From an optimization exercise on the open Yosys and OpenROAD flow, aimed at small area and a short achievable clock period; shortcuts taken in it are not production practice.
RTL that was checked went through simulation tests only; none was proved equivalent to the original.
Some runs may be left out. An edit can pass the tests and still lose a function that they never use.
Only the layout flow was run in runs 1, 2 and 7; the RTL was not checked for function there.
Power is estimated from default activity; no workload was simulated.

--- flow/design.v: outline only ---
// module testAdd: 6 lines
// module Add: 6 lines
// module testSub: 6 lines
// module Sub: 6 lines
// module testComp: 8 lines
// module Comp: 24 lines
// module testMux2x1: 7 lines
// module Mux2x1: 12 lines
// module testReg: 7 lines
// module Reg: 11 lines
// module testSHL: 6 lines
// module SHL: 6 lines
// module testSHR: 6 lines
// module SHR: 6 lines
// module CircuitTest: 1230 lines
// module g_aoi21: 3 lines
// module g_inv: 3 lines
// module g_ltsel: 3 lines
// module g_nand2: 3 lines
// module g_nand2b: 3 lines
// module g_nor2: 3 lines
// module g_oai21: 3 lines
// module g_xor2: 3 lines
module CircuitTest (a,b,c,z,x,clk,rst);
  // ...
==> flow/flow/run.sh <==
#!/bin/bash
# Own layout flow: the standard ORFS flow (standard.sh) with these changes:
#  - synthesis script flow/mixsynth.tcl: synth_recipe.tcl with ABC run per module,
#    the small gate modules (g_*) with ORFS's speed script and the top module with
#    ORFS's area script (ABC_AREA 1); hierarchy is flattened at the end as before;
#  - no Yosys full/half-adder extraction (ADDER_MAP_FILE empty);
#  - ABC sizes for a 2 fF load (ABC_LOAD_IN_FF), so gate modules get small cells;
#  - the port buffers that buffer_ports puts on every input and output are
#    sky130_fd_sc_hd__buf_1 instead of the default delay buffer.
# Make's full output goes to flow_make.log here; each ORFS step keeps its own log
# under orfs/logs/.
set -uo pipefail
here=$(pwd)
bash standard.sh ADDER_MAP_FILE= ABC_LOAD_IN_FF=2 \
  "SYNTH_SCRIPT=$here/flow/mixsynth.tcl" \
  "BUFFER_PORTS_ARGS=-buffer_cell sky130_fd_sc_hd__buf_1" \
  finish > flow_make.log 2>&1
==> flow/flow/mixsynth.tcl <==
# The standard flow's synthesis script (synth_recipe.tcl) with one change: ABC maps the small
# gate modules (g_*) with ORFS's speed script, which keeps XOR and MUX cells,
# and the rest of the design with ORFS's area script.
proc synth {args} { yosys synth -nofsm -noshare {*}$args }
proc abc {args} {
  set i [lsearch -exact $args -script]
  set speed [lreplace $args $i [expr {$i + 1}] -script $::env(SCRIPTS_DIR)/abc_speed.script]
  set area [lreplace $args $i [expr {$i + 1}] -script $::env(SCRIPTS_DIR)/abc_area.script]
  foreach m [split [string trim [yosys tee -q -s result.string select -list-mod =g_*]] "\n"] {
    if {$m ne ""} { yosys abc {*}$speed =$m }
  }
  yosys abc {*}$area =$::env(DESIGN_NAME)
}
source $::env(SCRIPTS_DIR)/synth.tcl
# left out here: clear keep_hierarchy, flatten, clean up, hide names made inside functions, write 1_2_yosys.v
==> flow/standard.sh <==
#!/bin/bash
# synth_recipe.tcl (not shown) runs the flow's synth.tcl, then flattens the netlist and writes it again
# the make line also repeats each setting of config.mk as NAME=value (left out here)
make -C /OpenROAD-flow-scripts/flow DESIGN_CONFIG=/design/flow/config.mk WORK_HOME=/design/flow/orfs CLKGATE_MAP_FILE= SYNTH_SCRIPT=/design/flow/synth_recipe.tcl "${@:-finish}"
==> flow/config.mk <==
export PLATFORM = sky130hd
export DESIGN_NAME = CircuitTest
export DESIGN_NICKNAME = CircuitTest
export VERILOG_FILES = /design/flow/design.v
export SDC_FILE = /design/flow/constraint.sdc
export NUM_CORES = 4
export LEC_CHECK = 0
export ABC_AREA = 1
export CAP_MARGIN = 20
export CORE_MARGIN = 2
export CORE_UTILIZATION = 40
export CTS_BUF_LIST = sky130_fd_sc_hd__clkbuf_8
export SETUP_SLACK_MARGIN = 4.5
export SLEW_MARGIN = 20
export SYNTH_HIERARCHICAL = 1
export TNS_END_PERCENT = 0
==> flow/constraint.sdc <==
create_clock -name core_clock -period 7.5 [get_ports {clk}]
set_input_delay 1.5000 -clock core_clock [delete_from_list [all_inputs] [get_ports {clk}]]
set_output_delay 1.5000 -clock core_clock [all_outputs]
set_load 0.01 [all_outputs]
Run 1, metal 1:
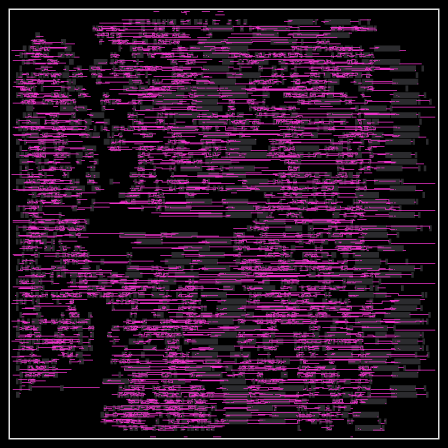
nets with wire on the layer: 2010
share of all routed wire: 44%

Run 1, M2 wires:
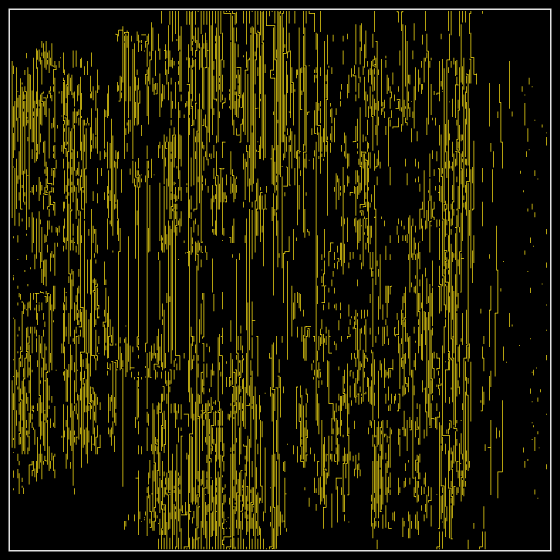
main direction: vertical
share of all routed wire: 47%
nets with wire on the layer: 1726
longest straight run: 90.1 µm

Run 1, met3 routing:
Scale bar: 50 µm.
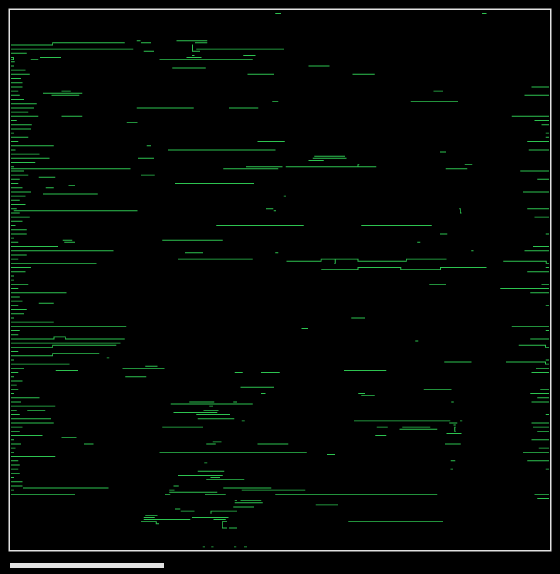
wire length on this layer: 2380 µm
share of all routed wire: 6.5%
nets with wire on the layer: 268
longest straight run: 52.2 µm
main direction: horizontal

Run 1, met4 routing:
Scale bar: 50 µm.
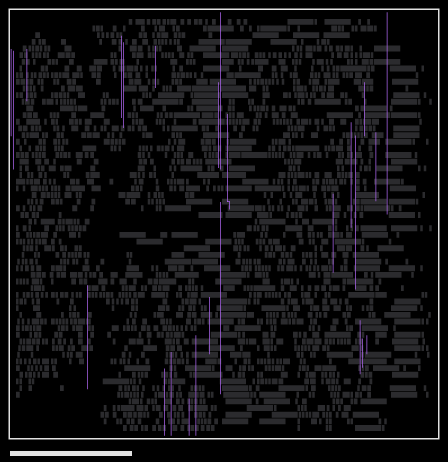
longest straight run: 82.3 µm
nets with wire on the layer: 21
wire length on this layer: 899 µm
share of all routed wire: 2.5%
main direction: vertical

==> summary.md, run 1 <==
| Metric | Value |
|---|---|
| Reg clk slew, reported paths | approximately 0.080 ns |
| Syn Nets | around 2000 |
| Sink Count | ~130 |
| Largest net degree at the start of global routing | 67 |
| TritonRoute pass-1 iters | 5 |
| RD Place Congestion | 0.900 |
| WP depth | 14 |
| Most common cell after layout, fill and taps aside | nand2_1 |
| Slew headroom | a little over two fifths |
| CTS Root Buffer Type | clkbuf_8 |
| Share of flip-flops with an asynchronous set or reset | 0% |
| Die H | around 170 µm |
| CTS Buffer Depth | 2 |
| DRT antenna net count | 0 |
| Total GRT Usage | 22.6% |
| I/O Buffers | 257 |
| Avg Vias per Cell | just under 5 |
| Main synth FF type | edfxtp_1 |
| R2R cell count | 20 |
| DRC violation count after routing | 0 |
| Final Hold Viols | 0 |
| Startpoint type of the worst setup path | primary input |
| Layout Nets | approximately 2200 |
| # setup viols final | 0 |
| Core Region | between 20000 and 30000 µm² |
| Worst skew pair latency | 0.46 ns |
| Area Growth Syn to Fin | 23.5% |
| Post-synth top area share | 33.7% |
| Cell Count, Final, Fillers Out | roughly 2400 |
| Initial core utilization | 40.7% |
| Seq cells post-synth | ~130 |
| Cell count after synthesis | about 1800 |
| Die width | ~170 µm |
| PwrDens | about 210 nW/µm² |
| Setup Skew | ~0.014 ns |
| HPWL Detailed | 27300 µm |
| Placed instance count | roughly 2400 |
| Most frequent cells in the layout | 569 x nand2_1, 293 x nor2_1, 133 x buf_1 |
| Crit Path Class | primary input to flip-flop |
| Synth warnings | 7 |
| Hold path cells | 2 |
| Status | finished clean |
| MaxCap Viol Count | 0 |
| Leading area contributor after synthesis | edfxtp_1 |
| Cell Area, Synth | between 10000 and 15000 µm² |
| Buf/Inv on CP | 3 |
| Slew Viols, Final | 0 |
| Tmin final | around 3.2 ns |
## run 1: metrics by stage
step,hold slack [ns],utilization (%),power (µW),area (µm²),setup WS [ns]
finish,0.760,50.2,3060,14400,4.32
global route,0.808,50.2,3280,14400,4.24
CTS,0.749,48.1,3000,13800,4.27
detailed placement,0.730,45.4,2280,13000,2.64
global placement,0.734,45.4,2250,13000,2.62
floorplan,0.603,-,1910,11700,3.72
## run 1: worst register-to-register path, cell delays in order (launching register included)
cell and delay, ns:
edfxtp_1 0.41, buf_12 0.22, inv_4 0.19, nand2_1 0.08, nand3_1 0.10, nand3_1 0.10
nand2_1 0.13, nand2_1 0.08, nand2_2 0.10, nand2_1 0.08, nand2_2 0.12, nand2_1 0.08
nand2_2 0.10, nand2_1 0.08, nand2_2 0.12, nand2_2 0.06, nand2_2 0.10, nand2_1 0.06
nand2_1 0.07, xor2_1 0.17, o21ai_0 0.11
## run 1: final cells by class
class | count | area (µm²) | area share [%]
Antenna cell | 1 | 2.50 | 0.0174
Clock inverter | 15 | 190 | 1.32
Tap cell | 384 | 480 | 3.33
Timing Repair inverter | 2 | 16.3 | 0.113
Clock buffer | 17 | 234 | 1.62
Multi-Input combinational cell | 1498 | 7520 | 52.2
Inverter | 112 | 459 | 3.19
Timing Repair Buffer | 280 | 1580 | 11.0
Sequential cell | 131 | 3930 | 27.3
## run 1: metal layers
layer / GRT usage (%) / vias to the layer above / wire length, µm
met4: 7.15 / 0 / 898
met3: 3.76 / 54 / 2380
li1: - / 6245 / -
met5: 0 / - / 0
met2: 38.6 / 428 / 17200
met1: 29.3 / 5322 / 16000
## run 1: synthesized netlist by cell type, types with 5 or more instances
library cell,number
xnor2_1,32
nand2_2,19
a21oi_1,94
nor3_1,5
xor2_1,113
nand2b_1,65
nand3_1,33
inv_1,107
o21ai_0,60
nor2_1,323
o21a_1,5
edfxtp_1,131
inv_2,5
or2_1,5
clkbuf_1,17
nand2_1,577
o21ai_1,130
or2_2,7
## run 1: cells by family after synthesis
family	Yosys count	synth area share [%]
mux	1	0.0857
buf+inv	137	4.90
xor+xnor	148	11.4
simple gates	1045	36.4
compound gates	304	13.5
flops	131	33.7
## run 1: power breakdown
part | total, µW | internal (µW) | leakage, µW | switching, µW
registers | 1080 | 1010 | 0.00128 | 70.9
logic | 1340 | 499 | 0.00499 | 840
clock network | 643 | 358 | 0.000204 | 285
## run 1: timing repair
action                     CTS  global route
buffers inserted             6             2
hold buffers                 0             0
pin swaps                   17            52
setup endpoints to repair   86            97
gates resized for setup     83           192
gates cloned                 6             5
==> run 2: changes to the inputs <==
--- a/flow/config.mk
+++ b/flow/config.mk
@@ -10,7 +10,7 @@
 export CORE_MARGIN = 2
 export CORE_UTILIZATION = 40
 export CTS_BUF_LIST = sky130_fd_sc_hd__clkbuf_8
-export SETUP_SLACK_MARGIN = 4.5
+export SETUP_SLACK_MARGIN = 4.35
 export SLEW_MARGIN = 20
 export SYNTH_HIERARCHICAL = 1
 export TNS_END_PERCENT = 0
Run 2, cell outlines without signal wires:
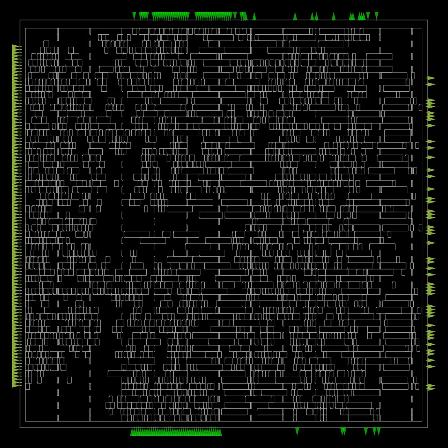
FFs & Latches: 131
row count: 62
Core Region: 28700 µm²
Cell Count, Final, Fillers Out: 2440

==> run 2 against run 1 <==
Compared with the run above:
- wire length is the same
- count of clock-buffer cells in the layout is the same
- area after synthesis is the same
- maximum frequency is the same
- flip-flop and latch count is the same
- first-iteration DRC count is the same
- die area is the same
- worst hold slack is the same
- via count is the same
- clock skew is the same
- cell count is the same
==> summary.md, run 2 <==
| Metric | Value |
|---|---|
| RD Place Congestion | 0.900 (unchanged) |
| Place WS | 2.64 ns (unchanged) |
| Die width | 175 µm (unchanged) |
| Largest net degree at the start of global routing | 67 (unchanged) |
| Crit Path Class | primary input to flip-flop |
| Slew Viols, Final | 0 (unchanged) |
| Sw frac | 39.1% (unchanged) |
| Syn Nets | 1960 (unchanged) |
| H-tree lvl count | 4 |
| TritonRoute pass-1 iters | 5 (unchanged) |
| FF/Latch Area | 3930 µm² (unchanged) |
| Top cells by count, synth | 577 x nand2_1, 323 x nor2_1, 131 x edfxtp_1, 130 x o21ai_1, 113 x xor2_1 |
| MaxCap Viol Count | 0 (unchanged) |
| Comb power frac | 43.8% (about the same) |
| Sink Count | 131 (unchanged) |
| Die H | 175 µm (unchanged) |
| Synth warnings | 7 (unchanged) |
| Cell count after synthesis | 1766 (unchanged) |
| Most frequent cells in the layout | 569 x nand2_1, 293 x nor2_1, 133 x buf_1 |
| Hold path cells | 2 (unchanged) |
| Avg Vias per Cell | 4.94 (unchanged) |
| Finished Core Util | 50.2% (unchanged) |
| Seq cells post-synth | 131 (unchanged) |
| Area Growth Syn to Fin | 23.5% (unchanged) |
| Cell Area, Synth | 11700 µm² (unchanged) |
| I/O Buffers | 257 (unchanged) |
| Seq pwr share | 35.2% (about the same) |
| CTS Root Buffer Type | clkbuf_8 |
| Setup Skew | 0.0138 ns (unchanged) |
| Post-synth top area share | 33.7% (unchanged) |
| Min Hold Slack | 0.760 ns (unchanged) |
| Startpoint type of the worst setup path | primary input |
| Worst skew pair latency | 0.46 ns (about the same) |
| Layout Nets | 2236 (unchanged) |
| Final Hold Viols | 0 (unchanged) |
| R2R cell count | 20 (unchanged) |
| Slew headroom | 42.7% (unchanged) |
| Tot Pwr | 3060 µW (unchanged) |
| Seq/Total Area, Yosys | between 30% and 40% |
| DRT antenna net count | 0 (unchanged) |
| CTS Buffer Depth | 2 (unchanged) |
| Routed WL | between 30000 and 40000 µm |
| Share of flip-flops with an asynchronous set or reset | 0% (unchanged) |
| DRT iter0 DRCs | around 680 |
| Critical path arrival | 3.40 ns |
| Area of the multi-input gates | 7520 µm² (unchanged) |
| Total GRT Usage | 22.6% (unchanged) |
| Initial core utilization | 40.7% (unchanged) |
| Final worst-path setup slack | 4.32 ns (unchanged) |
| PwrDens | 212 nW/µm² (unchanged) |
| Main synth FF type | edfxtp_1 |
| Io pins | between 200 and 300 |
| Reg clk slew, reported paths | 0.08 ns (about the same) |
| Clock Power Share | 21.0% (about the same) |
| Internal power | 1860 µW (unchanged) |
| # setup viols final | 0 (unchanged) |
| Status | finished clean |
| Most common cell after layout, fill and taps aside | nand2_1 |
[run 2: cell counts in the layout (fill, tap and decap cells not counted)]
No cell type changed its count.
[run 2: critical path, cell delays in order]
cell and delay (ns):
buf_2 0.16, xor2_2 0.22, nor2_2 0.07, a21oi_1 0.20, o21ai_2 0.10, a21oi_2 0.15, o21ai_2 0.07, a21oi_2 0.13
nor2_1 0.05, o21a_2 0.23, buf_8 0.16, clkbuf_16 0.19, nand2_1 0.07, nand2_1 0.08
[run 2: power by group through the flow]
stage / combinational, µW / clock, µW / sequential (µW)
final: 1340 / 643 / 1080
after CTS: 1260 / 656 / 1080
after floorplan: 780 / 0 / 1130
after global routing: 1510 / 680 / 1100
after global placement: 1160 / 0 / 1100
after detailed placement: 1180 / 0 / 1100
[run 2: stage by stage]
stage	cells	instance area, µm²
after floorplan	1766	11700
after global placement	2388	13000
after detailed placement	2388	13000
after CTS	2432	13800
after global routing	2440	14400
final	2440	14400
[run 2: layer usage]
layer,up-vias,routed length [µm],GRT usage [%]
li1,6245,-,-
met3,54,2380,3.76
met5,-,0,0
met2,428,17200,38.6
met4,0,898,7.15
met1,5322,16000,29.3
[run 2: what timing repair did]
| item | in CTS | in global routing |
|---|---|---|
| gates resized for setup | 83 | 192 |
| setup endpoints to repair | 83 | 84 |
| cloned | 6 | 5 |
| pin swaps | 17 | 52 |
| buffers inserted | 6 | 2 |
[run 2: layout make-up]
cell class | instances | share of cell area, %
timing repair buffer | 280 | 11.0
multi-input combinational | 1498 | 52.2
timing repair inverter | 2 | 0.113
clock inverter | 15 | 1.32
antenna | 1 | 0.0174
clock buffer | 17 | 1.62
inverter | 112 | 3.19
tap | 384 | 3.33
sequential | 131 | 27.3
[run 2: kinds of logic after synthesis]
group           after synthesis  share of synthesized area [%]
simple gates               1045                           36.4
mux                           1                         0.0857
xor+xnor                    148                           11.4
buf+inv                     137                           4.90
compound gates              304                           13.5
flops                       131                           33.7
--- run 3 (changed files replaced; the others as in run 2) ---
removed: flow/flow/mixsynth.tcl
==> flow/design.v <==
`timescale 1ns / 1ps
module testAdd(a_1,b_1,sum_1);
	input [63:0] a_1;
	input [63:0] b_1;
	output [63:0] sum_1;
	Add #(.WIDTH(64)) Add_1(a_1,b_1,sum_1);
endmodule
module Add #(parameter WIDTH = 64)(a,b,sum);
input [WIDTH-1:0] a;
input [WIDTH-1:0] b;
output [WIDTH-1:0] sum;
assign{sum} = b + a;
endmodule  
`timescale 1ns / 1ps
module testSub(a_1,b_1,diff_1);
	input [31:0] a_1;
	input [31:0] b_1;
	output [31:0] diff_1;
	Sub #(.WIDTH(32)) Sub_1(a_1,b_1,diff_1);
	endmodule
module Sub #(parameter WIDTH = 32) (a,b,diff);
input [WIDTH - 1: 0] a;
input [WIDTH - 1: 0] b;
output [WIDTH - 1: 0] diff;
	assign{diff} = a - b;
endmodule  
`timescale 1ns / 1ps
module testComp(a_1,b_1,eq_1,lt_1,gt_1);
	input [63:0] a_1;
	input [63:0] b_1;
	output    eq_1;
	output    lt_1;
	output    gt_1;
	Comp #(.WIDTH(64)) Comp_1(a_1,b_1,eq_1,lt_1,gt_1);
endmodule
module Comp #(parameter WIDTH = 64) (a, b, eq, lt, gt);
input [WIDTH - 1:0] a;
input [WIDTH - 1:0] b;
output reg   eq;
output reg   lt;
output reg   gt;
    always @* begin
      if (a<b) begin
        eq = 0;
        lt = 1;
        gt = 0;
      end
      else if (a==b) begin
        eq = 1;
        lt = 0;
        gt = 0;
      end
      else begin
        eq = 0;
        lt = 0;
        gt = 1;
      end
    end
endmodule  
`timescale 1ns / 1ps
module testMux2x1(a_1,b_1,sel_1,d_1);
	input [63:0] a_1;
	input [63:0] b_1;
	input [63:0] sel_1;
	output [63:0] d_1;
	Mux2x1 #(.WIDTH(64)) Mux2x1_1(a_1,b_1,sel_1,d_1);
endmodule
 module Mux2x1 #(parameter WIDTH = 64) (a, b, sel, d);
 input [WIDTH - 1: 0] a; 
 input [WIDTH - 1: 0] b;
 input [WIDTH - 1: 0] sel;
 output [WIDTH - 1: 0] d;
 reg [WIDTH - 1: 0] d;
 always @(a or b or sel)
 if (sel == 1'b0)
 d = a;
 else
 d = b;
 endmodule  
`timescale 1ns / 1ps
module testReg(d_1,Clk,Rst,q_1);
	input Clk;
	input Rst;
	input [31:0] d_1;
	output [31:0] q_1;
	Reg #(.WIDTH(32)) Reg_1(d_1,Clk,Rst,q_1);
endmodule
module Reg #(parameter WIDTH = 32)(d,Clk,Rst,q);
input Clk;
input Rst;
input [WIDTH-1:0] d;
output reg [WIDTH-1:0] q;
 always @(posedge Clk) begin
 if(Rst == 0)begin
 q <= d;
end
end
endmodule  
`timescale 1ns / 1ps
module testSHL(a_1,sh_amt_1,d_1);
	input [1:0] a_1;
	input [1:0] sh_amt_1;
	output [1:0] d_1;
	SHL #(.WIDTH(2)) SHL_1(a_1,sh_amt_1,d_1);
endmodule
module SHL #(parameter WIDTH = 2) (a,sh_amt,d);
input [WIDTH-1 : 0] a;
input [WIDTH-1 : 0] sh_amt;
output [WIDTH-1 : 0] d;
    assign d = {a<<sh_amt};
	endmodule  
`timescale 1ns / 1ps
module testSHR(a_1,sh_amt_1,d_1);
	input [1:0] a_1;
	input [1:0] sh_amt_1;
	output [1:0] d_1;
	SHR #(.WIDTH(2)) SHR_1(a_1,sh_amt_1,d_1);
endmodule
module SHR #(parameter WIDTH = 2) (a,sh_amt,d);
input [WIDTH-1 : 0] a;
input [WIDTH-1 : 0] sh_amt;
output [WIDTH-1 : 0] d;
    assign d = {a>>sh_amt};
	endmodule  
`timescale 1ns / 1ps
module CircuitTest (a,b,c,z,x,clk,rst);
input [63:0] a, b, c;
input clk,rst;
output reg [31:0] z, x;
reg [32:0] ar, yr;
reg er;
wire n1 = a[0] & b[0];
wire n2 = a[0] | b[0];
wire n3 = a[1] & b[1];
wire n4 = a[1] | b[1];
wire n5 = a[2] & b[2];
wire n6 = a[2] | b[2];
wire n7 = a[3] & b[3];
wire n8 = a[3] | b[3];
wire n9 = a[4] & b[4];
wire n10 = a[4] | b[4];
wire n11 = a[5] & b[5];
wire n12 = a[5] | b[5];
wire n13 = a[6] & b[6];
wire n14 = a[6] | b[6];
wire n15 = a[7] & b[7];
wire n16 = a[7] | b[7];
wire n17 = a[8] & b[8];
wire n18 = a[8] | b[8];
wire n19 = a[9] & b[9];
wire n20 = a[9] | b[9];
wire n21 = a[10] & b[10];
wire n22 = a[10] | b[10];
wire n23 = a[11] & b[11];
wire n24 = a[11] | b[11];
wire n25 = a[12] & b[12];
wire n26 = a[12] | b[12];
wire n27 = a[13] & b[13];
wire n28 = a[13] | b[13];
wire n29 = a[14] & b[14];
wire n30 = a[14] | b[14];
wire n31 = a[15] & b[15];
wire n32 = a[15] | b[15];
wire n33 = a[16] & b[16];
wire n34 = a[16] | b[16];
wire n35 = a[17] & b[17];
wire n36 = a[17] | b[17];
wire n37 = a[18] & b[18];
wire n38 = a[18] | b[18];
wire n39 = a[19] & b[19];
wire n40 = a[19] | b[19];
wire n41 = a[20] & b[20];
wire n42 = a[20] | b[20];
wire n43 = a[21] & b[21];
wire n44 = a[21] | b[21];
wire n45 = a[22] & b[22];
wire n46 = a[22] | b[22];
wire n47 = a[23] & b[23];
wire n48 = a[23] | b[23];
wire n49 = a[24] & b[24];
wire n50 = a[24] | b[24];
wire n51 = a[25] & b[25];
wire n52 = a[25] | b[25];
wire n53 = a[26] & b[26];
wire n54 = a[26] | b[26];
wire n55 = a[27] & b[27];
wire n56 = a[27] | b[27];
wire n57 = a[28] & b[28];
wire n58 = a[28] | b[28];
wire n59 = a[29] & b[29];
wire n60 = a[29] | b[29];
wire n61 = a[30] & b[30];
wire n62 = a[30] | b[30];
wire n63 = a[31] & b[31];
wire n64 = a[31] | b[31];
wire n65 = a[32] & b[32];
wire n66 = a[32] | b[32];
wire n67 = a[33] & b[33];
wire n68 = a[33] | b[33];
wire n69 = a[34] & b[34];
wire n70 = a[34] | b[34];
wire n71 = a[35] & b[35];
wire n72 = a[35] | b[35];
wire n73 = a[36] & b[36];
wire n74 = a[36] | b[36];
wire n75 = a[37] & b[37];
wire n76 = a[37] | b[37];
wire n77 = a[38] & b[38];
wire n78 = a[38] | b[38];
wire n79 = a[39] & b[39];
wire n80 = a[39] | b[39];
wire n81 = a[40] & b[40];
wire n82 = a[40] | b[40];
wire n83 = a[41] & b[41];
wire n84 = a[41] | b[41];
wire n85 = a[42] & b[42];
wire n86 = a[42] | b[42];
wire n87 = a[43] & b[43];
wire n88 = a[43] | b[43];
wire n89 = a[44] & b[44];
wire n90 = a[44] | b[44];
wire n91 = a[45] & b[45];
wire n92 = a[45] | b[45];
wire n93 = a[46] & b[46];
wire n94 = a[46] | b[46];
wire n95 = a[47] & b[47];
wire n96 = a[47] | b[47];
wire n97 = a[48] & b[48];
wire n98 = a[48] | b[48];
wire n99 = a[49] & b[49];
wire n100 = a[49] | b[49];
wire n101 = a[50] & b[50];
wire n102 = a[50] | b[50];
wire n103 = a[51] & b[51];
wire n104 = a[51] | b[51];
wire n105 = a[52] & b[52];
wire n106 = a[52] | b[52];
wire n107 = a[53] & b[53];
wire n108 = a[53] | b[53];
wire n109 = a[54] & b[54];
wire n110 = a[54] | b[54];
wire n111 = a[55] & b[55];
wire n112 = a[55] | b[55];
wire n113 = a[56] & b[56];
wire n114 = a[56] | b[56];
wire n115 = a[57] & b[57];
wire n116 = a[57] | b[57];
wire n117 = a[58] & b[58];
wire n118 = a[58] | b[58];
wire n119 = a[59] & b[59];
wire n120 = a[59] | b[59];
wire n121 = a[60] & b[60];
wire n122 = a[60] | b[60];
wire n123 = a[61] & b[61];
wire n124 = a[61] | b[61];
wire n125 = a[62] & b[62];
wire n126 = a[62] | b[62];
wire n127 = a[63] & b[63];
wire n128 = a[63] | b[63];
wire n129 = n3 | (n4 & n1);
wire n130 = n4 & n2;
wire n131 = n7 | (n8 & n5);
wire n132 = n8 & n6;
wire n133 = n11 | (n12 & n9);
wire n134 = n12 & n10;
wire n135 = n15 | (n16 & n13);
wire n136 = n16 & n14;
wire n137 = n19 | (n20 & n17);
wire n138 = n20 & n18;
wire n139 = n23 | (n24 & n21);
wire n140 = n24 & n22;
wire n141 = n27 | (n28 & n25);
wire n142 = n28 & n26;
wire n143 = n31 | (n32 & n29);
wire n144 = n32 & n30;
wire n145 = n35 | (n36 & n33);
wire n146 = n36 & n34;
wire n147 = n39 | (n40 & n37);
wire n148 = n40 & n38;
wire n149 = n43 | (n44 & n41);
wire n150 = n44 & n42;
wire n151 = n47 | (n48 & n45);
wire n152 = n48 & n46;
wire n153 = n51 | (n52 & n49);
wire n154 = n52 & n50;
wire n155 = n55 | (n56 & n53);
wire n156 = n56 & n54;
wire n157 = n59 | (n60 & n57);
wire n158 = n60 & n58;
wire n159 = n63 | (n64 & n61);
wire n160 = n64 & n62;
wire n161 = n67 | (n68 & n65);
wire n162 = n68 & n66;
wire n163 = n71 | (n72 & n69);
wire n164 = n72 & n70;
wire n165 = n75 | (n76 & n73);
wire n166 = n76 & n74;
wire n167 = n79 | (n80 & n77);
wire n168 = n80 & n78;
wire n169 = n83 | (n84 & n81);
wire n170 = n84 & n82;
wire n171 = n87 | (n88 & n85);
wire n172 = n88 & n86;
wire n173 = n91 | (n92 & n89);
wire n174 = n92 & n90;
wire n175 = n95 | (n96 & n93);
wire n176 = n96 & n94;
wire n177 = n99 | (n100 & n97);
wire n178 = n100 & n98;
wire n179 = n103 | (n104 & n101);
wire n180 = n104 & n102;
wire n181 = n107 | (n108 & n105);
wire n182 = n108 & n106;
wire n183 = n111 | (n112 & n109);
wire n184 = n112 & n110;
wire n185 = n115 | (n116 & n113);
wire n186 = n116 & n114;
wire n187 = n119 | (n120 & n117);
wire n188 = n120 & n118;
wire n189 = n123 | (n124 & n121);
wire n190 = n124 & n122;
wire n191 = n127 | (n128 & n125);
wire n192 = n128 & n126;
wire n193 = n131 | (n132 & n129);
wire n194 = n132 & n130;
wire n195 = n135 | (n136 & n133);
wire n196 = n136 & n134;
wire n197 = n139 | (n140 & n137);
wire n198 = n140 & n138;
wire n199 = n143 | (n144 & n141);
wire n200 = n144 & n142;
wire n201 = n147 | (n148 & n145);
wire n202 = n148 & n146;
wire n203 = n151 | (n152 & n149);
wire n204 = n152 & n150;
wire n205 = n155 | (n156 & n153);
wire n206 = n156 & n154;
wire n207 = n159 | (n160 & n157);
wire n208 = n160 & n158;
wire n209 = n163 | (n164 & n161);
wire n210 = n164 & n162;
wire n211 = n167 | (n168 & n165);
wire n212 = n168 & n166;
wire n213 = n171 | (n172 & n169);
wire n214 = n172 & n170;
wire n215 = n175 | (n176 & n173);
wire n216 = n176 & n174;
wire n217 = n179 | (n180 & n177);
wire n218 = n180 & n178;
wire n219 = n183 | (n184 & n181);
wire n220 = n184 & n182;
wire n221 = n187 | (n188 & n185);
wire n222 = n188 & n186;
wire n223 = n191 | (n192 & n189);
wire n224 = n192 & n190;
wire n225 = n195 | (n196 & n193);
wire n226 = n196 & n194;
wire n227 = n199 | (n200 & n197);
wire n228 = n200 & n198;
wire n229 = n203 | (n204 & n201);
wire n230 = n204 & n202;
wire n231 = n207 | (n208 & n205);
wire n232 = n208 & n206;
wire n233 = n211 | (n212 & n209);
wire n234 = n212 & n210;
wire n235 = n215 | (n216 & n213);
wire n236 = n216 & n214;
wire n237 = n219 | (n220 & n217);
wire n238 = n220 & n218;
wire n239 = n223 | (n224 & n221);
wire n240 = n224 & n222;
wire n241 = n227 | (n228 & n225);
wire n242 = n228 & n226;
wire n243 = n231 | (n232 & n229);
wire n244 = n232 & n230;
wire n245 = n235 | (n236 & n233);
wire n246 = n236 & n234;
wire n247 = n239 | (n240 & n237);
wire n248 = n240 & n238;
wire n249 = n243 | (n244 & n241);
wire n250 = n244 & n242;
wire n251 = n247 | (n248 & n245);
wire n252 = n248 & n246;
wire n253 = n251 | (n252 & n249);
wire n254 = n252 & n250;
wire n255 = a[0] & c[0];
wire n256 = a[0] | c[0];
wire n257 = a[1] & c[1];
wire n258 = a[1] | c[1];
wire n259 = a[2] & c[2];
wire n260 = a[2] | c[2];
wire n261 = a[3] & c[3];
wire n262 = a[3] | c[3];
wire n263 = a[4] & c[4];
wire n264 = a[4] | c[4];
wire n265 = a[5] & c[5];
wire n266 = a[5] | c[5];
wire n267 = a[6] & c[6];
wire n268 = a[6] | c[6];
wire n269 = a[7] & c[7];
wire n270 = a[7] | c[7];
wire n271 = a[8] & c[8];
wire n272 = a[8] | c[8];
wire n273 = a[9] & c[9];
wire n274 = a[9] | c[9];
wire n275 = a[10] & c[10];
wire n276 = a[10] | c[10];
wire n277 = a[11] & c[11];
wire n278 = a[11] | c[11];
wire n279 = a[12] & c[12];
wire n280 = a[12] | c[12];
wire n281 = a[13] & c[13];
wire n282 = a[13] | c[13];
wire n283 = a[14] & c[14];
wire n284 = a[14] | c[14];
wire n285 = a[15] & c[15];
wire n286 = a[15] | c[15];
wire n287 = a[16] & c[16];
wire n288 = a[16] | c[16];
wire n289 = a[17] & c[17];
wire n290 = a[17] | c[17];
wire n291 = a[18] & c[18];
wire n292 = a[18] | c[18];
wire n293 = a[19] & c[19];
wire n294 = a[19] | c[19];
wire n295 = a[20] & c[20];
wire n296 = a[20] | c[20];
wire n297 = a[21] & c[21];
wire n298 = a[21] | c[21];
wire n299 = a[22] & c[22];
wire n300 = a[22] | c[22];
wire n301 = a[23] & c[23];
wire n302 = a[23] | c[23];
wire n303 = a[24] & c[24];
wire n304 = a[24] | c[24];
wire n305 = a[25] & c[25];
wire n306 = a[25] | c[25];
wire n307 = a[26] & c[26];
wire n308 = a[26] | c[26];
wire n309 = a[27] & c[27];
wire n310 = a[27] | c[27];
wire n311 = a[28] & c[28];
wire n312 = a[28] | c[28];
wire n313 = a[29] & c[29];
wire n314 = a[29] | c[29];
wire n315 = a[30] & c[30];
wire n316 = a[30] | c[30];
wire n317 = a[31] & c[31];
wire n318 = a[31] | c[31];
wire n319 = a[32] & c[32];
wire n320 = a[32] | c[32];
wire n321 = a[33] & c[33];
wire n322 = a[33] | c[33];
wire n323 = a[34] & c[34];
wire n324 = a[34] | c[34];
wire n325 = a[35] & c[35];
wire n326 = a[35] | c[35];
wire n327 = a[36] & c[36];
wire n328 = a[36] | c[36];
wire n329 = a[37] & c[37];
wire n330 = a[37] | c[37];
wire n331 = a[38] & c[38];
wire n332 = a[38] | c[38];
wire n333 = a[39] & c[39];
wire n334 = a[39] | c[39];
wire n335 = a[40] & c[40];
wire n336 = a[40] | c[40];
wire n337 = a[41] & c[41];
wire n338 = a[41] | c[41];
wire n339 = a[42] & c[42];
wire n340 = a[42] | c[42];
wire n341 = a[43] & c[43];
wire n342 = a[43] | c[43];
wire n343 = a[44] & c[44];
wire n344 = a[44] | c[44];
wire n345 = a[45] & c[45];
wire n346 = a[45] | c[45];
wire n347 = a[46] & c[46];
wire n348 = a[46] | c[46];
wire n349 = a[47] & c[47];
wire n350 = a[47] | c[47];
wire n351 = a[48] & c[48];
wire n352 = a[48] | c[48];
wire n353 = a[49] & c[49];
wire n354 = a[49] | c[49];
wire n355 = a[50] & c[50];
wire n356 = a[50] | c[50];
wire n357 = a[51] & c[51];
wire n358 = a[51] | c[51];
wire n359 = a[52] & c[52];
wire n360 = a[52] | c[52];
wire n361 = a[53] & c[53];
wire n362 = a[53] | c[53];
wire n363 = a[54] & c[54];
wire n364 = a[54] | c[54];
wire n365 = a[55] & c[55];
wire n366 = a[55] | c[55];
wire n367 = a[56] & c[56];
wire n368 = a[56] | c[56];
wire n369 = a[57] & c[57];
wire n370 = a[57] | c[57];
wire n371 = a[58] & c[58];
wire n372 = a[58] | c[58];
wire n373 = a[59] & c[59];
wire n374 = a[59] | c[59];
wire n375 = a[60] & c[60];
wire n376 = a[60] | c[60];
wire n377 = a[61] & c[61];
wire n378 = a[61] | c[61];
wire n379 = a[62] & c[62];
wire n380 = a[62] | c[62];
wire n381 = a[63] & c[63];
wire n382 = a[63] | c[63];
wire n383 = n257 | (n258 & n255);
wire n384 = n258 & n256;
wire n385 = n261 | (n262 & n259);
wire n386 = n262 & n260;
wire n387 = n265 | (n266 & n263);
wire n388 = n266 & n264;
wire n389 = n269 | (n270 & n267);
wire n390 = n270 & n268;
wire n391 = n273 | (n274 & n271);
wire n392 = n274 & n272;
wire n393 = n277 | (n278 & n275);
wire n394 = n278 & n276;
wire n395 = n281 | (n282 & n279);
wire n396 = n282 & n280;
wire n397 = n285 | (n286 & n283);
wire n398 = n286 & n284;
wire n399 = n289 | (n290 & n287);
wire n400 = n290 & n288;
wire n401 = n293 | (n294 & n291);
wire n402 = n294 & n292;
wire n403 = n297 | (n298 & n295);
wire n404 = n298 & n296;
wire n405 = n301 | (n302 & n299);
wire n406 = n302 & n300;
wire n407 = n305 | (n306 & n303);
wire n408 = n306 & n304;
wire n409 = n309 | (n310 & n307);
wire n410 = n310 & n308;
wire n411 = n313 | (n314 & n311);
wire n412 = n314 & n312;
wire n413 = n317 | (n318 & n315);
wire n414 = n318 & n316;
wire n415 = n321 | (n322 & n319);
wire n416 = n322 & n320;
wire n417 = n325 | (n326 & n323);
wire n418 = n326 & n324;
wire n419 = n329 | (n330 & n327);
wire n420 = n330 & n328;
wire n421 = n333 | (n334 & n331);
wire n422 = n334 & n332;
wire n423 = n337 | (n338 & n335);
wire n424 = n338 & n336;
wire n425 = n341 | (n342 & n339);
wire n426 = n342 & n340;
wire n427 = n345 | (n346 & n343);
wire n428 = n346 & n344;
wire n429 = n349 | (n350 & n347);
wire n430 = n350 & n348;
wire n431 = n353 | (n354 & n351);
wire n432 = n354 & n352;
wire n433 = n357 | (n358 & n355);
wire n434 = n358 & n356;
wire n435 = n361 | (n362 & n359);
wire n436 = n362 & n360;
wire n437 = n365 | (n366 & n363);
wire n438 = n366 & n364;
wire n439 = n369 | (n370 & n367);
wire n440 = n370 & n368;
wire n441 = n373 | (n374 & n371);
wire n442 = n374 & n372;
wire n443 = n377 | (n378 & n375);
wire n444 = n378 & n376;
wire n445 = n381 | (n382 & n379);
wire n446 = n382 & n380;
wire n447 = n385 | (n386 & n383);
wire n448 = n386 & n384;
wire n449 = n389 | (n390 & n387);
wire n450 = n390 & n388;
wire n451 = n393 | (n394 & n391);
wire n452 = n394 & n392;
wire n453 = n397 | (n398 & n395);
wire n454 = n398 & n396;
wire n455 = n401 | (n402 & n399);
wire n456 = n402 & n400;
wire n457 = n405 | (n406 & n403);
wire n458 = n406 & n404;
wire n459 = n409 | (n410 & n407);
wire n460 = n410 & n408;
wire n461 = n413 | (n414 & n411);
wire n462 = n414 & n412;
wire n463 = n417 | (n418 & n415);
wire n464 = n418 & n416;
wire n465 = n421 | (n422 & n419);
wire n466 = n422 & n420;
wire n467 = n425 | (n426 & n423);
wire n468 = n426 & n424;
wire n469 = n429 | (n430 & n427);
wire n470 = n430 & n428;
wire n471 = n433 | (n434 & n431);
wire n472 = n434 & n432;
wire n473 = n437 | (n438 & n435);
wire n474 = n438 & n436;
wire n475 = n441 | (n442 & n439);
wire n476 = n442 & n440;
wire n477 = n445 | (n446 & n443);
wire n478 = n446 & n444;
wire n479 = n449 | (n450 & n447);
wire n480 = n450 & n448;
wire n481 = n453 | (n454 & n451);
wire n482 = n454 & n452;
wire n483 = n457 | (n458 & n455);
wire n484 = n458 & n456;
wire n485 = n461 | (n462 & n459);
wire n486 = n462 & n460;
wire n487 = n465 | (n466 & n463);
wire n488 = n466 & n464;
wire n489 = n469 | (n470 & n467);
wire n490 = n470 & n468;
wire n491 = n473 | (n474 & n471);
wire n492 = n474 & n472;
wire n493 = n477 | (n478 & n475);
wire n494 = n478 & n476;
wire n495 = n481 | (n482 & n479);
wire n496 = n482 & n480;
wire n497 = n485 | (n486 & n483);
wire n498 = n486 & n484;
wire n499 = n489 | (n490 & n487);
wire n500 = n490 & n488;
wire n501 = n493 | (n494 & n491);
wire n502 = n494 & n492;
wire n503 = n497 | (n498 & n495);
wire n504 = n498 & n496;
wire n505 = n501 | (n502 & n499);
wire n506 = n502 & n500;
wire n507 = n505 | (n506 & n503);
wire n508 = n506 & n504;
wire n509 = ~b[0] & c[0];
wire n510 = ~(b[0] ^ c[0]);
wire n511 = ~b[1] & c[1];
wire n512 = ~(b[1] ^ c[1]);
wire n513 = ~b[2] & c[2];
wire n514 = ~(b[2] ^ c[2]);
wire n515 = ~b[3] & c[3];
wire n516 = ~(b[3] ^ c[3]);
wire n517 = ~b[4] & c[4];
wire n518 = ~(b[4] ^ c[4]);
wire n519 = ~b[5] & c[5];
wire n520 = ~(b[5] ^ c[5]);
wire n521 = ~b[6] & c[6];
wire n522 = ~(b[6] ^ c[6]);
wire n523 = ~b[7] & c[7];
wire n524 = ~(b[7] ^ c[7]);
wire n525 = ~b[8] & c[8];
wire n526 = ~(b[8] ^ c[8]);
wire n527 = ~b[9] & c[9];
wire n528 = ~(b[9] ^ c[9]);
wire n529 = ~b[10] & c[10];
wire n530 = ~(b[10] ^ c[10]);
wire n531 = ~b[11] & c[11];
wire n532 = ~(b[11] ^ c[11]);
wire n533 = ~b[12] & c[12];
wire n534 = ~(b[12] ^ c[12]);
wire n535 = ~b[13] & c[13];
wire n536 = ~(b[13] ^ c[13]);
wire n537 = ~b[14] & c[14];
wire n538 = ~(b[14] ^ c[14]);
wire n539 = ~b[15] & c[15];
wire n540 = ~(b[15] ^ c[15]);
wire n541 = ~b[16] & c[16];
wire n542 = ~(b[16] ^ c[16]);
wire n543 = ~b[17] & c[17];
wire n544 = ~(b[17] ^ c[17]);
wire n545 = ~b[18] & c[18];
wire n546 = ~(b[18] ^ c[18]);
wire n547 = ~b[19] & c[19];
wire n548 = ~(b[19] ^ c[19]);
wire n549 = ~b[20] & c[20];
wire n550 = ~(b[20] ^ c[20]);
wire n551 = ~b[21] & c[21];
wire n552 = ~(b[21] ^ c[21]);
wire n553 = ~b[22] & c[22];
wire n554 = ~(b[22] ^ c[22]);
wire n555 = ~b[23] & c[23];
wire n556 = ~(b[23] ^ c[23]);
wire n557 = ~b[24] & c[24];
wire n558 = ~(b[24] ^ c[24]);
wire n559 = ~b[25] & c[25];
wire n560 = ~(b[25] ^ c[25]);
wire n561 = ~b[26] & c[26];
wire n562 = ~(b[26] ^ c[26]);
wire n563 = ~b[27] & c[27];
wire n564 = ~(b[27] ^ c[27]);
wire n565 = ~b[28] & c[28];
wire n566 = ~(b[28] ^ c[28]);
wire n567 = ~b[29] & c[29];
wire n568 = ~(b[29] ^ c[29]);
wire n569 = ~b[30] & c[30];
wire n570 = ~(b[30] ^ c[30]);
wire n571 = ~b[31] & c[31];
wire n572 = ~(b[31] ^ c[31]);
wire n573 = ~b[32] & c[32];
wire n574 = ~(b[32] ^ c[32]);
wire n575 = ~b[33] & c[33];
wire n576 = ~(b[33] ^ c[33]);
wire n577 = ~b[34] & c[34];
wire n578 = ~(b[34] ^ c[34]);
wire n579 = ~b[35] & c[35];
wire n580 = ~(b[35] ^ c[35]);
wire n581 = ~b[36] & c[36];
wire n582 = ~(b[36] ^ c[36]);
wire n583 = ~b[37] & c[37];
wire n584 = ~(b[37] ^ c[37]);
wire n585 = ~b[38] & c[38];
wire n586 = ~(b[38] ^ c[38]);
wire n587 = ~b[39] & c[39];
wire n588 = ~(b[39] ^ c[39]);
wire n589 = ~b[40] & c[40];
wire n590 = ~(b[40] ^ c[40]);
wire n591 = ~b[41] & c[41];
wire n592 = ~(b[41] ^ c[41]);
wire n593 = ~b[42] & c[42];
wire n594 = ~(b[42] ^ c[42]);
wire n595 = ~b[43] & c[43];
wire n596 = ~(b[43] ^ c[43]);
wire n597 = ~b[44] & c[44];
wire n598 = ~(b[44] ^ c[44]);
wire n599 = ~b[45] & c[45];
wire n600 = ~(b[45] ^ c[45]);
wire n601 = ~b[46] & c[46];
wire n602 = ~(b[46] ^ c[46]);
wire n603 = ~b[47] & c[47];
wire n604 = ~(b[47] ^ c[47]);
wire n605 = ~b[48] & c[48];
wire n606 = ~(b[48] ^ c[48]);
wire n607 = ~b[49] & c[49];
wire n608 = ~(b[49] ^ c[49]);
wire n609 = ~b[50] & c[50];
wire n610 = ~(b[50] ^ c[50]);
wire n611 = ~b[51] & c[51];
wire n612 = ~(b[51] ^ c[51]);
wire n613 = ~b[52] & c[52];
wire n614 = ~(b[52] ^ c[52]);
wire n615 = ~b[53] & c[53];
wire n616 = ~(b[53] ^ c[53]);
wire n617 = ~b[54] & c[54];
wire n618 = ~(b[54] ^ c[54]);
wire n619 = ~b[55] & c[55];
wire n620 = ~(b[55] ^ c[55]);
wire n621 = ~b[56] & c[56];
wire n622 = ~(b[56] ^ c[56]);
wire n623 = ~b[57] & c[57];
wire n624 = ~(b[57] ^ c[57]);
wire n625 = ~b[58] & c[58];
wire n626 = ~(b[58] ^ c[58]);
wire n627 = ~b[59] & c[59];
wire n628 = ~(b[59] ^ c[59]);
wire n629 = ~b[60] & c[60];
wire n630 = ~(b[60] ^ c[60]);
wire n631 = ~b[61] & c[61];
wire n632 = ~(b[61] ^ c[61]);
wire n633 = ~b[62] & c[62];
wire n634 = ~(b[62] ^ c[62]);
wire n635 = ~b[63] & c[63];
wire n636 = ~(b[63] ^ c[63]);
wire n637 = n511 | (n512 & n509);
wire n638 = n512 & n510;
wire n639 = n515 | (n516 & n513);
wire n640 = n516 & n514;
wire n641 = n519 | (n520 & n517);
wire n642 = n520 & n518;
wire n643 = n523 | (n524 & n521);
wire n644 = n524 & n522;
wire n645 = n527 | (n528 & n525);
wire n646 = n528 & n526;
wire n647 = n531 | (n532 & n529);
wire n648 = n532 & n530;
wire n649 = n535 | (n536 & n533);
wire n650 = n536 & n534;
wire n651 = n539 | (n540 & n537);
wire n652 = n540 & n538;
wire n653 = n543 | (n544 & n541);
wire n654 = n544 & n542;
wire n655 = n547 | (n548 & n545);
wire n656 = n548 & n546;
wire n657 = n551 | (n552 & n549);
wire n658 = n552 & n550;
wire n659 = n555 | (n556 & n553);
wire n660 = n556 & n554;
wire n661 = n559 | (n560 & n557);
wire n662 = n560 & n558;
wire n663 = n563 | (n564 & n561);
wire n664 = n564 & n562;
wire n665 = n567 | (n568 & n565);
wire n666 = n568 & n566;
wire n667 = n571 | (n572 & n569);
wire n668 = n572 & n570;
wire n669 = n575 | (n576 & n573);
wire n670 = n576 & n574;
wire n671 = n579 | (n580 & n577);
wire n672 = n580 & n578;
wire n673 = n583 | (n584 & n581);
wire n674 = n584 & n582;
wire n675 = n587 | (n588 & n585);
wire n676 = n588 & n586;
wire n677 = n591 | (n592 & n589);
wire n678 = n592 & n590;
wire n679 = n595 | (n596 & n593);
wire n680 = n596 & n594;
wire n681 = n599 | (n600 & n597);
wire n682 = n600 & n598;
wire n683 = n603 | (n604 & n601);
wire n684 = n604 & n602;
wire n685 = n607 | (n608 & n605);
wire n686 = n608 & n606;
wire n687 = n611 | (n612 & n609);
wire n688 = n612 & n610;
wire n689 = n615 | (n616 & n613);
wire n690 = n616 & n614;
wire n691 = n619 | (n620 & n617);
wire n692 = n620 & n618;
wire n693 = n623 | (n624 & n621);
wire n694 = n624 & n622;
wire n695 = n627 | (n628 & n625);
wire n696 = n628 & n626;
wire n697 = n631 | (n632 & n629);
wire n698 = n632 & n630;
wire n699 = n635 | (n636 & n633);
wire n700 = n636 & n634;
wire n701 = n639 | (n640 & n637);
wire n702 = n640 & n638;
wire n703 = n643 | (n644 & n641);
wire n704 = n644 & n642;
wire n705 = n647 | (n648 & n645);
wire n706 = n648 & n646;
wire n707 = n651 | (n652 & n649);
wire n708 = n652 & n650;
wire n709 = n655 | (n656 & n653);
wire n710 = n656 & n654;
wire n711 = n659 | (n660 & n657);
wire n712 = n660 & n658;
wire n713 = n663 | (n664 & n661);
wire n714 = n664 & n662;
wire n715 = n667 | (n668 & n665);
wire n716 = n668 & n666;
wire n717 = n671 | (n672 & n669);
wire n718 = n672 & n670;
wire n719 = n675 | (n676 & n673);
wire n720 = n676 & n674;
wire n721 = n679 | (n680 & n677);
wire n722 = n680 & n678;
wire n723 = n683 | (n684 & n681);
wire n724 = n684 & n682;
wire n725 = n687 | (n688 & n685);
wire n726 = n688 & n686;
wire n727 = n691 | (n692 & n689);
wire n728 = n692 & n690;
wire n729 = n695 | (n696 & n693);
wire n730 = n696 & n694;
wire n731 = n699 | (n700 & n697);
wire n732 = n700 & n698;
wire n733 = n703 | (n704 & n701);
wire n734 = n704 & n702;
wire n735 = n707 | (n708 & n705);
wire n736 = n708 & n706;
wire n737 = n711 | (n712 & n709);
wire n738 = n712 & n710;
wire n739 = n715 | (n716 & n713);
wire n740 = n716 & n714;
wire n741 = n719 | (n720 & n717);
wire n742 = n720 & n718;
wire n743 = n723 | (n724 & n721);
wire n744 = n724 & n722;
wire n745 = n727 | (n728 & n725);
wire n746 = n728 & n726;
wire n747 = n731 | (n732 & n729);
wire n748 = n732 & n730;
wire n749 = n735 | (n736 & n733);
wire n750 = n736 & n734;
wire n751 = n739 | (n740 & n737);
wire n752 = n740 & n738;
wire n753 = n743 | (n744 & n741);
wire n754 = n744 & n742;
wire n755 = n747 | (n748 & n745);
wire n756 = n748 & n746;
wire n757 = n751 | (n752 & n749);
wire n758 = n752 & n750;
wire n759 = n755 | (n756 & n753);
wire n760 = n756 & n754;
wire n761 = n759 | (n760 & n757);
wire n762 = n760 & n758;
wire cd = n253;
wire ce = n507;
wire bLTc = n761;
wire dEQe = n762;
wire dLTe = (cd ^ ce) ? cd : bLTc;
wire [32:0] y = dLTe ? c[32:0] : b[32:0];
wire n763 = ar[0] ^ yr[0];
wire n764 = ar[1] ^ yr[1];
wire n765 = ar[2] ^ yr[2];
wire n766 = ar[3] ^ yr[3];
wire n767 = ar[4] ^ yr[4];
wire n768 = ar[5] ^ yr[5];
wire n769 = ar[6] ^ yr[6];
wire n770 = ar[7] ^ yr[7];
wire n771 = ar[8] ^ yr[8];
wire n772 = ar[9] ^ yr[9];
wire n773 = ar[10] ^ yr[10];
wire n774 = ar[11] ^ yr[11];
wire n775 = ar[12] ^ yr[12];
wire n776 = ar[13] ^ yr[13];
wire n777 = ar[14] ^ yr[14];
wire n778 = ar[15] ^ yr[15];
wire n779 = ar[16] ^ yr[16];
wire n780 = ar[17] ^ yr[17];
wire n781 = ar[18] ^ yr[18];
wire n782 = ar[19] ^ yr[19];
wire n783 = ar[20] ^ yr[20];
wire n784 = ar[21] ^ yr[21];
wire n785 = ar[22] ^ yr[22];
wire n786 = ar[23] ^ yr[23];
wire n787 = ar[24] ^ yr[24];
wire n788 = ar[25] ^ yr[25];
wire n789 = ar[26] ^ yr[26];
wire n790 = ar[27] ^ yr[27];
wire n791 = ar[28] ^ yr[28];
wire n792 = ar[29] ^ yr[29];
wire n793 = ar[30] ^ yr[30];
wire n794 = ar[31] ^ yr[31];
wire n795 = ar[32] ^ yr[32];
wire n796 = ar[0] & yr[0];
wire n797 = ar[1] & yr[1];
wire n798 = ar[2] & yr[2];
wire n799 = ar[3] & yr[3];
wire n800 = ar[4] & yr[4];
wire n801 = ar[5] & yr[5];
wire n802 = ar[6] & yr[6];
wire n803 = ar[7] & yr[7];
wire n804 = ar[8] & yr[8];
wire n805 = ar[9] & yr[9];
wire n806 = ar[10] & yr[10];
wire n807 = ar[11] & yr[11];
wire n808 = ar[12] & yr[12];
wire n809 = ar[13] & yr[13];
wire n810 = ar[14] & yr[14];
wire n811 = ar[15] & yr[15];
wire n812 = ar[16] & yr[16];
wire n813 = ar[17] & yr[17];
wire n814 = ar[18] & yr[18];
wire n815 = ar[19] & yr[19];
wire n816 = ar[20] & yr[20];
wire n817 = ar[21] & yr[21];
wire n818 = ar[22] & yr[22];
wire n819 = ar[23] & yr[23];
wire n820 = ar[24] & yr[24];
wire n821 = ar[25] & yr[25];
wire n822 = ar[26] & yr[26];
wire n823 = ar[27] & yr[27];
wire n824 = ar[28] & yr[28];
wire n825 = ar[29] & yr[29];
wire n826 = ar[30] & yr[30];
wire n827 = ar[31] & yr[31];
wire n828 = ar[32] & yr[32];
wire n829 = n797 | (n764 & n796);
wire n830 = n764 & n763;
wire n831 = n799 | (n766 & n798);
wire n832 = n766 & n765;
wire n833 = n801 | (n768 & n800);
wire n834 = n768 & n767;
wire n835 = n803 | (n770 & n802);
wire n836 = n770 & n769;
wire n837 = n805 | (n772 & n804);
wire n838 = n772 & n771;
wire n839 = n807 | (n774 & n806);
wire n840 = n774 & n773;
wire n841 = n809 | (n776 & n808);
wire n842 = n776 & n775;
wire n843 = n811 | (n778 & n810);
wire n844 = n778 & n777;
wire n845 = n813 | (n780 & n812);
wire n846 = n780 & n779;
wire n847 = n815 | (n782 & n814);
wire n848 = n782 & n781;
wire n849 = n817 | (n784 & n816);
wire n850 = n784 & n783;
wire n851 = n819 | (n786 & n818);
wire n852 = n786 & n785;
wire n853 = n821 | (n788 & n820);
wire n854 = n788 & n787;
wire n855 = n823 | (n790 & n822);
wire n856 = n790 & n789;
wire n857 = n825 | (n792 & n824);
wire n858 = n792 & n791;
wire n859 = n827 | (n794 & n826);
wire n860 = n794 & n793;
wire n861 = n831 | (n832 & n829);
wire n862 = n832 & n830;
wire n863 = n835 | (n836 & n833);
wire n864 = n836 & n834;
wire n865 = n839 | (n840 & n837);
wire n866 = n840 & n838;
wire n867 = n843 | (n844 & n841);
wire n868 = n844 & n842;
wire n869 = n847 | (n848 & n845);
wire n870 = n848 & n846;
wire n871 = n851 | (n852 & n849);
wire n872 = n852 & n850;
wire n873 = n855 | (n856 & n853);
wire n874 = n856 & n854;
wire n875 = n859 | (n860 & n857);
wire n876 = n860 & n858;
wire n877 = n863 | (n864 & n861);
wire n878 = n864 & n862;
wire n879 = n867 | (n868 & n865);
wire n880 = n868 & n866;
wire n881 = n871 | (n872 & n869);
wire n882 = n872 & n870;
wire n883 = n875 | (n876 & n873);
wire n884 = n876 & n874;
wire n885 = n879 | (n880 & n877);
wire n886 = n880 & n878;
wire n887 = n883 | (n884 & n881);
wire n888 = n884 & n882;
wire n889 = n887 | (n888 & n885);
wire n890 = n888 & n886;
wire n891 = n881 | (n882 & n885);
wire n892 = n882 & n886;
wire n893 = n865 | (n866 & n877);
wire n894 = n866 & n878;
wire n895 = n869 | (n870 & n885);
wire n896 = n870 & n886;
wire n897 = n873 | (n874 & n891);
wire n898 = n874 & n892;
wire n899 = n833 | (n834 & n861);
wire n900 = n834 & n862;
wire n901 = n837 | (n838 & n877);
wire n902 = n838 & n878;
wire n903 = n841 | (n842 & n893);
wire n904 = n842 & n894;
wire n905 = n845 | (n846 & n885);
wire n906 = n846 & n886;
wire n907 = n849 | (n850 & n895);
wire n908 = n850 & n896;
wire n909 = n853 | (n854 & n891);
wire n910 = n854 & n892;
wire n911 = n857 | (n858 & n897);
wire n912 = n858 & n898;
wire n913 = n798 | (n765 & n829);
wire n914 = n765 & n830;
wire n915 = n800 | (n767 & n861);
wire n916 = n767 & n862;
wire n917 = n802 | (n769 & n899);
wire n918 = n769 & n900;
wire n919 = n804 | (n771 & n877);
wire n920 = n771 & n878;
wire n921 = n806 | (n773 & n901);
wire n922 = n773 & n902;
wire n923 = n808 | (n775 & n893);
wire n924 = n775 & n894;
wire n925 = n810 | (n777 & n903);
wire n926 = n777 & n904;
wire n927 = n812 | (n779 & n885);
wire n928 = n779 & n886;
wire n929 = n814 | (n781 & n905);
wire n930 = n781 & n906;
wire n931 = n816 | (n783 & n895);
wire n932 = n783 & n896;
wire n933 = n818 | (n785 & n907);
wire n934 = n785 & n908;
wire n935 = n820 | (n787 & n891);
wire n936 = n787 & n892;
wire n937 = n822 | (n789 & n909);
wire n938 = n789 & n910;
wire n939 = n824 | (n791 & n897);
wire n940 = n791 & n898;
wire n941 = n826 | (n793 & n911);
wire n942 = n793 & n912;
wire n943 = n828 | (n795 & n889);
wire n944 = n795 & n890;
wire n945 = n764 ^ n796;
wire n946 = n765 ^ n829;
wire n947 = n766 ^ n913;
wire n948 = n767 ^ n861;
wire n949 = n768 ^ n915;
wire n950 = n769 ^ n899;
wire n951 = n770 ^ n917;
wire n952 = n771 ^ n877;
wire n953 = n772 ^ n919;
wire n954 = n773 ^ n901;
wire n955 = n774 ^ n921;
wire n956 = n775 ^ n893;
wire n957 = n776 ^ n923;
wire n958 = n777 ^ n903;
wire n959 = n778 ^ n925;
wire n960 = n779 ^ n885;
wire n961 = n780 ^ n927;
wire n962 = n781 ^ n905;
wire n963 = n782 ^ n929;
wire n964 = n783 ^ n895;
wire n965 = n784 ^ n931;
wire n966 = n785 ^ n907;
wire n967 = n786 ^ n933;
wire n968 = n787 ^ n891;
wire n969 = n788 ^ n935;
wire n970 = n789 ^ n909;
wire n971 = n790 ^ n937;
wire n972 = n791 ^ n897;
wire n973 = n792 ^ n939;
wire n974 = n793 ^ n911;
wire n975 = n794 ^ n941;
wire n976 = n795 ^ n889;
wire n977 = yr[0] ^ er;
wire n978 = yr[1] ^ er;
wire n979 = yr[2] ^ er;
wire n980 = yr[3] ^ er;
wire n981 = yr[4] ^ er;
wire n982 = yr[5] ^ er;
wire n983 = yr[6] ^ er;
wire n984 = yr[7] ^ er;
wire n985 = yr[8] ^ er;
wire n986 = yr[9] ^ er;
wire n987 = yr[10] ^ er;
wire n988 = yr[11] ^ er;
wire n989 = yr[12] ^ er;
wire n990 = yr[13] ^ er;
wire n991 = yr[14] ^ er;
wire n992 = yr[15] ^ er;
wire n993 = yr[16] ^ er;
wire n994 = yr[17] ^ er;
wire n995 = yr[18] ^ er;
wire n996 = yr[19] ^ er;
wire n997 = yr[20] ^ er;
wire n998 = yr[21] ^ er;
wire n999 = yr[22] ^ er;
wire n1000 = yr[23] ^ er;
wire n1001 = yr[24] ^ er;
wire n1002 = yr[25] ^ er;
wire n1003 = yr[26] ^ er;
wire n1004 = yr[27] ^ er;
wire n1005 = yr[28] ^ er;
wire n1006 = yr[29] ^ er;
wire n1007 = yr[30] ^ er;
wire n1008 = yr[31] ^ er;
wire n1009 = ar[0] ^ n977;
wire n1010 = ar[1] ^ n978;
wire n1011 = ar[2] ^ n979;
wire n1012 = ar[3] ^ n980;
wire n1013 = ar[4] ^ n981;
wire n1014 = ar[5] ^ n982;
wire n1015 = ar[6] ^ n983;
wire n1016 = ar[7] ^ n984;
wire n1017 = ar[8] ^ n985;
wire n1018 = ar[9] ^ n986;
wire n1019 = ar[10] ^ n987;
wire n1020 = ar[11] ^ n988;
wire n1021 = ar[12] ^ n989;
wire n1022 = ar[13] ^ n990;
wire n1023 = ar[14] ^ n991;
wire n1024 = ar[15] ^ n992;
wire n1025 = ar[16] ^ n993;
wire n1026 = ar[17] ^ n994;
wire n1027 = ar[18] ^ n995;
wire n1028 = ar[19] ^ n996;
wire n1029 = ar[20] ^ n997;
wire n1030 = ar[21] ^ n998;
wire n1031 = ar[22] ^ n999;
wire n1032 = ar[23] ^ n1000;
wire n1033 = ar[24] ^ n1001;
wire n1034 = ar[25] ^ n1002;
wire n1035 = ar[26] ^ n1003;
wire n1036 = ar[27] ^ n1004;
wire n1037 = ar[28] ^ n1005;
wire n1038 = ar[29] ^ n1006;
wire n1039 = ar[30] ^ n1007;
wire n1040 = ar[31] ^ n1008;
wire n1041 = ar[0] & n977;
wire n1042 = ar[1] & n978;
wire n1043 = ar[2] & n979;
wire n1044 = ar[3] & n980;
wire n1045 = ar[4] & n981;
wire n1046 = ar[5] & n982;
wire n1047 = ar[6] & n983;
wire n1048 = ar[7] & n984;
wire n1049 = ar[8] & n985;
wire n1050 = ar[9] & n986;
wire n1051 = ar[10] & n987;
wire n1052 = ar[11] & n988;
wire n1053 = ar[12] & n989;
wire n1054 = ar[13] & n990;
wire n1055 = ar[14] & n991;
wire n1056 = ar[15] & n992;
wire n1057 = ar[16] & n993;
wire n1058 = ar[17] & n994;
wire n1059 = ar[18] & n995;
wire n1060 = ar[19] & n996;
wire n1061 = ar[20] & n997;
wire n1062 = ar[21] & n998;
wire n1063 = ar[22] & n999;
wire n1064 = ar[23] & n1000;
wire n1065 = ar[24] & n1001;
wire n1066 = ar[25] & n1002;
wire n1067 = ar[26] & n1003;
wire n1068 = ar[27] & n1004;
wire n1069 = ar[28] & n1005;
wire n1070 = ar[29] & n1006;
wire n1071 = ar[30] & n1007;
wire n1072 = ar[31] & n1008;
wire n1073 = n1041 | (n1009 & er);
wire n1074 = n1042 | (n1010 & n1073);
wire n1075 = n1010 & n1009;
wire n1076 = n1044 | (n1012 & n1043);
wire n1077 = n1012 & n1011;
wire n1078 = n1046 | (n1014 & n1045);
wire n1079 = n1014 & n1013;
wire n1080 = n1048 | (n1016 & n1047);
wire n1081 = n1016 & n1015;
wire n1082 = n1050 | (n1018 & n1049);
wire n1083 = n1018 & n1017;
wire n1084 = n1052 | (n1020 & n1051);
wire n1085 = n1020 & n1019;
wire n1086 = n1054 | (n1022 & n1053);
wire n1087 = n1022 & n1021;
wire n1088 = n1056 | (n1024 & n1055);
wire n1089 = n1024 & n1023;
wire n1090 = n1058 | (n1026 & n1057);
wire n1091 = n1026 & n1025;
wire n1092 = n1060 | (n1028 & n1059);
wire n1093 = n1028 & n1027;
wire n1094 = n1062 | (n1030 & n1061);
wire n1095 = n1030 & n1029;
wire n1096 = n1064 | (n1032 & n1063);
wire n1097 = n1032 & n1031;
wire n1098 = n1066 | (n1034 & n1065);
wire n1099 = n1034 & n1033;
wire n1100 = n1068 | (n1036 & n1067);
wire n1101 = n1036 & n1035;
wire n1102 = n1070 | (n1038 & n1069);
wire n1103 = n1038 & n1037;
wire n1104 = n1072 | (n1040 & n1071);
wire n1105 = n1040 & n1039;
wire n1106 = n1076 | (n1077 & n1074);
wire n1107 = n1077 & n1075;
wire n1108 = n1080 | (n1081 & n1078);
wire n1109 = n1081 & n1079;
wire n1110 = n1084 | (n1085 & n1082);
wire n1111 = n1085 & n1083;
wire n1112 = n1088 | (n1089 & n1086);
wire n1113 = n1089 & n1087;
wire n1114 = n1092 | (n1093 & n1090);
wire n1115 = n1093 & n1091;
wire n1116 = n1096 | (n1097 & n1094);
wire n1117 = n1097 & n1095;
wire n1118 = n1100 | (n1101 & n1098);
wire n1119 = n1101 & n1099;
wire n1120 = n1104 | (n1105 & n1102);
wire n1121 = n1105 & n1103;
wire n1122 = n1108 | (n1109 & n1106);
wire n1123 = n1109 & n1107;
wire n1124 = n1112 | (n1113 & n1110);
wire n1125 = n1113 & n1111;
wire n1126 = n1116 | (n1117 & n1114);
wire n1127 = n1117 & n1115;
wire n1128 = n1120 | (n1121 & n1118);
wire n1129 = n1121 & n1119;
wire n1130 = n1124 | (n1125 & n1122);
wire n1131 = n1125 & n1123;
wire n1132 = n1128 | (n1129 & n1126);
wire n1133 = n1129 & n1127;
wire n1134 = n1132 | (n1133 & n1130);
wire n1135 = n1133 & n1131;
wire n1136 = n1126 | (n1127 & n1130);
wire n1137 = n1127 & n1131;
wire n1138 = n1110 | (n1111 & n1122);
wire n1139 = n1111 & n1123;
wire n1140 = n1114 | (n1115 & n1130);
wire n1141 = n1115 & n1131;
wire n1142 = n1118 | (n1119 & n1136);
wire n1143 = n1119 & n1137;
wire n1144 = n1078 | (n1079 & n1106);
wire n1145 = n1079 & n1107;
wire n1146 = n1082 | (n1083 & n1122);
wire n1147 = n1083 & n1123;
wire n1148 = n1086 | (n1087 & n1138);
wire n1149 = n1087 & n1139;
wire n1150 = n1090 | (n1091 & n1130);
wire n1151 = n1091 & n1131;
wire n1152 = n1094 | (n1095 & n1140);
wire n1153 = n1095 & n1141;
wire n1154 = n1098 | (n1099 & n1136);
wire n1155 = n1099 & n1137;
wire n1156 = n1102 | (n1103 & n1142);
wire n1157 = n1103 & n1143;
wire n1158 = n1043 | (n1011 & n1074);
wire n1159 = n1011 & n1075;
wire n1160 = n1045 | (n1013 & n1106);
wire n1161 = n1013 & n1107;
wire n1162 = n1047 | (n1015 & n1144);
wire n1163 = n1015 & n1145;
wire n1164 = n1049 | (n1017 & n1122);
wire n1165 = n1017 & n1123;
wire n1166 = n1051 | (n1019 & n1146);
wire n1167 = n1019 & n1147;
wire n1168 = n1053 | (n1021 & n1138);
wire n1169 = n1021 & n1139;
wire n1170 = n1055 | (n1023 & n1148);
wire n1171 = n1023 & n1149;
wire n1172 = n1057 | (n1025 & n1130);
wire n1173 = n1025 & n1131;
wire n1174 = n1059 | (n1027 & n1150);
wire n1175 = n1027 & n1151;
wire n1176 = n1061 | (n1029 & n1140);
wire n1177 = n1029 & n1141;
wire n1178 = n1063 | (n1031 & n1152);
wire n1179 = n1031 & n1153;
wire n1180 = n1065 | (n1033 & n1136);
wire n1181 = n1033 & n1137;
wire n1182 = n1067 | (n1035 & n1154);
wire n1183 = n1035 & n1155;
wire n1184 = n1069 | (n1037 & n1142);
wire n1185 = n1037 & n1143;
wire n1186 = n1071 | (n1039 & n1156);
wire n1187 = n1039 & n1157;
wire n1188 = n1009 ^ er;
wire n1189 = n1010 ^ n1073;
wire n1190 = n1011 ^ n1074;
wire n1191 = n1012 ^ n1158;
wire n1192 = n1013 ^ n1106;
wire n1193 = n1014 ^ n1160;
wire n1194 = n1015 ^ n1144;
wire n1195 = n1016 ^ n1162;
wire n1196 = n1017 ^ n1122;
wire n1197 = n1018 ^ n1164;
wire n1198 = n1019 ^ n1146;
wire n1199 = n1020 ^ n1166;
wire n1200 = n1021 ^ n1138;
wire n1201 = n1022 ^ n1168;
wire n1202 = n1023 ^ n1148;
wire n1203 = n1024 ^ n1170;
wire n1204 = n1025 ^ n1130;
wire n1205 = n1026 ^ n1172;
wire n1206 = n1027 ^ n1150;
wire n1207 = n1028 ^ n1174;
wire n1208 = n1029 ^ n1140;
wire n1209 = n1030 ^ n1176;
wire n1210 = n1031 ^ n1152;
wire n1211 = n1032 ^ n1178;
wire n1212 = n1033 ^ n1136;
wire n1213 = n1034 ^ n1180;
wire n1214 = n1035 ^ n1154;
wire n1215 = n1036 ^ n1182;
wire n1216 = n1037 ^ n1142;
wire n1217 = n1038 ^ n1184;
wire n1218 = n1039 ^ n1156;
wire n1219 = n1040 ^ n1186;
wire [32:0] greg = {n976, n975, n974, n973, n972, n971, n970, n969, n968, n967, n966, n965, n964, n963, n962, n961, n960, n959, n958, n957, n956, n955, n954, n953, n952, n951, n950, n949, n948, n947, n946, n945, n763};
wire [31:0] hreg = {n1219, n1218, n1217, n1216, n1215, n1214, n1213, n1212, n1211, n1210, n1209, n1208, n1207, n1206, n1205, n1204, n1203, n1202, n1201, n1200, n1199, n1198, n1197, n1196, n1195, n1194, n1193, n1192, n1191, n1190, n1189, n1188};
always @(posedge clk) begin
  if (!rst) begin
    ar <= a[32:0];
    yr <= y;
    er <= dEQe;
    x <= dLTe ? {hreg[30:0], 1'b0} : hreg;
    z <= dEQe ? greg[32:1] : greg[31:0];
  end
end
endmodule
==> flow/flow/run.sh <==
#!/bin/bash
# Own layout flow: the standard ORFS flow (standard.sh) with two changes:
#  - no Yosys full/half-adder extraction (ADDER_MAP_FILE empty), so ABC maps the
#    hand-written prefix carry logic itself;
#  - the port buffers that buffer_ports inserts on every input and output are
#    sky130_fd_sc_hd__buf_1 instead of the default delay buffer.
# Make's full output goes to flow_make.log here; each ORFS step keeps its own log
# under orfs/logs/.
set -uo pipefail
bash standard.sh ADDER_MAP_FILE= \
  "BUFFER_PORTS_ARGS=-buffer_cell sky130_fd_sc_hd__buf_1" \
  finish > flow_make.log 2>&1
==> flow/config.mk <==
export PLATFORM = sky130hd
export DESIGN_NAME = CircuitTest
export DESIGN_NICKNAME = CircuitTest
export VERILOG_FILES = /design/flow/design.v
export SDC_FILE = /design/flow/constraint.sdc
export NUM_CORES = 4
export LEC_CHECK = 0
export ABC_AREA = 1
export CAP_MARGIN = 20
export CORE_MARGIN = 2
export CORE_UTILIZATION = 40
export SETUP_SLACK_MARGIN = 4
export SLEW_MARGIN = 20
export TNS_END_PERCENT = 0
Run 3, met3 routing:
Scale bar: 50 µm.
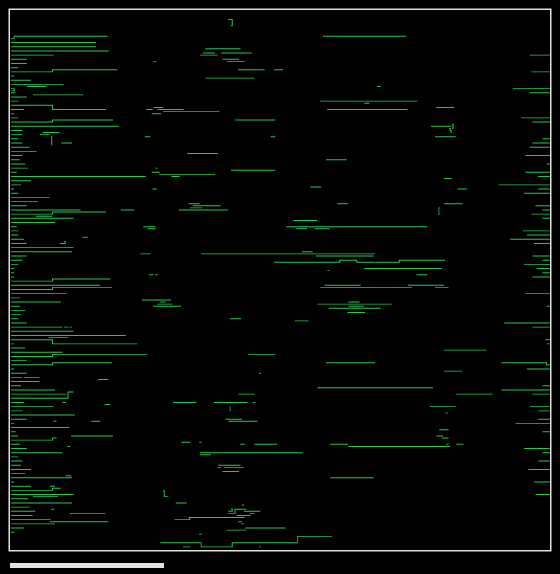
share of all routed wire: 7.7%
longest straight run: 56.1 µm
main direction: horizontal
wire length on this layer: 2850 µm

Run 3, cell outlines without signal wires:
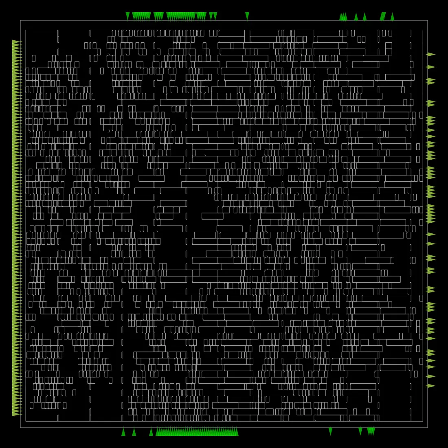
Fill cells: 3028
Seq/total area: 27.8%
Cell Count, Final, Fillers Out: 2464
Tap Cells: 384

Run 3, metal 1:
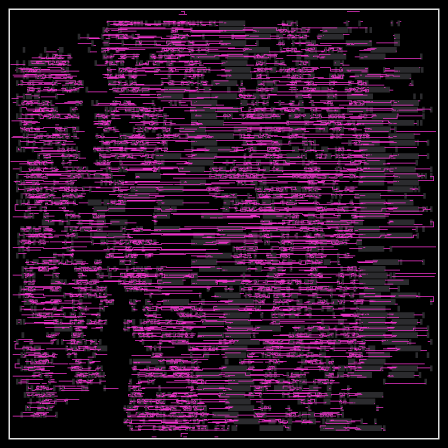
Routed WL: 36800 µm
met1 Use GR: 29.3%
vias: 12300

==> run 3 against run 2 <==
Compared with the run above:
- via count rose by 2.1%
- combinational power decreased by 4%
- sequential power hardly changed
- synthesized cell count rose by 1.3%
- sequential share of layout area rose by 0.55 points
- first-iteration DRC count is 12% higher
- critical path type unchanged
- non-clock buffer count is 3 lower
- highest routed layer unchanged
- global-route usage is essentially flat
- clock power increased by 34%
- setup slack got worse by 0.27 ns
- flip-flop and latch count did not move
==> summary.md, run 3 <==
| Metric | Value |
|---|---|
| Status | finished clean |
| Sink Count | 131 (unchanged) |
| PwrDens | 228 nW/µm² (+7.2%) |
| Hold path cells | 2 (unchanged) |
| Area Growth Syn to Fin | 20.2% |
| Share of flip-flops with an asynchronous set or reset | 0% (unchanged) |
| Syn Nets | 1983 (+1.2%) |
| FF/Latch Area | 3930 µm² (unchanged) |
| Critical Path Slowest Stage Cell | buf_12 |
| CTS Root Buffer Type | clkbuf_16 |
| Post-synth top area share | 33.4% (-0.25 points) |
| Main synth FF type | edfxtp_1 |
| Placed instance count | 2411 (+0.96%) |
| R2R cell count | 21 (+5.0%) |
| I/O Buffers | 257 (unchanged) |
| Placed instance area | 13100 µm² (+0.56%) |
| Row count | 62 (unchanged) |
| Setup Skew | 0.00620 ns (-0.00763 ns) |
| Min Hold Slack | 0.784 ns (+0.0242 ns) |
| Most frequent cells in the layout | 578 x nand2_1, 263 x inv_1, 247 x buf_1 |
| Delay of the slowest cell on the worst path | 0.25 ns (+0.02 ns) |
| Top cells by count, synth | 582 x nand2_1, 266 x inv_1, 182 x nor2_1, 148 x o21ai_0, 131 x edfxtp_1 |
| TritonRoute pass-1 iters | 6 (+1) |
| Finished Core Util | 49.0% (-1.2 points) |
| Cell mode on critical path | nand2_1 |
| CP Cell Sequence | clkbuf_2 > nor2_1 > inv_1 > o21ai_1 > nor2_1 > nand2_1 > nand3_1 > nand2_1 > nand3_1 > a21oi_2 > nand2_1 > a21oi_2 > buf_4 > nor2_2 > a21oi_4 > buf_12 > o21ai_0 |
| Seq/Total Area, Yosys | 33.4% (-0.25 points) |
| Largest net degree at the start of global routing | 70 (+4.5%) |
| Seq cells post-synth | 131 (unchanged) |
| # setup viols final | 0 (unchanged) |
| Cell count after synthesis | 1789 (+1.3%) |
| Area of the multi-input gates | 6820 µm² (-9.3%) |
| Initial core utilization | 40.8% (+0.080 points) |
| Final Hold Viols | 0 (unchanged) |
| Core Region | 28900 µm² (+0.54%) |
| Worst skew pair latency | 0.43 ns (-0.03 ns) |
| Layout Nets | 2259 (+1.0%) |
| Crit Path Class | primary input to flip-flop |
| Avg Vias per Cell | 5.00 (+1.2%) |
## run 3: cell types whose count changed after synthesis, sizes merged, moves of 15 or more
cell    change
nand3      +52
o22ai      +15
xor2       -63
a21oi      -19
nor2      -139
o21ai      -36
inv       +154
nand2b     -65
nor3       +30
## run 3: layer usage
metal  global-route usage [%]  part of all wire (%)  wire [µm]  up-vias
met3                     5.04                   7.7       2850       52
met2                     37.4                    45      16600      454
met1                     29.3                    45      16500     5432
li1                         -                     -          -     6370
met4                     8.09                   2.3        852        0
met5                        0                     0          0        -
## run 3: stage by stage
step | total power [µW] | worst slack [ns]
after global routing | 3450 | 3.90
after global placement | 2270 | 2.56
after detailed placement | 2280 | 2.38
after floorplan | 1930 | 3.72
final | 3220 | 4.05
after CTS | 3170 | 3.99
## run 3: cell type report
class / count / share of cell area [%]
Multi-Input combinational cell: 1369 / 48.3
Sequential cell: 131 / 27.8
Timing Repair Buffer: 277 / 8.81
Inverter: 266 / 7.14
Tap cell: 384 / 3.40
Clock buffer: 17 / 3.01
Clock inverter: 15 / 1.35
Timing Repair inverter: 3 / 0.142
Antenna cell: 2 / 0.0354
## run 3: logic make-up after synthesis
family,count (synthesis),synth area share (%)
and+or+nand+nor,967,34.3
adders and majority gates,1,0.0851
xor gates and xnor gates,87,6.96
buffers and inverters,290,9.95
AOI/OAI and AO/OA,313,15.3
DFF,131,33.4
## run 3: where the power goes
part           switching [µW]  internal, µW  total (µW)
clock network             311           551         862
logic                     829           448        1280
registers                70.9          1010        1080
## run 3: repair_timing
item | 4_1_cts | 5_1_grt
gates resized for setup | 29 | 36
pin swaps | 2 | 7
gates cloned | 2 | 9
setup endpoints to repair | 98 | 94
buffers inserted | 1 | 7
## run 3: worst register-to-register path: stages (launching register included)
cell and delay (ns):
edfxtp_1 0.34, buf_6 0.39, clkinvlp_4 0.21, buf_4 0.21, o21ai_0 0.22, nand3_1 0.12, nand2_1 0.13, nand2_1 0.08
nand2_2 0.09, nand2_1 0.09, nand2_4 0.10, nand2_2 0.08, nand2_2 0.08, nand2_1 0.05, nand2_1 0.11, nand2_1 0.07
nand2_1 0.09, nand2_1 0.08, nand2_1 0.07, nand3_1 0.07, nand2_1 0.12, o21ai_1 0.10
Run 3, M2 wires:
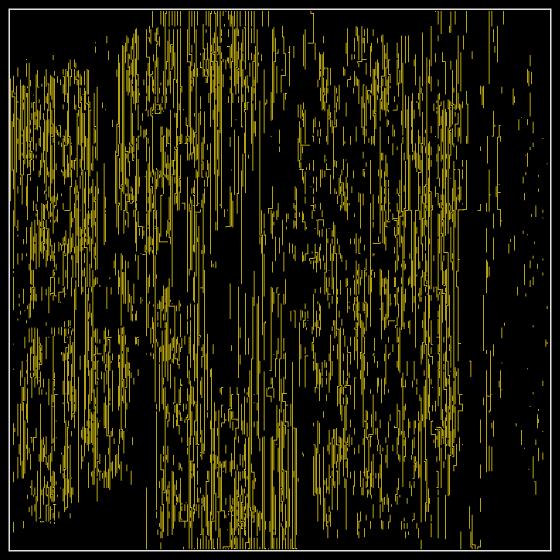

==> run 4: changes to the inputs <==
--- a/flow/config.mk
+++ b/flow/config.mk
@@ -9,6 +9,7 @@
 export CAP_MARGIN = 20
 export CORE_MARGIN = 2
 export CORE_UTILIZATION = 40
+export CTS_BUF_LIST = sky130_fd_sc_hd__clkbuf_8
 export SETUP_SLACK_MARGIN = 4
 export SLEW_MARGIN = 20
 export TNS_END_PERCENT = 0
Run 4, M2 wires:
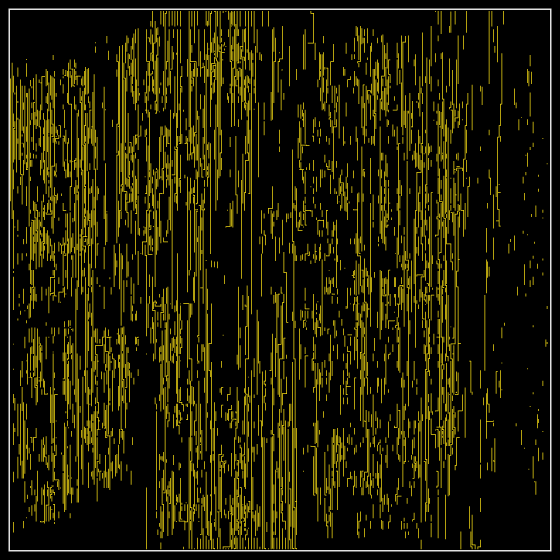
longest straight run: 85.7 µm
wire length on this layer: 16500 µm

Run 4, met4 routing:
Scale bar: 50 µm.
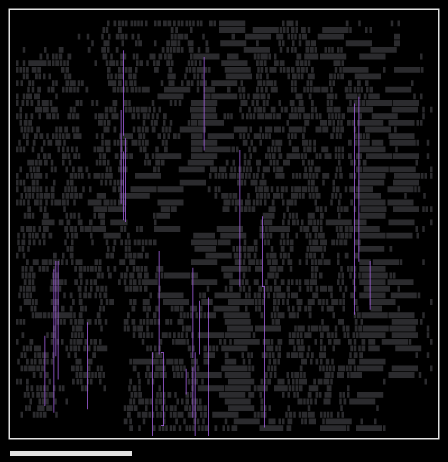
share of all routed wire: 2.7%
longest straight run: 86.4 µm
main direction: vertical
wire length on this layer: 986 µm
nets with wire on the layer: 20

Run 4, met3 routing:
Scale bar: 50 µm.
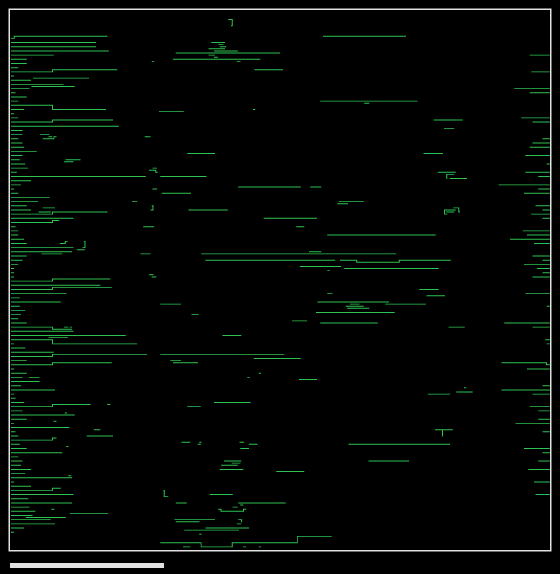
Routed WL: 36700 µm
met3 Resource Use GR: 4.89%
vias: 12200

==> run 4 against run 3 <==
Compared with the run above:
- register-to-register slack better by 0.06 ns
- synthesized cell count unchanged
- clock skew up 0.0039 ns
- critical path depth up 2
- first-iteration DRC count up 0.13%
- largest cell class unchanged
- global-route usage down 0.097 points
- area after synthesis unchanged
- sequential share of layout area up 0.26 points
- core utilization down 0.45 points
- worst hold slack worse by 0.0036 ns
- non-clock buffer count up 2
- die area unchanged
==> summary.md, run 4 <==
| Metric | Value |
|---|---|
| Area Growth Syn to Fin | 19.1% |
| PwrDens | 214 nW/µm² (-6.0%) |
| Seq cells post-synth | 131 (unchanged) |
| Critical Path Slowest Stage Cell | a21oi_2 |
| Cell Count, Final, Fillers Out | 2466 (+0.081%) |
| Place WS | 2.38 ns (unchanged) |
| CP Cell Sequence | clkbuf_2 > nor2_1 > inv_1 > o21ai_0 > nor2_1 > nand2_1 > nand3_1 > nand2_1 > nand3_1 > a21oi_2 > nand2_1 > a21oi_2 > nand2_4 > nand2_2 > o21ai_4 > buf_12 > buf_6 > nand2_1 > o21ai_0 |
| Worst vdd ir | 0.102 mV |
| Hold path cells | 2 (unchanged) |
| R2R cell count | 21 (unchanged) |
| Delay of the slowest cell on the worst path | 0.29 ns (+0.04 ns) |
| Cell mode on critical path | nand2_1 |
| Post-synth top area share | 33.4% (unchanged) |
| Slew headroom | 40.0% |
| Finished Core Util | 48.5% (-0.45 points) |
| Top cells by count, synth | 582 x nand2_1, 266 x inv_1, 182 x nor2_1, 148 x o21ai_0, 131 x edfxtp_1 |
| Crit Path Class | primary input to flip-flop |
| Slew at the pin closest to its max-slew limit | around 0.9 ns |
| Layout Nets | 2261 (+0.089%) |
| Final Hold Viols | 0 (unchanged) |
| Most frequent cells in the layout | 577 x nand2_1, 263 x inv_1, 243 x buf_1 |
| Area of the multi-input gates | 6840 µm² (+0.26%) |
| TritonRoute pass-1 iters | 5 (-1) |
| Antenna violations before repair | 2 |
| Row count | 62 (unchanged) |
| FF/Latch Area | 3930 µm² (unchanged) |
| I/O Buffers | 257 (unchanged) |
| Placed instance count | 2411 (unchanged) |
| Final period util | between 40% and 50% |
| Final worst-path setup slack | 4.05 ns (+0.00434 ns) |
| Status | finished clean |
| Avg Vias per Cell | 4.97 (-0.58%) |
| Seq/Total Area, Yosys | 33.4% (unchanged) |
| Initial core utilization | 40.8% (unchanged) |
| Cell count after synthesis | 1789 (unchanged) |
| # setup viols final | 0 (unchanged) |
| CTS Root Buffer Type | clkbuf_8 |
| Syn Nets | 1983 (unchanged) |
| Setup Skew | 0.0101 ns (+0.00386 ns) |
| Vias in the first global route | about 11000 |
| Fill cells | 3056 (+0.92%) |
| Crit. End Element | flip-flop |
| Share of flip-flops with an asynchronous set or reset | 0% (unchanged) |
| Sink Count | 131 (unchanged) |
| Largest net degree at the start of global routing | 70 (unchanged) |
## run 4: cell counts after synthesis
No cell type changed its count.
## run 4: timing repair
action	CTS	global route
setup buffers	0	9
pin swaps	1	9
cloned	2	10
endpoints found under the setup margin	98	87
resized for setup	27	48
## run 4: layer usage
layer	part of all wire (%)	wire length, µm	GRT usage, %
met1	45	16600	29.3
met2	45	16500	37.1
met3	7.4	2730	4.89
met4	2.7	986	8.23
met5	0	0	0
## run 4: stage by stage
stage               hold WS [ns]  power [µW]  area [µm²]
floorplan                  0.619        1930       11800
global placement           0.756        2270       13100
detailed placement         0.746        2280       13100
CTS                        0.760        2950       13700
global route               0.804        3230       14000
finish                     0.780        3000       14000
## run 4: area by class of cell
class / instances / share of cell area [%]
multi-input cells: 1369 / 48.9
flip-flops and latches: 131 / 28.1
repair buffers: 279 / 9.20
inverters: 266 / 7.21
well taps: 384 / 3.43
clock buffers: 17 / 1.67
clock inverters: 15 / 1.36
repair inverters: 3 / 0.143
diodes: 2 / 0.0357
## run 4: power by group
| part | switching, µW | internal (µW) | leakage (µW) |
|---|---|---|---|
| clock network | 278 | 358 | 0.000213 |
| registers | 70.6 | 1010 | 0.00128 |
| logic | 832 | 452 | 0.00510 |
## run 4: kinds of logic (layout without fill, tap and decap cells)
family | count (synthesis) | after routing | share of synthesized area (%)
AO/OA/AOI/OAI | 313 | 313 | 15.3
XOR/XNOR | 87 | 87 | 6.96
adder cells (fa/ha/maj) | 1 | 1 | 0.0851
buffers and inverters | 290 | 580 | 9.95
flip-flops | 131 | 131 | 33.4
other | 0 | 2 | 0
AND/OR/NAND/NOR | 967 | 968 | 34.3
## run 4: worst min-delay path: stages, from the launching register on
cell      delay [ns]
edfxtp_1        0.41
xnor2_1         0.12
nor2_1          0.13
Run 4, cell outlines without signal wires:
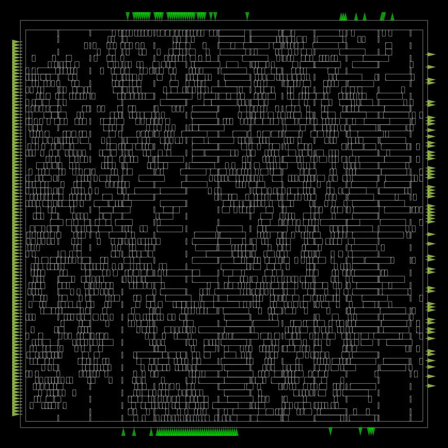

==> run 5: changes to the inputs <==
--- a/flow/config.mk
+++ b/flow/config.mk
@@ -10,6 +10,6 @@
 export CORE_MARGIN = 2
 export CORE_UTILIZATION = 40
 export CTS_BUF_LIST = sky130_fd_sc_hd__clkbuf_8
-export SETUP_SLACK_MARGIN = 4
+export SETUP_SLACK_MARGIN = 4.2
 export SLEW_MARGIN = 20
 export TNS_END_PERCENT = 0
Run 5, cell outlines without signal wires:
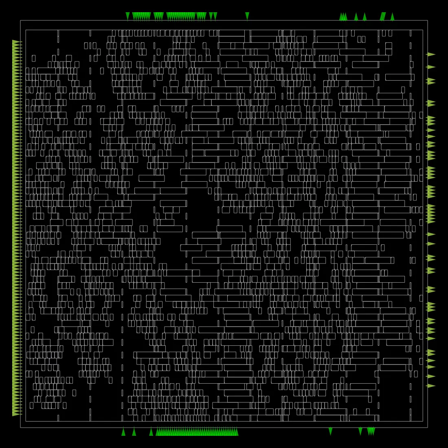
Core Region: 28900 µm²
Cell Count, Final, Fillers Out: 2467
Finished Core Util: 48.8%
Seq/total area: 27.9%

Run 5, metal 1:
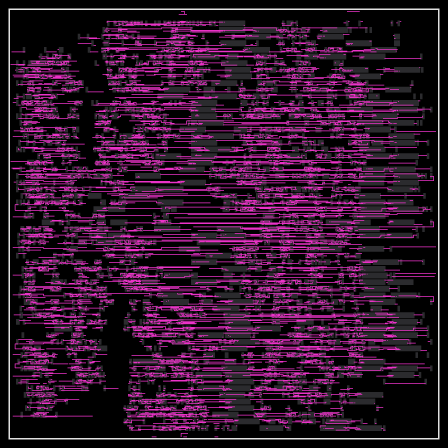
longest straight run: 72.2 µm
main direction: horizontal
nets with wire on the layer: 2049
share of all routed wire: 45%
wire length on this layer: 16700 µm

==> run 5 against run 4 <==
Compared with the run above:
- critical path type unchanged
- sequential power is essentially flat
- still clean on timing, DRC and antenna
- total power increased by 0.43%
- maximum frequency is 0.65% higher
- clock skew down 0.00074 ns
- synthesized cell count did not move
- flip-flop and latch count did not move
- sequential share of layout area down 0.17 points
- global-route usage grew 0.55 points
==> summary.md, run 5 <==
| Metric | Value |
|---|---|
| Status | finished clean |
| Vias in the first global route | 11500 (+1.7%) |
| Tot Pwr | 3010 µW (+0.43%) |
| PwrDens | 214 nW/µm² (-0.18%) |
| CTS Root Buffer Type | clkbuf_8 |
| Final period util | 45.7% (-0.30 points) |
| Top cells by count, synth | 582 x nand2_1, 266 x inv_1, 182 x nor2_1, 148 x o21ai_0, 131 x edfxtp_1 |
| Most frequent cells in the layout | 576 x nand2_1, 263 x inv_1, 239 x buf_1 |
| Hold path cells | 2 (unchanged) |
| Final Hold Viols | 0 (unchanged) |
| Avg Vias per Cell | 4.96 (about the same) |
| Initial core utilization | 40.8% (unchanged) |
| Layout Nets | 2262 (+0.044%) |
| Worst vdd ir | 0.101 mV (-1.0%) |
| Fill cells | 3052 (-0.13%) |
| CP Cell Sequence | buf_1 > nor2_2 > nor2_1 > a21oi_1 > o21ai_0 > a211oi_1 > nand2_1 > a21oi_1 > nand2_4 > nand2_4 > nand2_2 > o21ai_4 > buf_12 > buf_12 > o21ai_0 |
| Final worst-path setup slack | 4.07 ns (+0.0221 ns) |
| Row count | 62 (unchanged) |
| Antenna violations before repair | 2 (unchanged) |
| Routed WL | 36700 µm (about the same) |
| TritonRoute pass-1 iters | 5 (unchanged) |
| Seq cells post-synth | 131 (unchanged) |
| Slew headroom | 40.5% (+0.49 points) |
| Placed instance area | 13100 µm² (unchanged) |
| Largest net degree at the start of global routing | 70 (unchanged) |
| R2R cell count | 21 (unchanged) |
| Share of flip-flops with an asynchronous set or reset | 0% (unchanged) |
| Slew at the pin closest to its max-slew limit | 0.892 ns (-0.00728 ns) |
| Setup Skew | 0.00932 ns (-0.000736 ns) |
| Crit Path Class | primary input to flip-flop |
| Sink Count | 131 (unchanged) |
Run 5, met4 routing:
Scale bar: 50 µm.
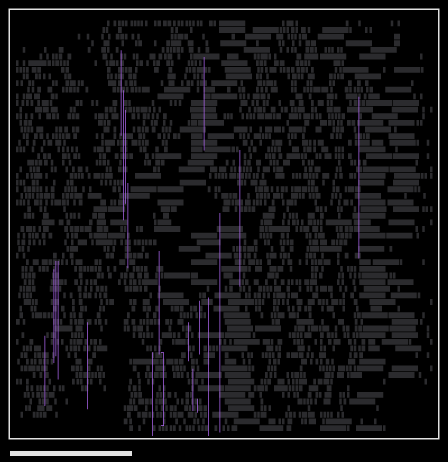
main direction: vertical
wire length on this layer: 823 µm

-- run 5: cell counts after synthesis --
No cell type changed its count.
-- run 5: kinds of logic (layout without fill, tap and decap cells) --
family          after synthesis  in the layout  share of synthesized area [%]
flops                       131            131                           33.4
other cells                   0              2                              0
xor+xnor                     87             87                           6.96
compound gates              313            313                           15.3
fa+ha+maj                     1              1                         0.0851
buf+inv                     290            581                           9.95
simple gates                967            968                           34.3
-- run 5: where the power goes --
| part | switching (µW) | internal (µW) |
|---|---|---|
| Sequential | 71.0 | 1010 |
| Clock | 278 | 358 |
| Combinational | 835 | 460 |
| Total | 1180 | 1820 |
-- run 5: layout make-up --
class	instances	area share, %
repair inverters	2	0.107
well taps	384	3.41
clock buffers	17	1.66
inverters	266	7.17
clock inverters	15	1.35
repair buffers	281	9.45
diodes	2	0.0355
multi-input cells	1369	48.9
flip-flops and latches	131	27.9
-- run 5: metrics by stage --
stage	hold slack, ns	instances
after global routing	0.804	2467
after CTS	0.760	2456
after floorplan	0.619	1789
final	0.777	2467
after global placement	0.756	2411
after detailed placement	0.746	2411
-- run 5: worst reg2reg max path, delay by kind of cell (launching register included) --
kind	cells	cell delay [ns]
buf+inv	3	0.64
simple gates	16	1.39
flops	1	0.38
compound gates	2	0.37
-- run 5: repair_timing --
| item | in CTS | in global routing |
|---|---|---|
| endpoints found under the setup margin | 98 | 98 |
| pin swaps | 5 | 8 |
| gates resized for setup | 36 | 55 |
| hold endpoints to repair | 0 | 0 |
| buffers inserted | 8 | 4 |
| cloned | 5 | 5 |
-- run 5: layer usage --
metal | global-route usage [%] | part of all wire (%)
met1 | 30.0 | 45
met4 | 8.57 | 2.2
met5 | 0 | 0
met3 | 4.87 | 7.3
met2 | 38.0 | 45
Run 5, met3 routing:
Scale bar: 50 µm.
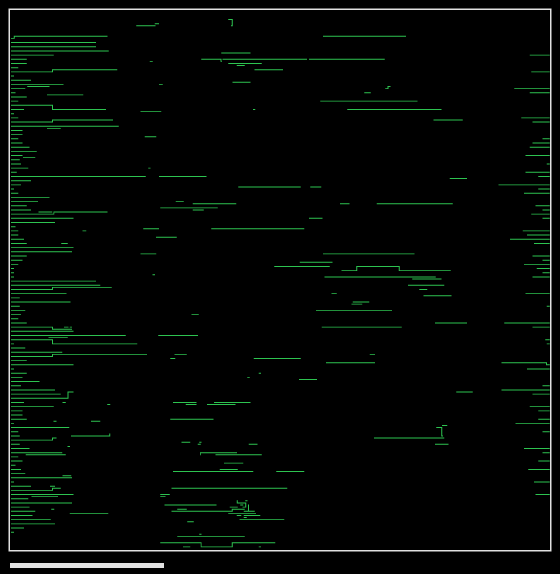

==> run 6: changes to the inputs <==
--- a/flow/config.mk
+++ b/flow/config.mk
@@ -8,8 +8,8 @@
 export ABC_AREA = 1
 export CAP_MARGIN = 20
 export CORE_MARGIN = 2
-export CORE_UTILIZATION = 40
+export CORE_UTILIZATION = 50
 export CTS_BUF_LIST = sky130_fd_sc_hd__clkbuf_8
-export SETUP_SLACK_MARGIN = 4.2
+export SETUP_SLACK_MARGIN = 4
 export SLEW_MARGIN = 20
 export TNS_END_PERCENT = 0
Run 6, met3 routing:
Scale bar: 50 µm.
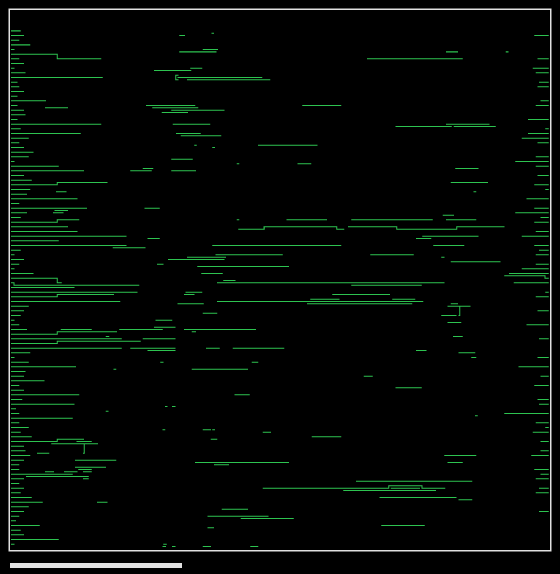
vias: 12100
Routed WL: 33100 µm
met3 Resource Use GR: 4.85%

Run 6, cell outlines without signal wires:
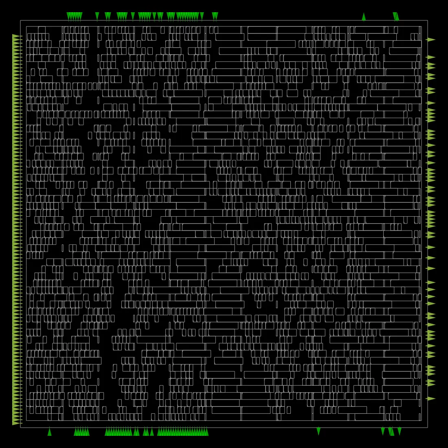
row count: 56
Finished Core Util: 59.5%
Tap Cells: 319
Core Region: 23300 µm²
Cell Count, Final, Fillers Out: 2396

Run 6, metal 1:
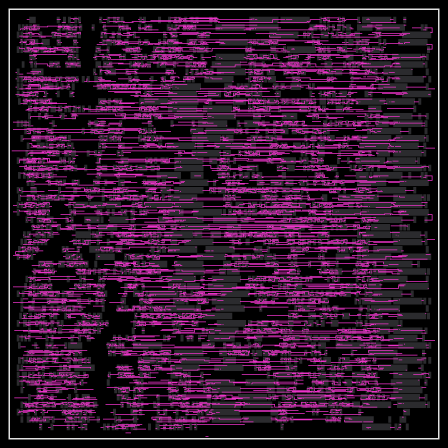
met1 Use GR: 34.9%

==> run 6 against run 5 <==
Compared with the run above:
- critical endpoint is now yr[31]$_DFFE_PN_
- worst hold slack improved by 0.017 ns
- first-iteration DRC count increased by 14%
- setup slack improved by 0.0023 ns
- register-to-register slack got worse by 0.19 ns
- cell area decreased by 1.8%
- core utilization increased by 11 points
- total power decreased by 1.7%
- wire length decreased by 9.8%
- clock power decreased by 3.5%
- non-clock buffer count decreased by 4
- flip-flop and latch count unchanged
- via count decreased by 0.82%
==> summary.md, run 6 <==
| Metric | Value |
|---|---|
| Status | finished clean |
| Vias in the first global route | 10400 (-9.8%) |
| Final period util | 45.6% (about the same) |
| R2R cell count | 21 (unchanged) |
| Final Hold Viols | 0 (unchanged) |
| Slew at the pin closest to its max-slew limit | 0.820 ns (-0.0723 ns) |
| Sw frac | 38.8% (-0.52 points) |
| Largest net degree at the start of global routing | 81 (+16%) |
| CTS Root Buffer Type | clkbuf_8 |
| Top cells by count, synth | 582 x nand2_1, 266 x inv_1, 182 x nor2_1, 148 x o21ai_0, 131 x edfxtp_1 |
| Hold path cells | 2 (unchanged) |
| Clock Power Share | 20.7% (-0.5 points) |
| Sink Count | 131 (unchanged) |
| Layout Nets | 2258 (-0.18%) |
| Antenna violations before repair | 1 (-1) |
| Tot Pwr | 2960 µW (-1.7%) |
| Placed instance count | 2346 (-2.7%) |
| Slew headroom | 45.3% (+4.8 points) |
| Setup Skew | 0.0128 ns (+0.00343 ns) |
| Initial core utilization | 50.6% (+9.8 points) |
| Share of flip-flops with an asynchronous set or reset | 0% (unchanged) |
| Seq pwr share | 36.3% (+0.5 points) |
| TritonRoute pass-1 iters | 5 (unchanged) |
| PwrDens | 214 nW/µm² (about the same) |
| Sw Pwr | 1150 µW (-3.0%) |
-- run 6: cell types whose count changed in the layout (fill, tap and decap cells not counted), moves of 3 or more --
cell      delta
nor3_2       -4
a21oi_2      -7
nor2_1       +3
o21ai_0      -3
o21ai_1      +3
buf_4        -4
clkbuf_2     -6
a21oi_1      +5
buf_2        -3
clkinv_4     -3
nor3_1       +4
nor2_2       -3
inv_1        +3
buf_1       +11
-- run 6: cells by family after synthesis --
| kind of cell | after synthesis | synth area share [%] |
|---|---|---|
| and+or+nand+nor | 967 | 34.3 |
| AOI/OAI and AO/OA | 313 | 15.3 |
| buffers and inverters | 290 | 9.95 |
| adders and majority gates | 1 | 0.0851 |
| DFF | 131 | 33.4 |
| xor gates and xnor gates | 87 | 6.96 |
-- run 6: area by class of cell --
type,count,area [µm²]
Inverter,266,1010
Timing Repair Buffer,277,1260
Fill cell,2289,9420
Clock buffer,17,234
Clock inverter,14,173
Sequential cell,131,3930
Tap cell,319,399
Multi-Input combinational cell,1369,6820
Antenna cell,1,2.50
Timing Repair inverter,2,15.0
-- run 6: per-layer routing --
metal | global-route usage (%) | vias to the layer above | routed length, µm
met5 | 0 | - | 0
met4 | 7.58 | 0 | 719
met3 | 4.85 | 45 | 2660
met2 | 39.1 | 430 | 14400
met1 | 34.9 | 5307 | 15300
li1 | - | 6362 | -
-- run 6: power groups by stage --
stage / clock network [µW] / logic, µW / registers (µW)
final: 614 / 1270 / 1070
after global routing: 655 / 1440 / 1090
after CTS: 628 / 1190 / 1080
after detailed placement: 0 / 1170 / 1090
after global placement: 0 / 1160 / 1090
after floorplan: 0 / 798 / 1130
-- run 6: worst min-delay path: stages (launching register included) --
cell	delay [ns]
edfxtp_1	0.38
xnor2_1	0.16
nor2_1	0.13
-- run 6: timing repair --
action | CTS | global route
pin swaps | 0 | 7
cloned | 2 | 9
endpoints found under the setup margin | 98 | 98
buffers inserted | 0 | 7
resized for setup | 13 | 47
-- run 6: metrics by stage --
step	instance area (µm²)	hold slack, ns
final	13800	0.794
after global routing	13800	0.824
after CTS	13500	0.784
after detailed placement	13000	0.767
after global placement	13000	0.748
after floorplan	11800	0.619
Run 6, M2 wires:
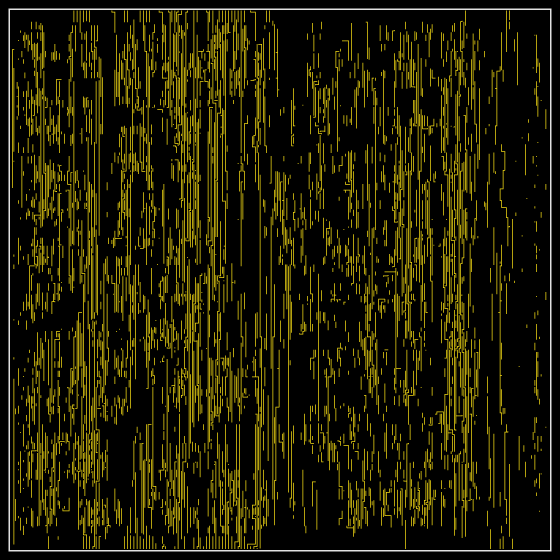

==> run 7: too many edits to list; what changed since run 6 <==
flow/design.v: 1368 -> 1380 lines; modules unchanged: 14
  CircuitTest: edited, 1243 -> 1231 lines
  g_aoi21: new, 3 lines
  g_inv: new, 3 lines
  g_ltsel: new, 3 lines
  g_nand2: new, 3 lines
  g_nand2b: new, 3 lines
  g_nor2: new, 3 lines
  g_oai21: new, 3 lines
  g_xor2: new, 3 lines
==> module g_oai21 as of run 7 <==
module g_oai21 (input a1, input a2, input b1, output y);
  assign y = ~((a1 | a2) & b1);
endmodule
==> module g_nand2b as of run 7 <==
module g_nand2b (input an, input b, output y);
  assign y = ~(~an & b);
endmodule
==> module g_nor2 as of run 7 <==
module g_nor2 (input a, input b, output y);
  assign y = ~(a | b);
endmodule
==> module g_nand2 as of run 7 <==
module g_nand2 (input a, input b, output y);
  assign y = ~(a & b);
endmodule
==> module g_ltsel as of run 7 <==
module g_ltsel (input cdn, input cen, input bltn, output y);
  assign y = ~cdn ? (cen | ~bltn) : (cen & ~bltn);
endmodule
==> module g_xor2 as of run 7 <==
module g_xor2 (input a, input b, output y);
  assign y = a ^ b;
endmodule
==> module g_inv as of run 7 <==
module g_inv (input a, output y);
  assign y = ~a;
endmodule
==> module g_aoi21 as of run 7 <==
module g_aoi21 (input a1, input a2, input b1, output y);
  assign y = ~((a1 & a2) | b1);
endmodule
==> flow/flow/run.sh (replaced) <==
#!/bin/bash
# Own layout flow: the standard ORFS flow (standard.sh) with these changes:
#  - synthesis script flow/mixsynth.tcl: synth_recipe.tcl with ABC run per module,
#    the small gate modules (g_*) with ORFS's speed script and the top module with
#    ORFS's area script (ABC_AREA 1); hierarchy is flattened at the end as before;
#  - no Yosys full/half-adder extraction (ADDER_MAP_FILE empty);
#  - ABC sizes for a 2 fF load (ABC_LOAD_IN_FF), so gate modules get small cells;
#  - the port buffers that buffer_ports puts on every input and output are
#    sky130_fd_sc_hd__buf_1 instead of the default delay buffer.
# Make's full output goes to flow_make.log here; each ORFS step keeps its own log
# under orfs/logs/.
set -uo pipefail
here=$(pwd)
bash standard.sh ADDER_MAP_FILE= ABC_LOAD_IN_FF=2 \
  "SYNTH_SCRIPT=$here/flow/mixsynth.tcl" \
  "BUFFER_PORTS_ARGS=-buffer_cell sky130_fd_sc_hd__buf_1" \
  finish > flow_make.log 2>&1
==> flow/flow/mixsynth.tcl (new file) <==
# The standard flow's synthesis script (synth_recipe.tcl) with one change: ABC maps the small
# gate modules (g_*) with ORFS's speed script, which keeps XOR and MUX cells,
# and the rest of the design with ORFS's area script.
proc synth {args} { yosys synth -nofsm -noshare {*}$args }
proc abc {args} {
  set i [lsearch -exact $args -script]
  set speed [lreplace $args $i [expr {$i + 1}] -script $::env(SCRIPTS_DIR)/abc_speed.script]
  set area [lreplace $args $i [expr {$i + 1}] -script $::env(SCRIPTS_DIR)/abc_area.script]
  foreach m [split [string trim [yosys tee -q -s result.string select -list-mod =g_*]] "\n"] {
    if {$m ne ""} { yosys abc {*}$speed =$m }
  }
  yosys abc {*}$area =$::env(DESIGN_NAME)
}
source $::env(SCRIPTS_DIR)/synth.tcl
# left out here: clear keep_hierarchy, flatten, clean up, hide names made inside functions, write 1_2_yosys.v
--- a/flow/config.mk
+++ b/flow/config.mk
@@ -9,7 +9,8 @@
 export CAP_MARGIN = 20
 export CORE_MARGIN = 2
-export CORE_UTILIZATION = 50
+export CORE_UTILIZATION = 40
 export CTS_BUF_LIST = sky130_fd_sc_hd__clkbuf_8
 export SETUP_SLACK_MARGIN = 4
 export SLEW_MARGIN = 20
+export SYNTH_HIERARCHICAL = 1
 export TNS_END_PERCENT = 0
Run 7, M2 wires:
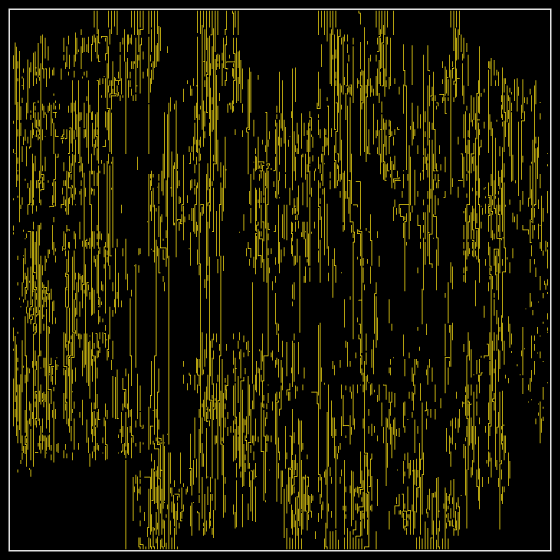
share of all routed wire: 47%
main direction: vertical
wire length on this layer: 14500 µm

Run 7, met4 routing:
Scale bar: 50 µm.
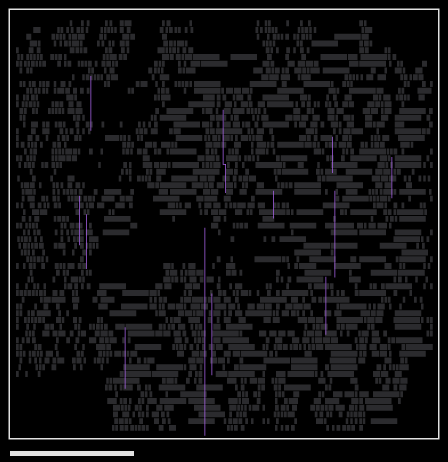
Routed WL: 31000 µm
vias: 10900

Run 7, metal 1:
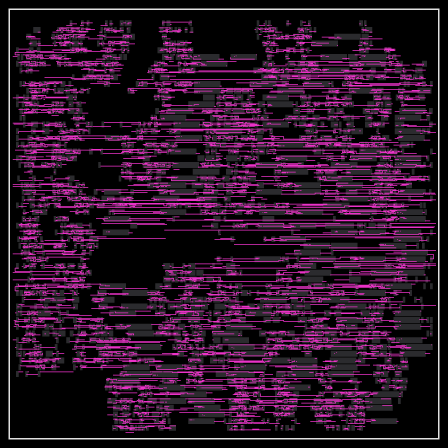
met1 Use GR: 26.8%

==> run 7 against run 6 <==
Compared with the run above:
- still clean on timing, DRC and antenna
- register-to-register slack better by 0.02 ns
- first-iteration DRC count decreased by 36%
- area after synthesis shrank 3.3%
- die area increased by 20%
- setup slack lost 0.056 ns
- synthesized cell count is 15% lower
- count of clock-buffer cells in the layout unchanged
- via count fell by 11%
- maximum frequency decreased by 1.6%
- non-clock buffer count is 10 lower
- flip-flop and latch count stayed put
- sequential share of layout area increased by 0.49 points
- critical path type unchanged
- critical endpoint is now yr[6]$_DFFE_PN_
- largest cell class unchanged
- largest power group unchanged
- highest routed layer unchanged
==> summary.md, run 7 <==
| Metric | Value |
|---|---|
| Slew at the pin closest to its max-slew limit | 0.798 ns (-0.0219 ns) |
| Most numerous cell in the Yosys netlist | nand2_1 |
| Final Hold Viols | 0 (unchanged) |
| Top cells by count, synth | 325 x nand2_1, 288 x nor2_1, 225 x xor2_1, 131 x edfxtp_1, 126 x o21ai_1 |
| Setup Skew | 0.0125 ns (-0.000280 ns) |
| CTS tree | yes |
| Vias in the first global route | 9997 (-3.4%) |
| Die width | between 150 and 200 µm |
| Die area | approximately 30000 µm² |
| F_max | around 0.29 GHz |
| Core Region | 27900 µm² (+20%) |
| Most common cell after layout, fill and taps aside | nand2_1 |
| Hold path cells | 2 (unchanged) |
| Cell count after synthesis | approximately 1500 |
| Final period util | 46.4% (+0.75 points) |
| Largest net degree at the start of global routing | 64 (-21%) |
| Setup TNS | 0 ns |
| Slew Viols, Final | 0 |
| Main area contributors after synthesis | edfxtp_1 35%, xor2_1 17%, nand2_1 11% |
| Avg WL per Cell | 14.2 µm |
| Hold_buf cts | 0 |
| Syn Nets | between 1500 and 2000 |
| RSZ-0062 raised after global routing | yes |
| Share of flip-flops with an asynchronous set or reset | 0% (unchanged) |
| Worst vdd ir | between 0.1 and 0.15 mV |
| Crit Path Class | primary input to flip-flop |
| TritonRoute pass-1 iters | 5 (unchanged) |
| Sink Count | 131 (unchanged) |
| Antenna violations before repair | 1 (unchanged) |
| Cts bufs inserted | 17 |
| Initial core utilization | 40.7% (-9.8 points) |
| Tmin final | approximately 3.5 ns |
| PwrDens | 228 nW/µm² (+6.9%) |
| Seq/Total Area, Yosys | about 35% |
| Area Growth Syn to Fin | 19.6% |
| ANT cells | 0 (-1) |
| DRC violation count after routing | 0 |
| Main synth FF type | edfxtp_1 |
| First-pass GRT wire length | a little under 50000 µm |
| Layout Nets | 1983 (-12%) |
| Hold Path Class | flip-flop to flip-flop |
| Finished Core Util | 48.7% (-11 points) |
| Leading area contributor after synthesis | edfxtp_1 |
| Synth warnings | 7 |
| Row count | 61 (+8.9%) |
| CP Data Required Time | 7.69 ns |
| R2R cell count | 23 (+9.5%) |
| HPWL Detailed | around 25000 µm |
| Avg Vias per Cell | between 4 and 5 |
| Slew headroom | 46.8% (+1.5 points) |
| Status | finished clean |
| H-tree lvl count | 4 |
| Critical path arrival | roughly 3.7 ns |
| CTS Root Buffer Type | clkbuf_8 |
## run 7: layout make-up
type	count	area [µm²]
Clock buffer	17	234
Clock inverter	15	235
Fill cell	2836	14300
Inverter	64	244
Multi-Input combinational cell	1308	7340
Sequential cell	131	3930
Tap cell	378	473
Timing Repair Buffer	267	1150
## run 7: kinds of logic (layout without fill, tap and decap cells)
group           Yosys count  count (layout)  share of synthesized area [%]
compound gates          291             292                           14.0
xor+xnor                225             225                           17.3
buf+inv                  82             363                           2.72
flops                   131             131                           34.6
mux                      36              36                           3.56
simple gates            755             755                           27.9
## run 7: metrics by stage
stage               hold WS (ns)  instance area [µm²]  total power, µW  cells
finish                     0.839                13600             3110   2180
global route               0.895                13600             3320   2180
CTS                        0.846                13400             3110   2178
detailed placement         0.826                12800             2350   2142
global placement           0.818                12800             2330   2142
floorplan                  0.735                11400             1970   1520
## run 7: timing repair
item,in CTS,in global routing
pin swaps,1,22
gates resized for setup,15,81
setup buffers,2,2
endpoints found under the setup margin,65,67
gates cloned,2,0
hold endpoints to repair,0,0
## run 7: where the power goes
part,total [µW],switching [µW],internal [µW]
logic,1280,796,479
registers,1110,93.8,1020
clock network,722,295,427
## run 7: critical path, stage by stage
cell and delay [ns]:
buf_2 0.15, nor2_1 0.14, nor2_1 0.09, a21oi_1 0.22, o21ai_1 0.19, a21oi_2 0.18
o21ai_1 0.11, a21oi_2 0.28, o21a_4 0.24, buf_12 0.19, mux2_2 0.37
## run 7: routing by layer
metal  vias to the layer above  wire length, µm  GRT usage, %
li1                       5622                -             -
met1                      4892            14000          26.8
met2                       318            14500          34.1
met3                        27             2150          4.51
met4                         0              337          4.27
met5                         -                0             0
Run 7, met3 routing:
Scale bar: 50 µm.
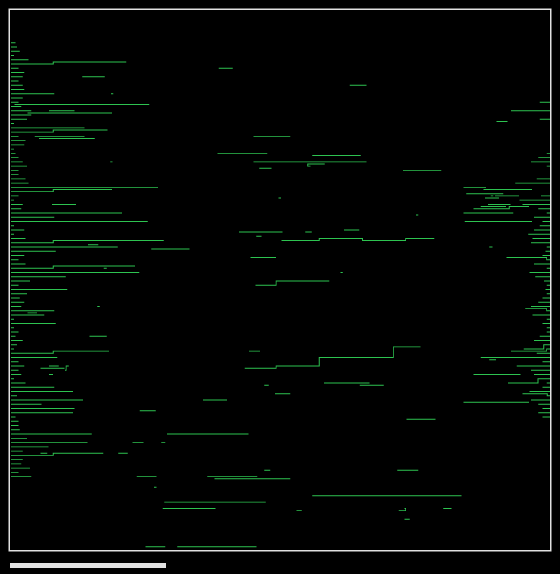

--- run 8: outline of the changes from run 7 ---
flow/design.v: 1380 -> 1380 lines; modules unchanged: 22
  CircuitTest: edited, 1231 -> 1231 lines
--- a/flow/config.mk
+++ b/flow/config.mk
@@ -11,5 +11,5 @@
 export CORE_UTILIZATION = 40
 export CTS_BUF_LIST = sky130_fd_sc_hd__clkbuf_8
-export SETUP_SLACK_MARGIN = 4
+export SETUP_SLACK_MARGIN = 4.2
 export SLEW_MARGIN = 20
 export SYNTH_HIERARCHICAL = 1
Run 8, met3 routing:
Scale bar: 50 µm.
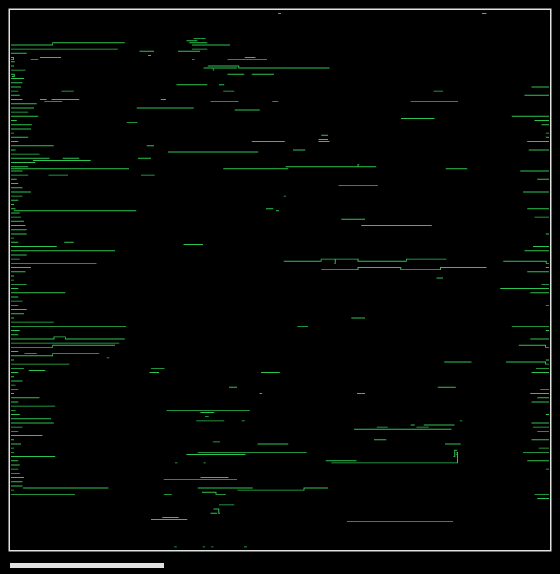
wire length on this layer: 2080 µm
longest straight run: 40.7 µm
share of all routed wire: 5.9%
main direction: horizontal

Run 8, M2 wires:
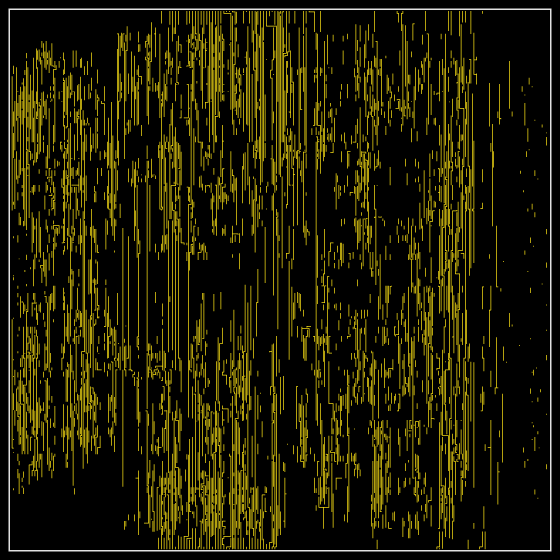
nets with wire on the layer: 1715
share of all routed wire: 47%
main direction: vertical

==> run 8 against run 7 <==
Compared with the run above:
- register-to-register slack better by 0.23 ns
- clock power is 11% lower
- clock skew hardly changed
- wire length is 13% higher
- via count is 9.6% higher
- first-iteration DRC count is 31% higher
==> summary.md, run 8 <==
| Metric | Value |
|---|---|
| Status | finished clean |
| WP depth | 15 (+4) |
| Cell count after synthesis | 1766 (+16%) |
| Leading area contributor after synthesis | edfxtp_1 |
| Row count | 62 (+1.6%) |
| Largest net degree at the start of global routing | 67 (+4.7%) |
| CP Cell Sequence | buf_1 > nor2_1 > nor2_1 > a21oi_1 > o21ai_1 > a21oi_1 > o21ai_1 > a21oi_2 > nor2_1 > o21a_2 > buf_12 > clkinv_16 > clkbuf_16 > nand3_1 > o21ai_0 |
| Vias in the first global route | 10800 (+8.5%) |
| Final Hold Viols | 0 (unchanged) |
| Slew Viols, Final | 0 (unchanged) |
| Slew headroom | 43.8% (-3.0 points) |
| CP delay by family, top | compound AO/OA/AOI/OAI gates |
| H-tree lvl count | 4 (unchanged) |
| Die area | 30600 µm² (+2.6%) |
| Final period util | 43.0% (-3.4 points) |
| Crit Path Class | primary input to flip-flop |
| Cts bufs inserted | 17 (unchanged) |
| Hold Path Class | flip-flop to flip-flop |
| Layout Nets | 2232 (+13%) |
| F_max | 0.310 GHz (+7.9%) |
| Slew at the pin closest to its max-slew limit | 0.843 ns (+0.0449 ns) |
| CTS Root Buffer Type | clkbuf_8 |
| Sink Count | 131 (unchanged) |
| Avg WL per Cell | 14.4 µm (+1.1%) |
| Most common cell after layout, fill and taps aside | nand2_1 |
| First-pass GRT wire length | 54100 µm (+9.9%) |
| Area Growth Syn to Fin | 20.9% |
| Share of flip-flops with an asynchronous set or reset | 0% (unchanged) |
| Avg Vias per Cell | 4.88 (-2.0%) |
| R2R cell count | 19 (-17%) |
| Setup Skew | 0.0125 ns (+0.0000225 ns) |
| Die width | 175 µm (+1.3%) |
| Worst vdd ir | 0.117 mV (+5.8%) |
| Cell mode on critical path | nor2_1 |
| PwrDens | 213 nW/µm² (-6.7%) |
| Core Region | 28700 µm² (+2.8%) |
| Most numerous cell in the Yosys netlist | nand2_1 |
| TritonRoute pass-1 iters | 5 (unchanged) |
| RSZ-0062 raised after global routing | yes |
| Initial core utilization | 40.7% (-0.053 points) |
| Critical path arrival | 3.42 ns (-0.25 ns) |
| Antenna violations before repair | 2 (+1) |
| Io pins | 258 |
| Final instance area | 14100 µm² (+3.7%) |
| CP Data Required Time | 7.70 ns (about the same) |
| Hold_buf cts | 0 (unchanged) |
| Top cells by count, synth | 577 x nand2_1, 323 x nor2_1, 131 x edfxtp_1, 130 x o21ai_1, 113 x xor2_1 |
| Placed instance area | 13000 µm² (+1.8%) |
| Critical Path Slowest Stage Cell | buf_1 |
| Buf/Inv on CP | 4 (+2) |
| DRC violation count after routing | 0 (unchanged) |
| Min Hold Slack | 0.753 ns (-0.0855 ns) |
| HPWL Detailed | 27300 µm (+10%) |
| Tmin final | 3.22 ns (-0.255 ns) |
| Fill cells | 2999 (+5.7%) |
| Syn Nets | 1960 (+14%) |
| Seq/Total Area, Yosys | 33.7% (-0.88 points) |
Run 8, met4 routing:
Scale bar: 50 µm.
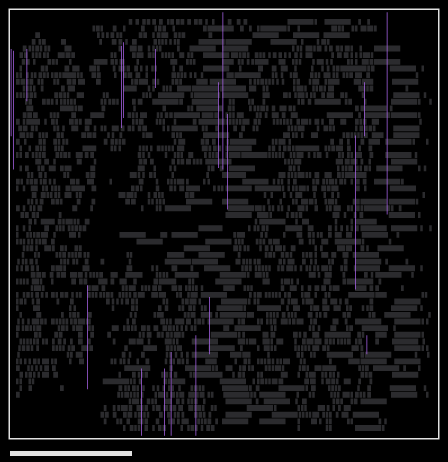
Routed WL: 35100 µm
vias: 11900

-- run 8: final cells by class --
type,instances,area [µm²],share of cell area (%)
multi-input combinational,1498,7400,52.5
sequential,131,3930,27.9
timing repair buffer,276,1390,9.87
tap,384,480,3.40
inverter,112,454,3.22
clock buffer,17,234,1.66
clock inverter,15,190,1.35
timing repair inverter,2,18.8,0.133
antenna,2,5.00,0.0355
-- run 8: worst reg2reg max path: stages, from the launching register on --
cell and delay [ns]:
edfxtp_1 0.38, buf_12 0.26, inv_2 0.20, o21ai_0 0.26, nand3_1 0.13, nand2_1 0.14, nand2_1 0.08, nand2_2 0.11
nand2_1 0.08, nand2_2 0.12, nand2_1 0.08, nand2_2 0.10, nand2_1 0.07, nand2_2 0.12, nand2_2 0.06, nand2_2 0.11
nand2_1 0.06, nand2_1 0.07, xor2_1 0.18, o21ai_0 0.11
-- run 8: logic make-up (layout without fill, tap and decap cells) --
| logic type | count (synthesis) | in the layout | synth area share, % |
|---|---|---|---|
| compound gates | 304 | 304 | 13.5 |
| xor+xnor | 148 | 148 | 11.4 |
| buf+inv | 137 | 422 | 4.90 |
| flops | 131 | 131 | 33.7 |
| mux | 1 | 1 | 0.0857 |
| other cells | 0 | 2 | 0 |
| simple gates | 1045 | 1045 | 36.4 |
-- run 8: power by group --
part	internal [µW]	switching, µW
logic	472	815
clock network	358	284
registers	1010	70.9
-- run 8: per-layer routing --
layer / wire [µm] / vias to the layer above / GRT usage, %
met1: 15800 / 5250 / 29.1
met3: 2080 / 41 / 3.79
li1: - / 6245 / -
met2: 16500 / 361 / 38.1
met5: 0 / - / 0
met4: 690 / 0 / 7.33
-- run 8: metrics by stage --
| step | std cells | util [%] | setup WS, ns | total power [µW] |
|---|---|---|---|---|
| 2_1_floorplan | 1766 | - | 3.72 | 1910 |
| 3_3_place_gp | 2388 | 45.4 | 2.62 | 2250 |
| 3_5_place_dp | 2388 | 45.4 | 2.64 | 2280 |
| 4_1_cts | 2428 | 47.7 | 4.16 | 2980 |
| 5_1_grt | 2437 | 49.2 | 4.18 | 3230 |
| 6_report | 2437 | 49.2 | 4.28 | 3010 |
-- run 8: what timing repair did --
| item | in CTS | in global routing |
|---|---|---|
| endpoints found under the setup margin | 83 | 83 |
| pin swaps | 8 | 31 |
| gates cloned | 4 | 3 |
| gates resized for setup | 57 | 121 |
| buffers inserted | 4 | 4 |

separate check: timing with driven ports:
In the flow no input, the clock included, has a driving cell. The finished layouts below were timed again as built, in two steps.
Step 1 assumes that a clkbuf_16 drives the clock port and a buf_2 every other input.
Step 2 times the ports against the registers' clock, not the clock port: input delays grow and output delays shrink by t, the midpoint of the rising clock arrivals with the driver on.
Slacks: no drivers / after step 1 / after step 2; pairs: no drivers / after step 1.
run	t, ns	slack for setup (ns)	clock arrival spread, ns	pins driven straight from the clock port
run 1	0.496	4.316 / 4.321 / 3.825	0.014 / 0.014	1
run 2	0.496	4.316 / 4.321 / 3.825	0.014 / 0.014	1
run 3	0.475	4.048 / 4.075 / 3.600	0.008 / 0.007	1
run 4	0.493	4.052 / 4.075 / 3.582	0.010 / 0.010	1
run 5	0.502	4.074 / 4.096 / 3.593	0.009 / 0.009	1
run 6	0.472	4.077 / 4.064 / 3.593	0.014 / 0.013	1
run 7	0.486	4.021 / 4.035 / 3.548	0.013 / 0.013	1
run 8	0.493	4.276 / 4.294 / 3.801	0.012 / 0.013	1
After both steps setup and hold are still met in every run listed.
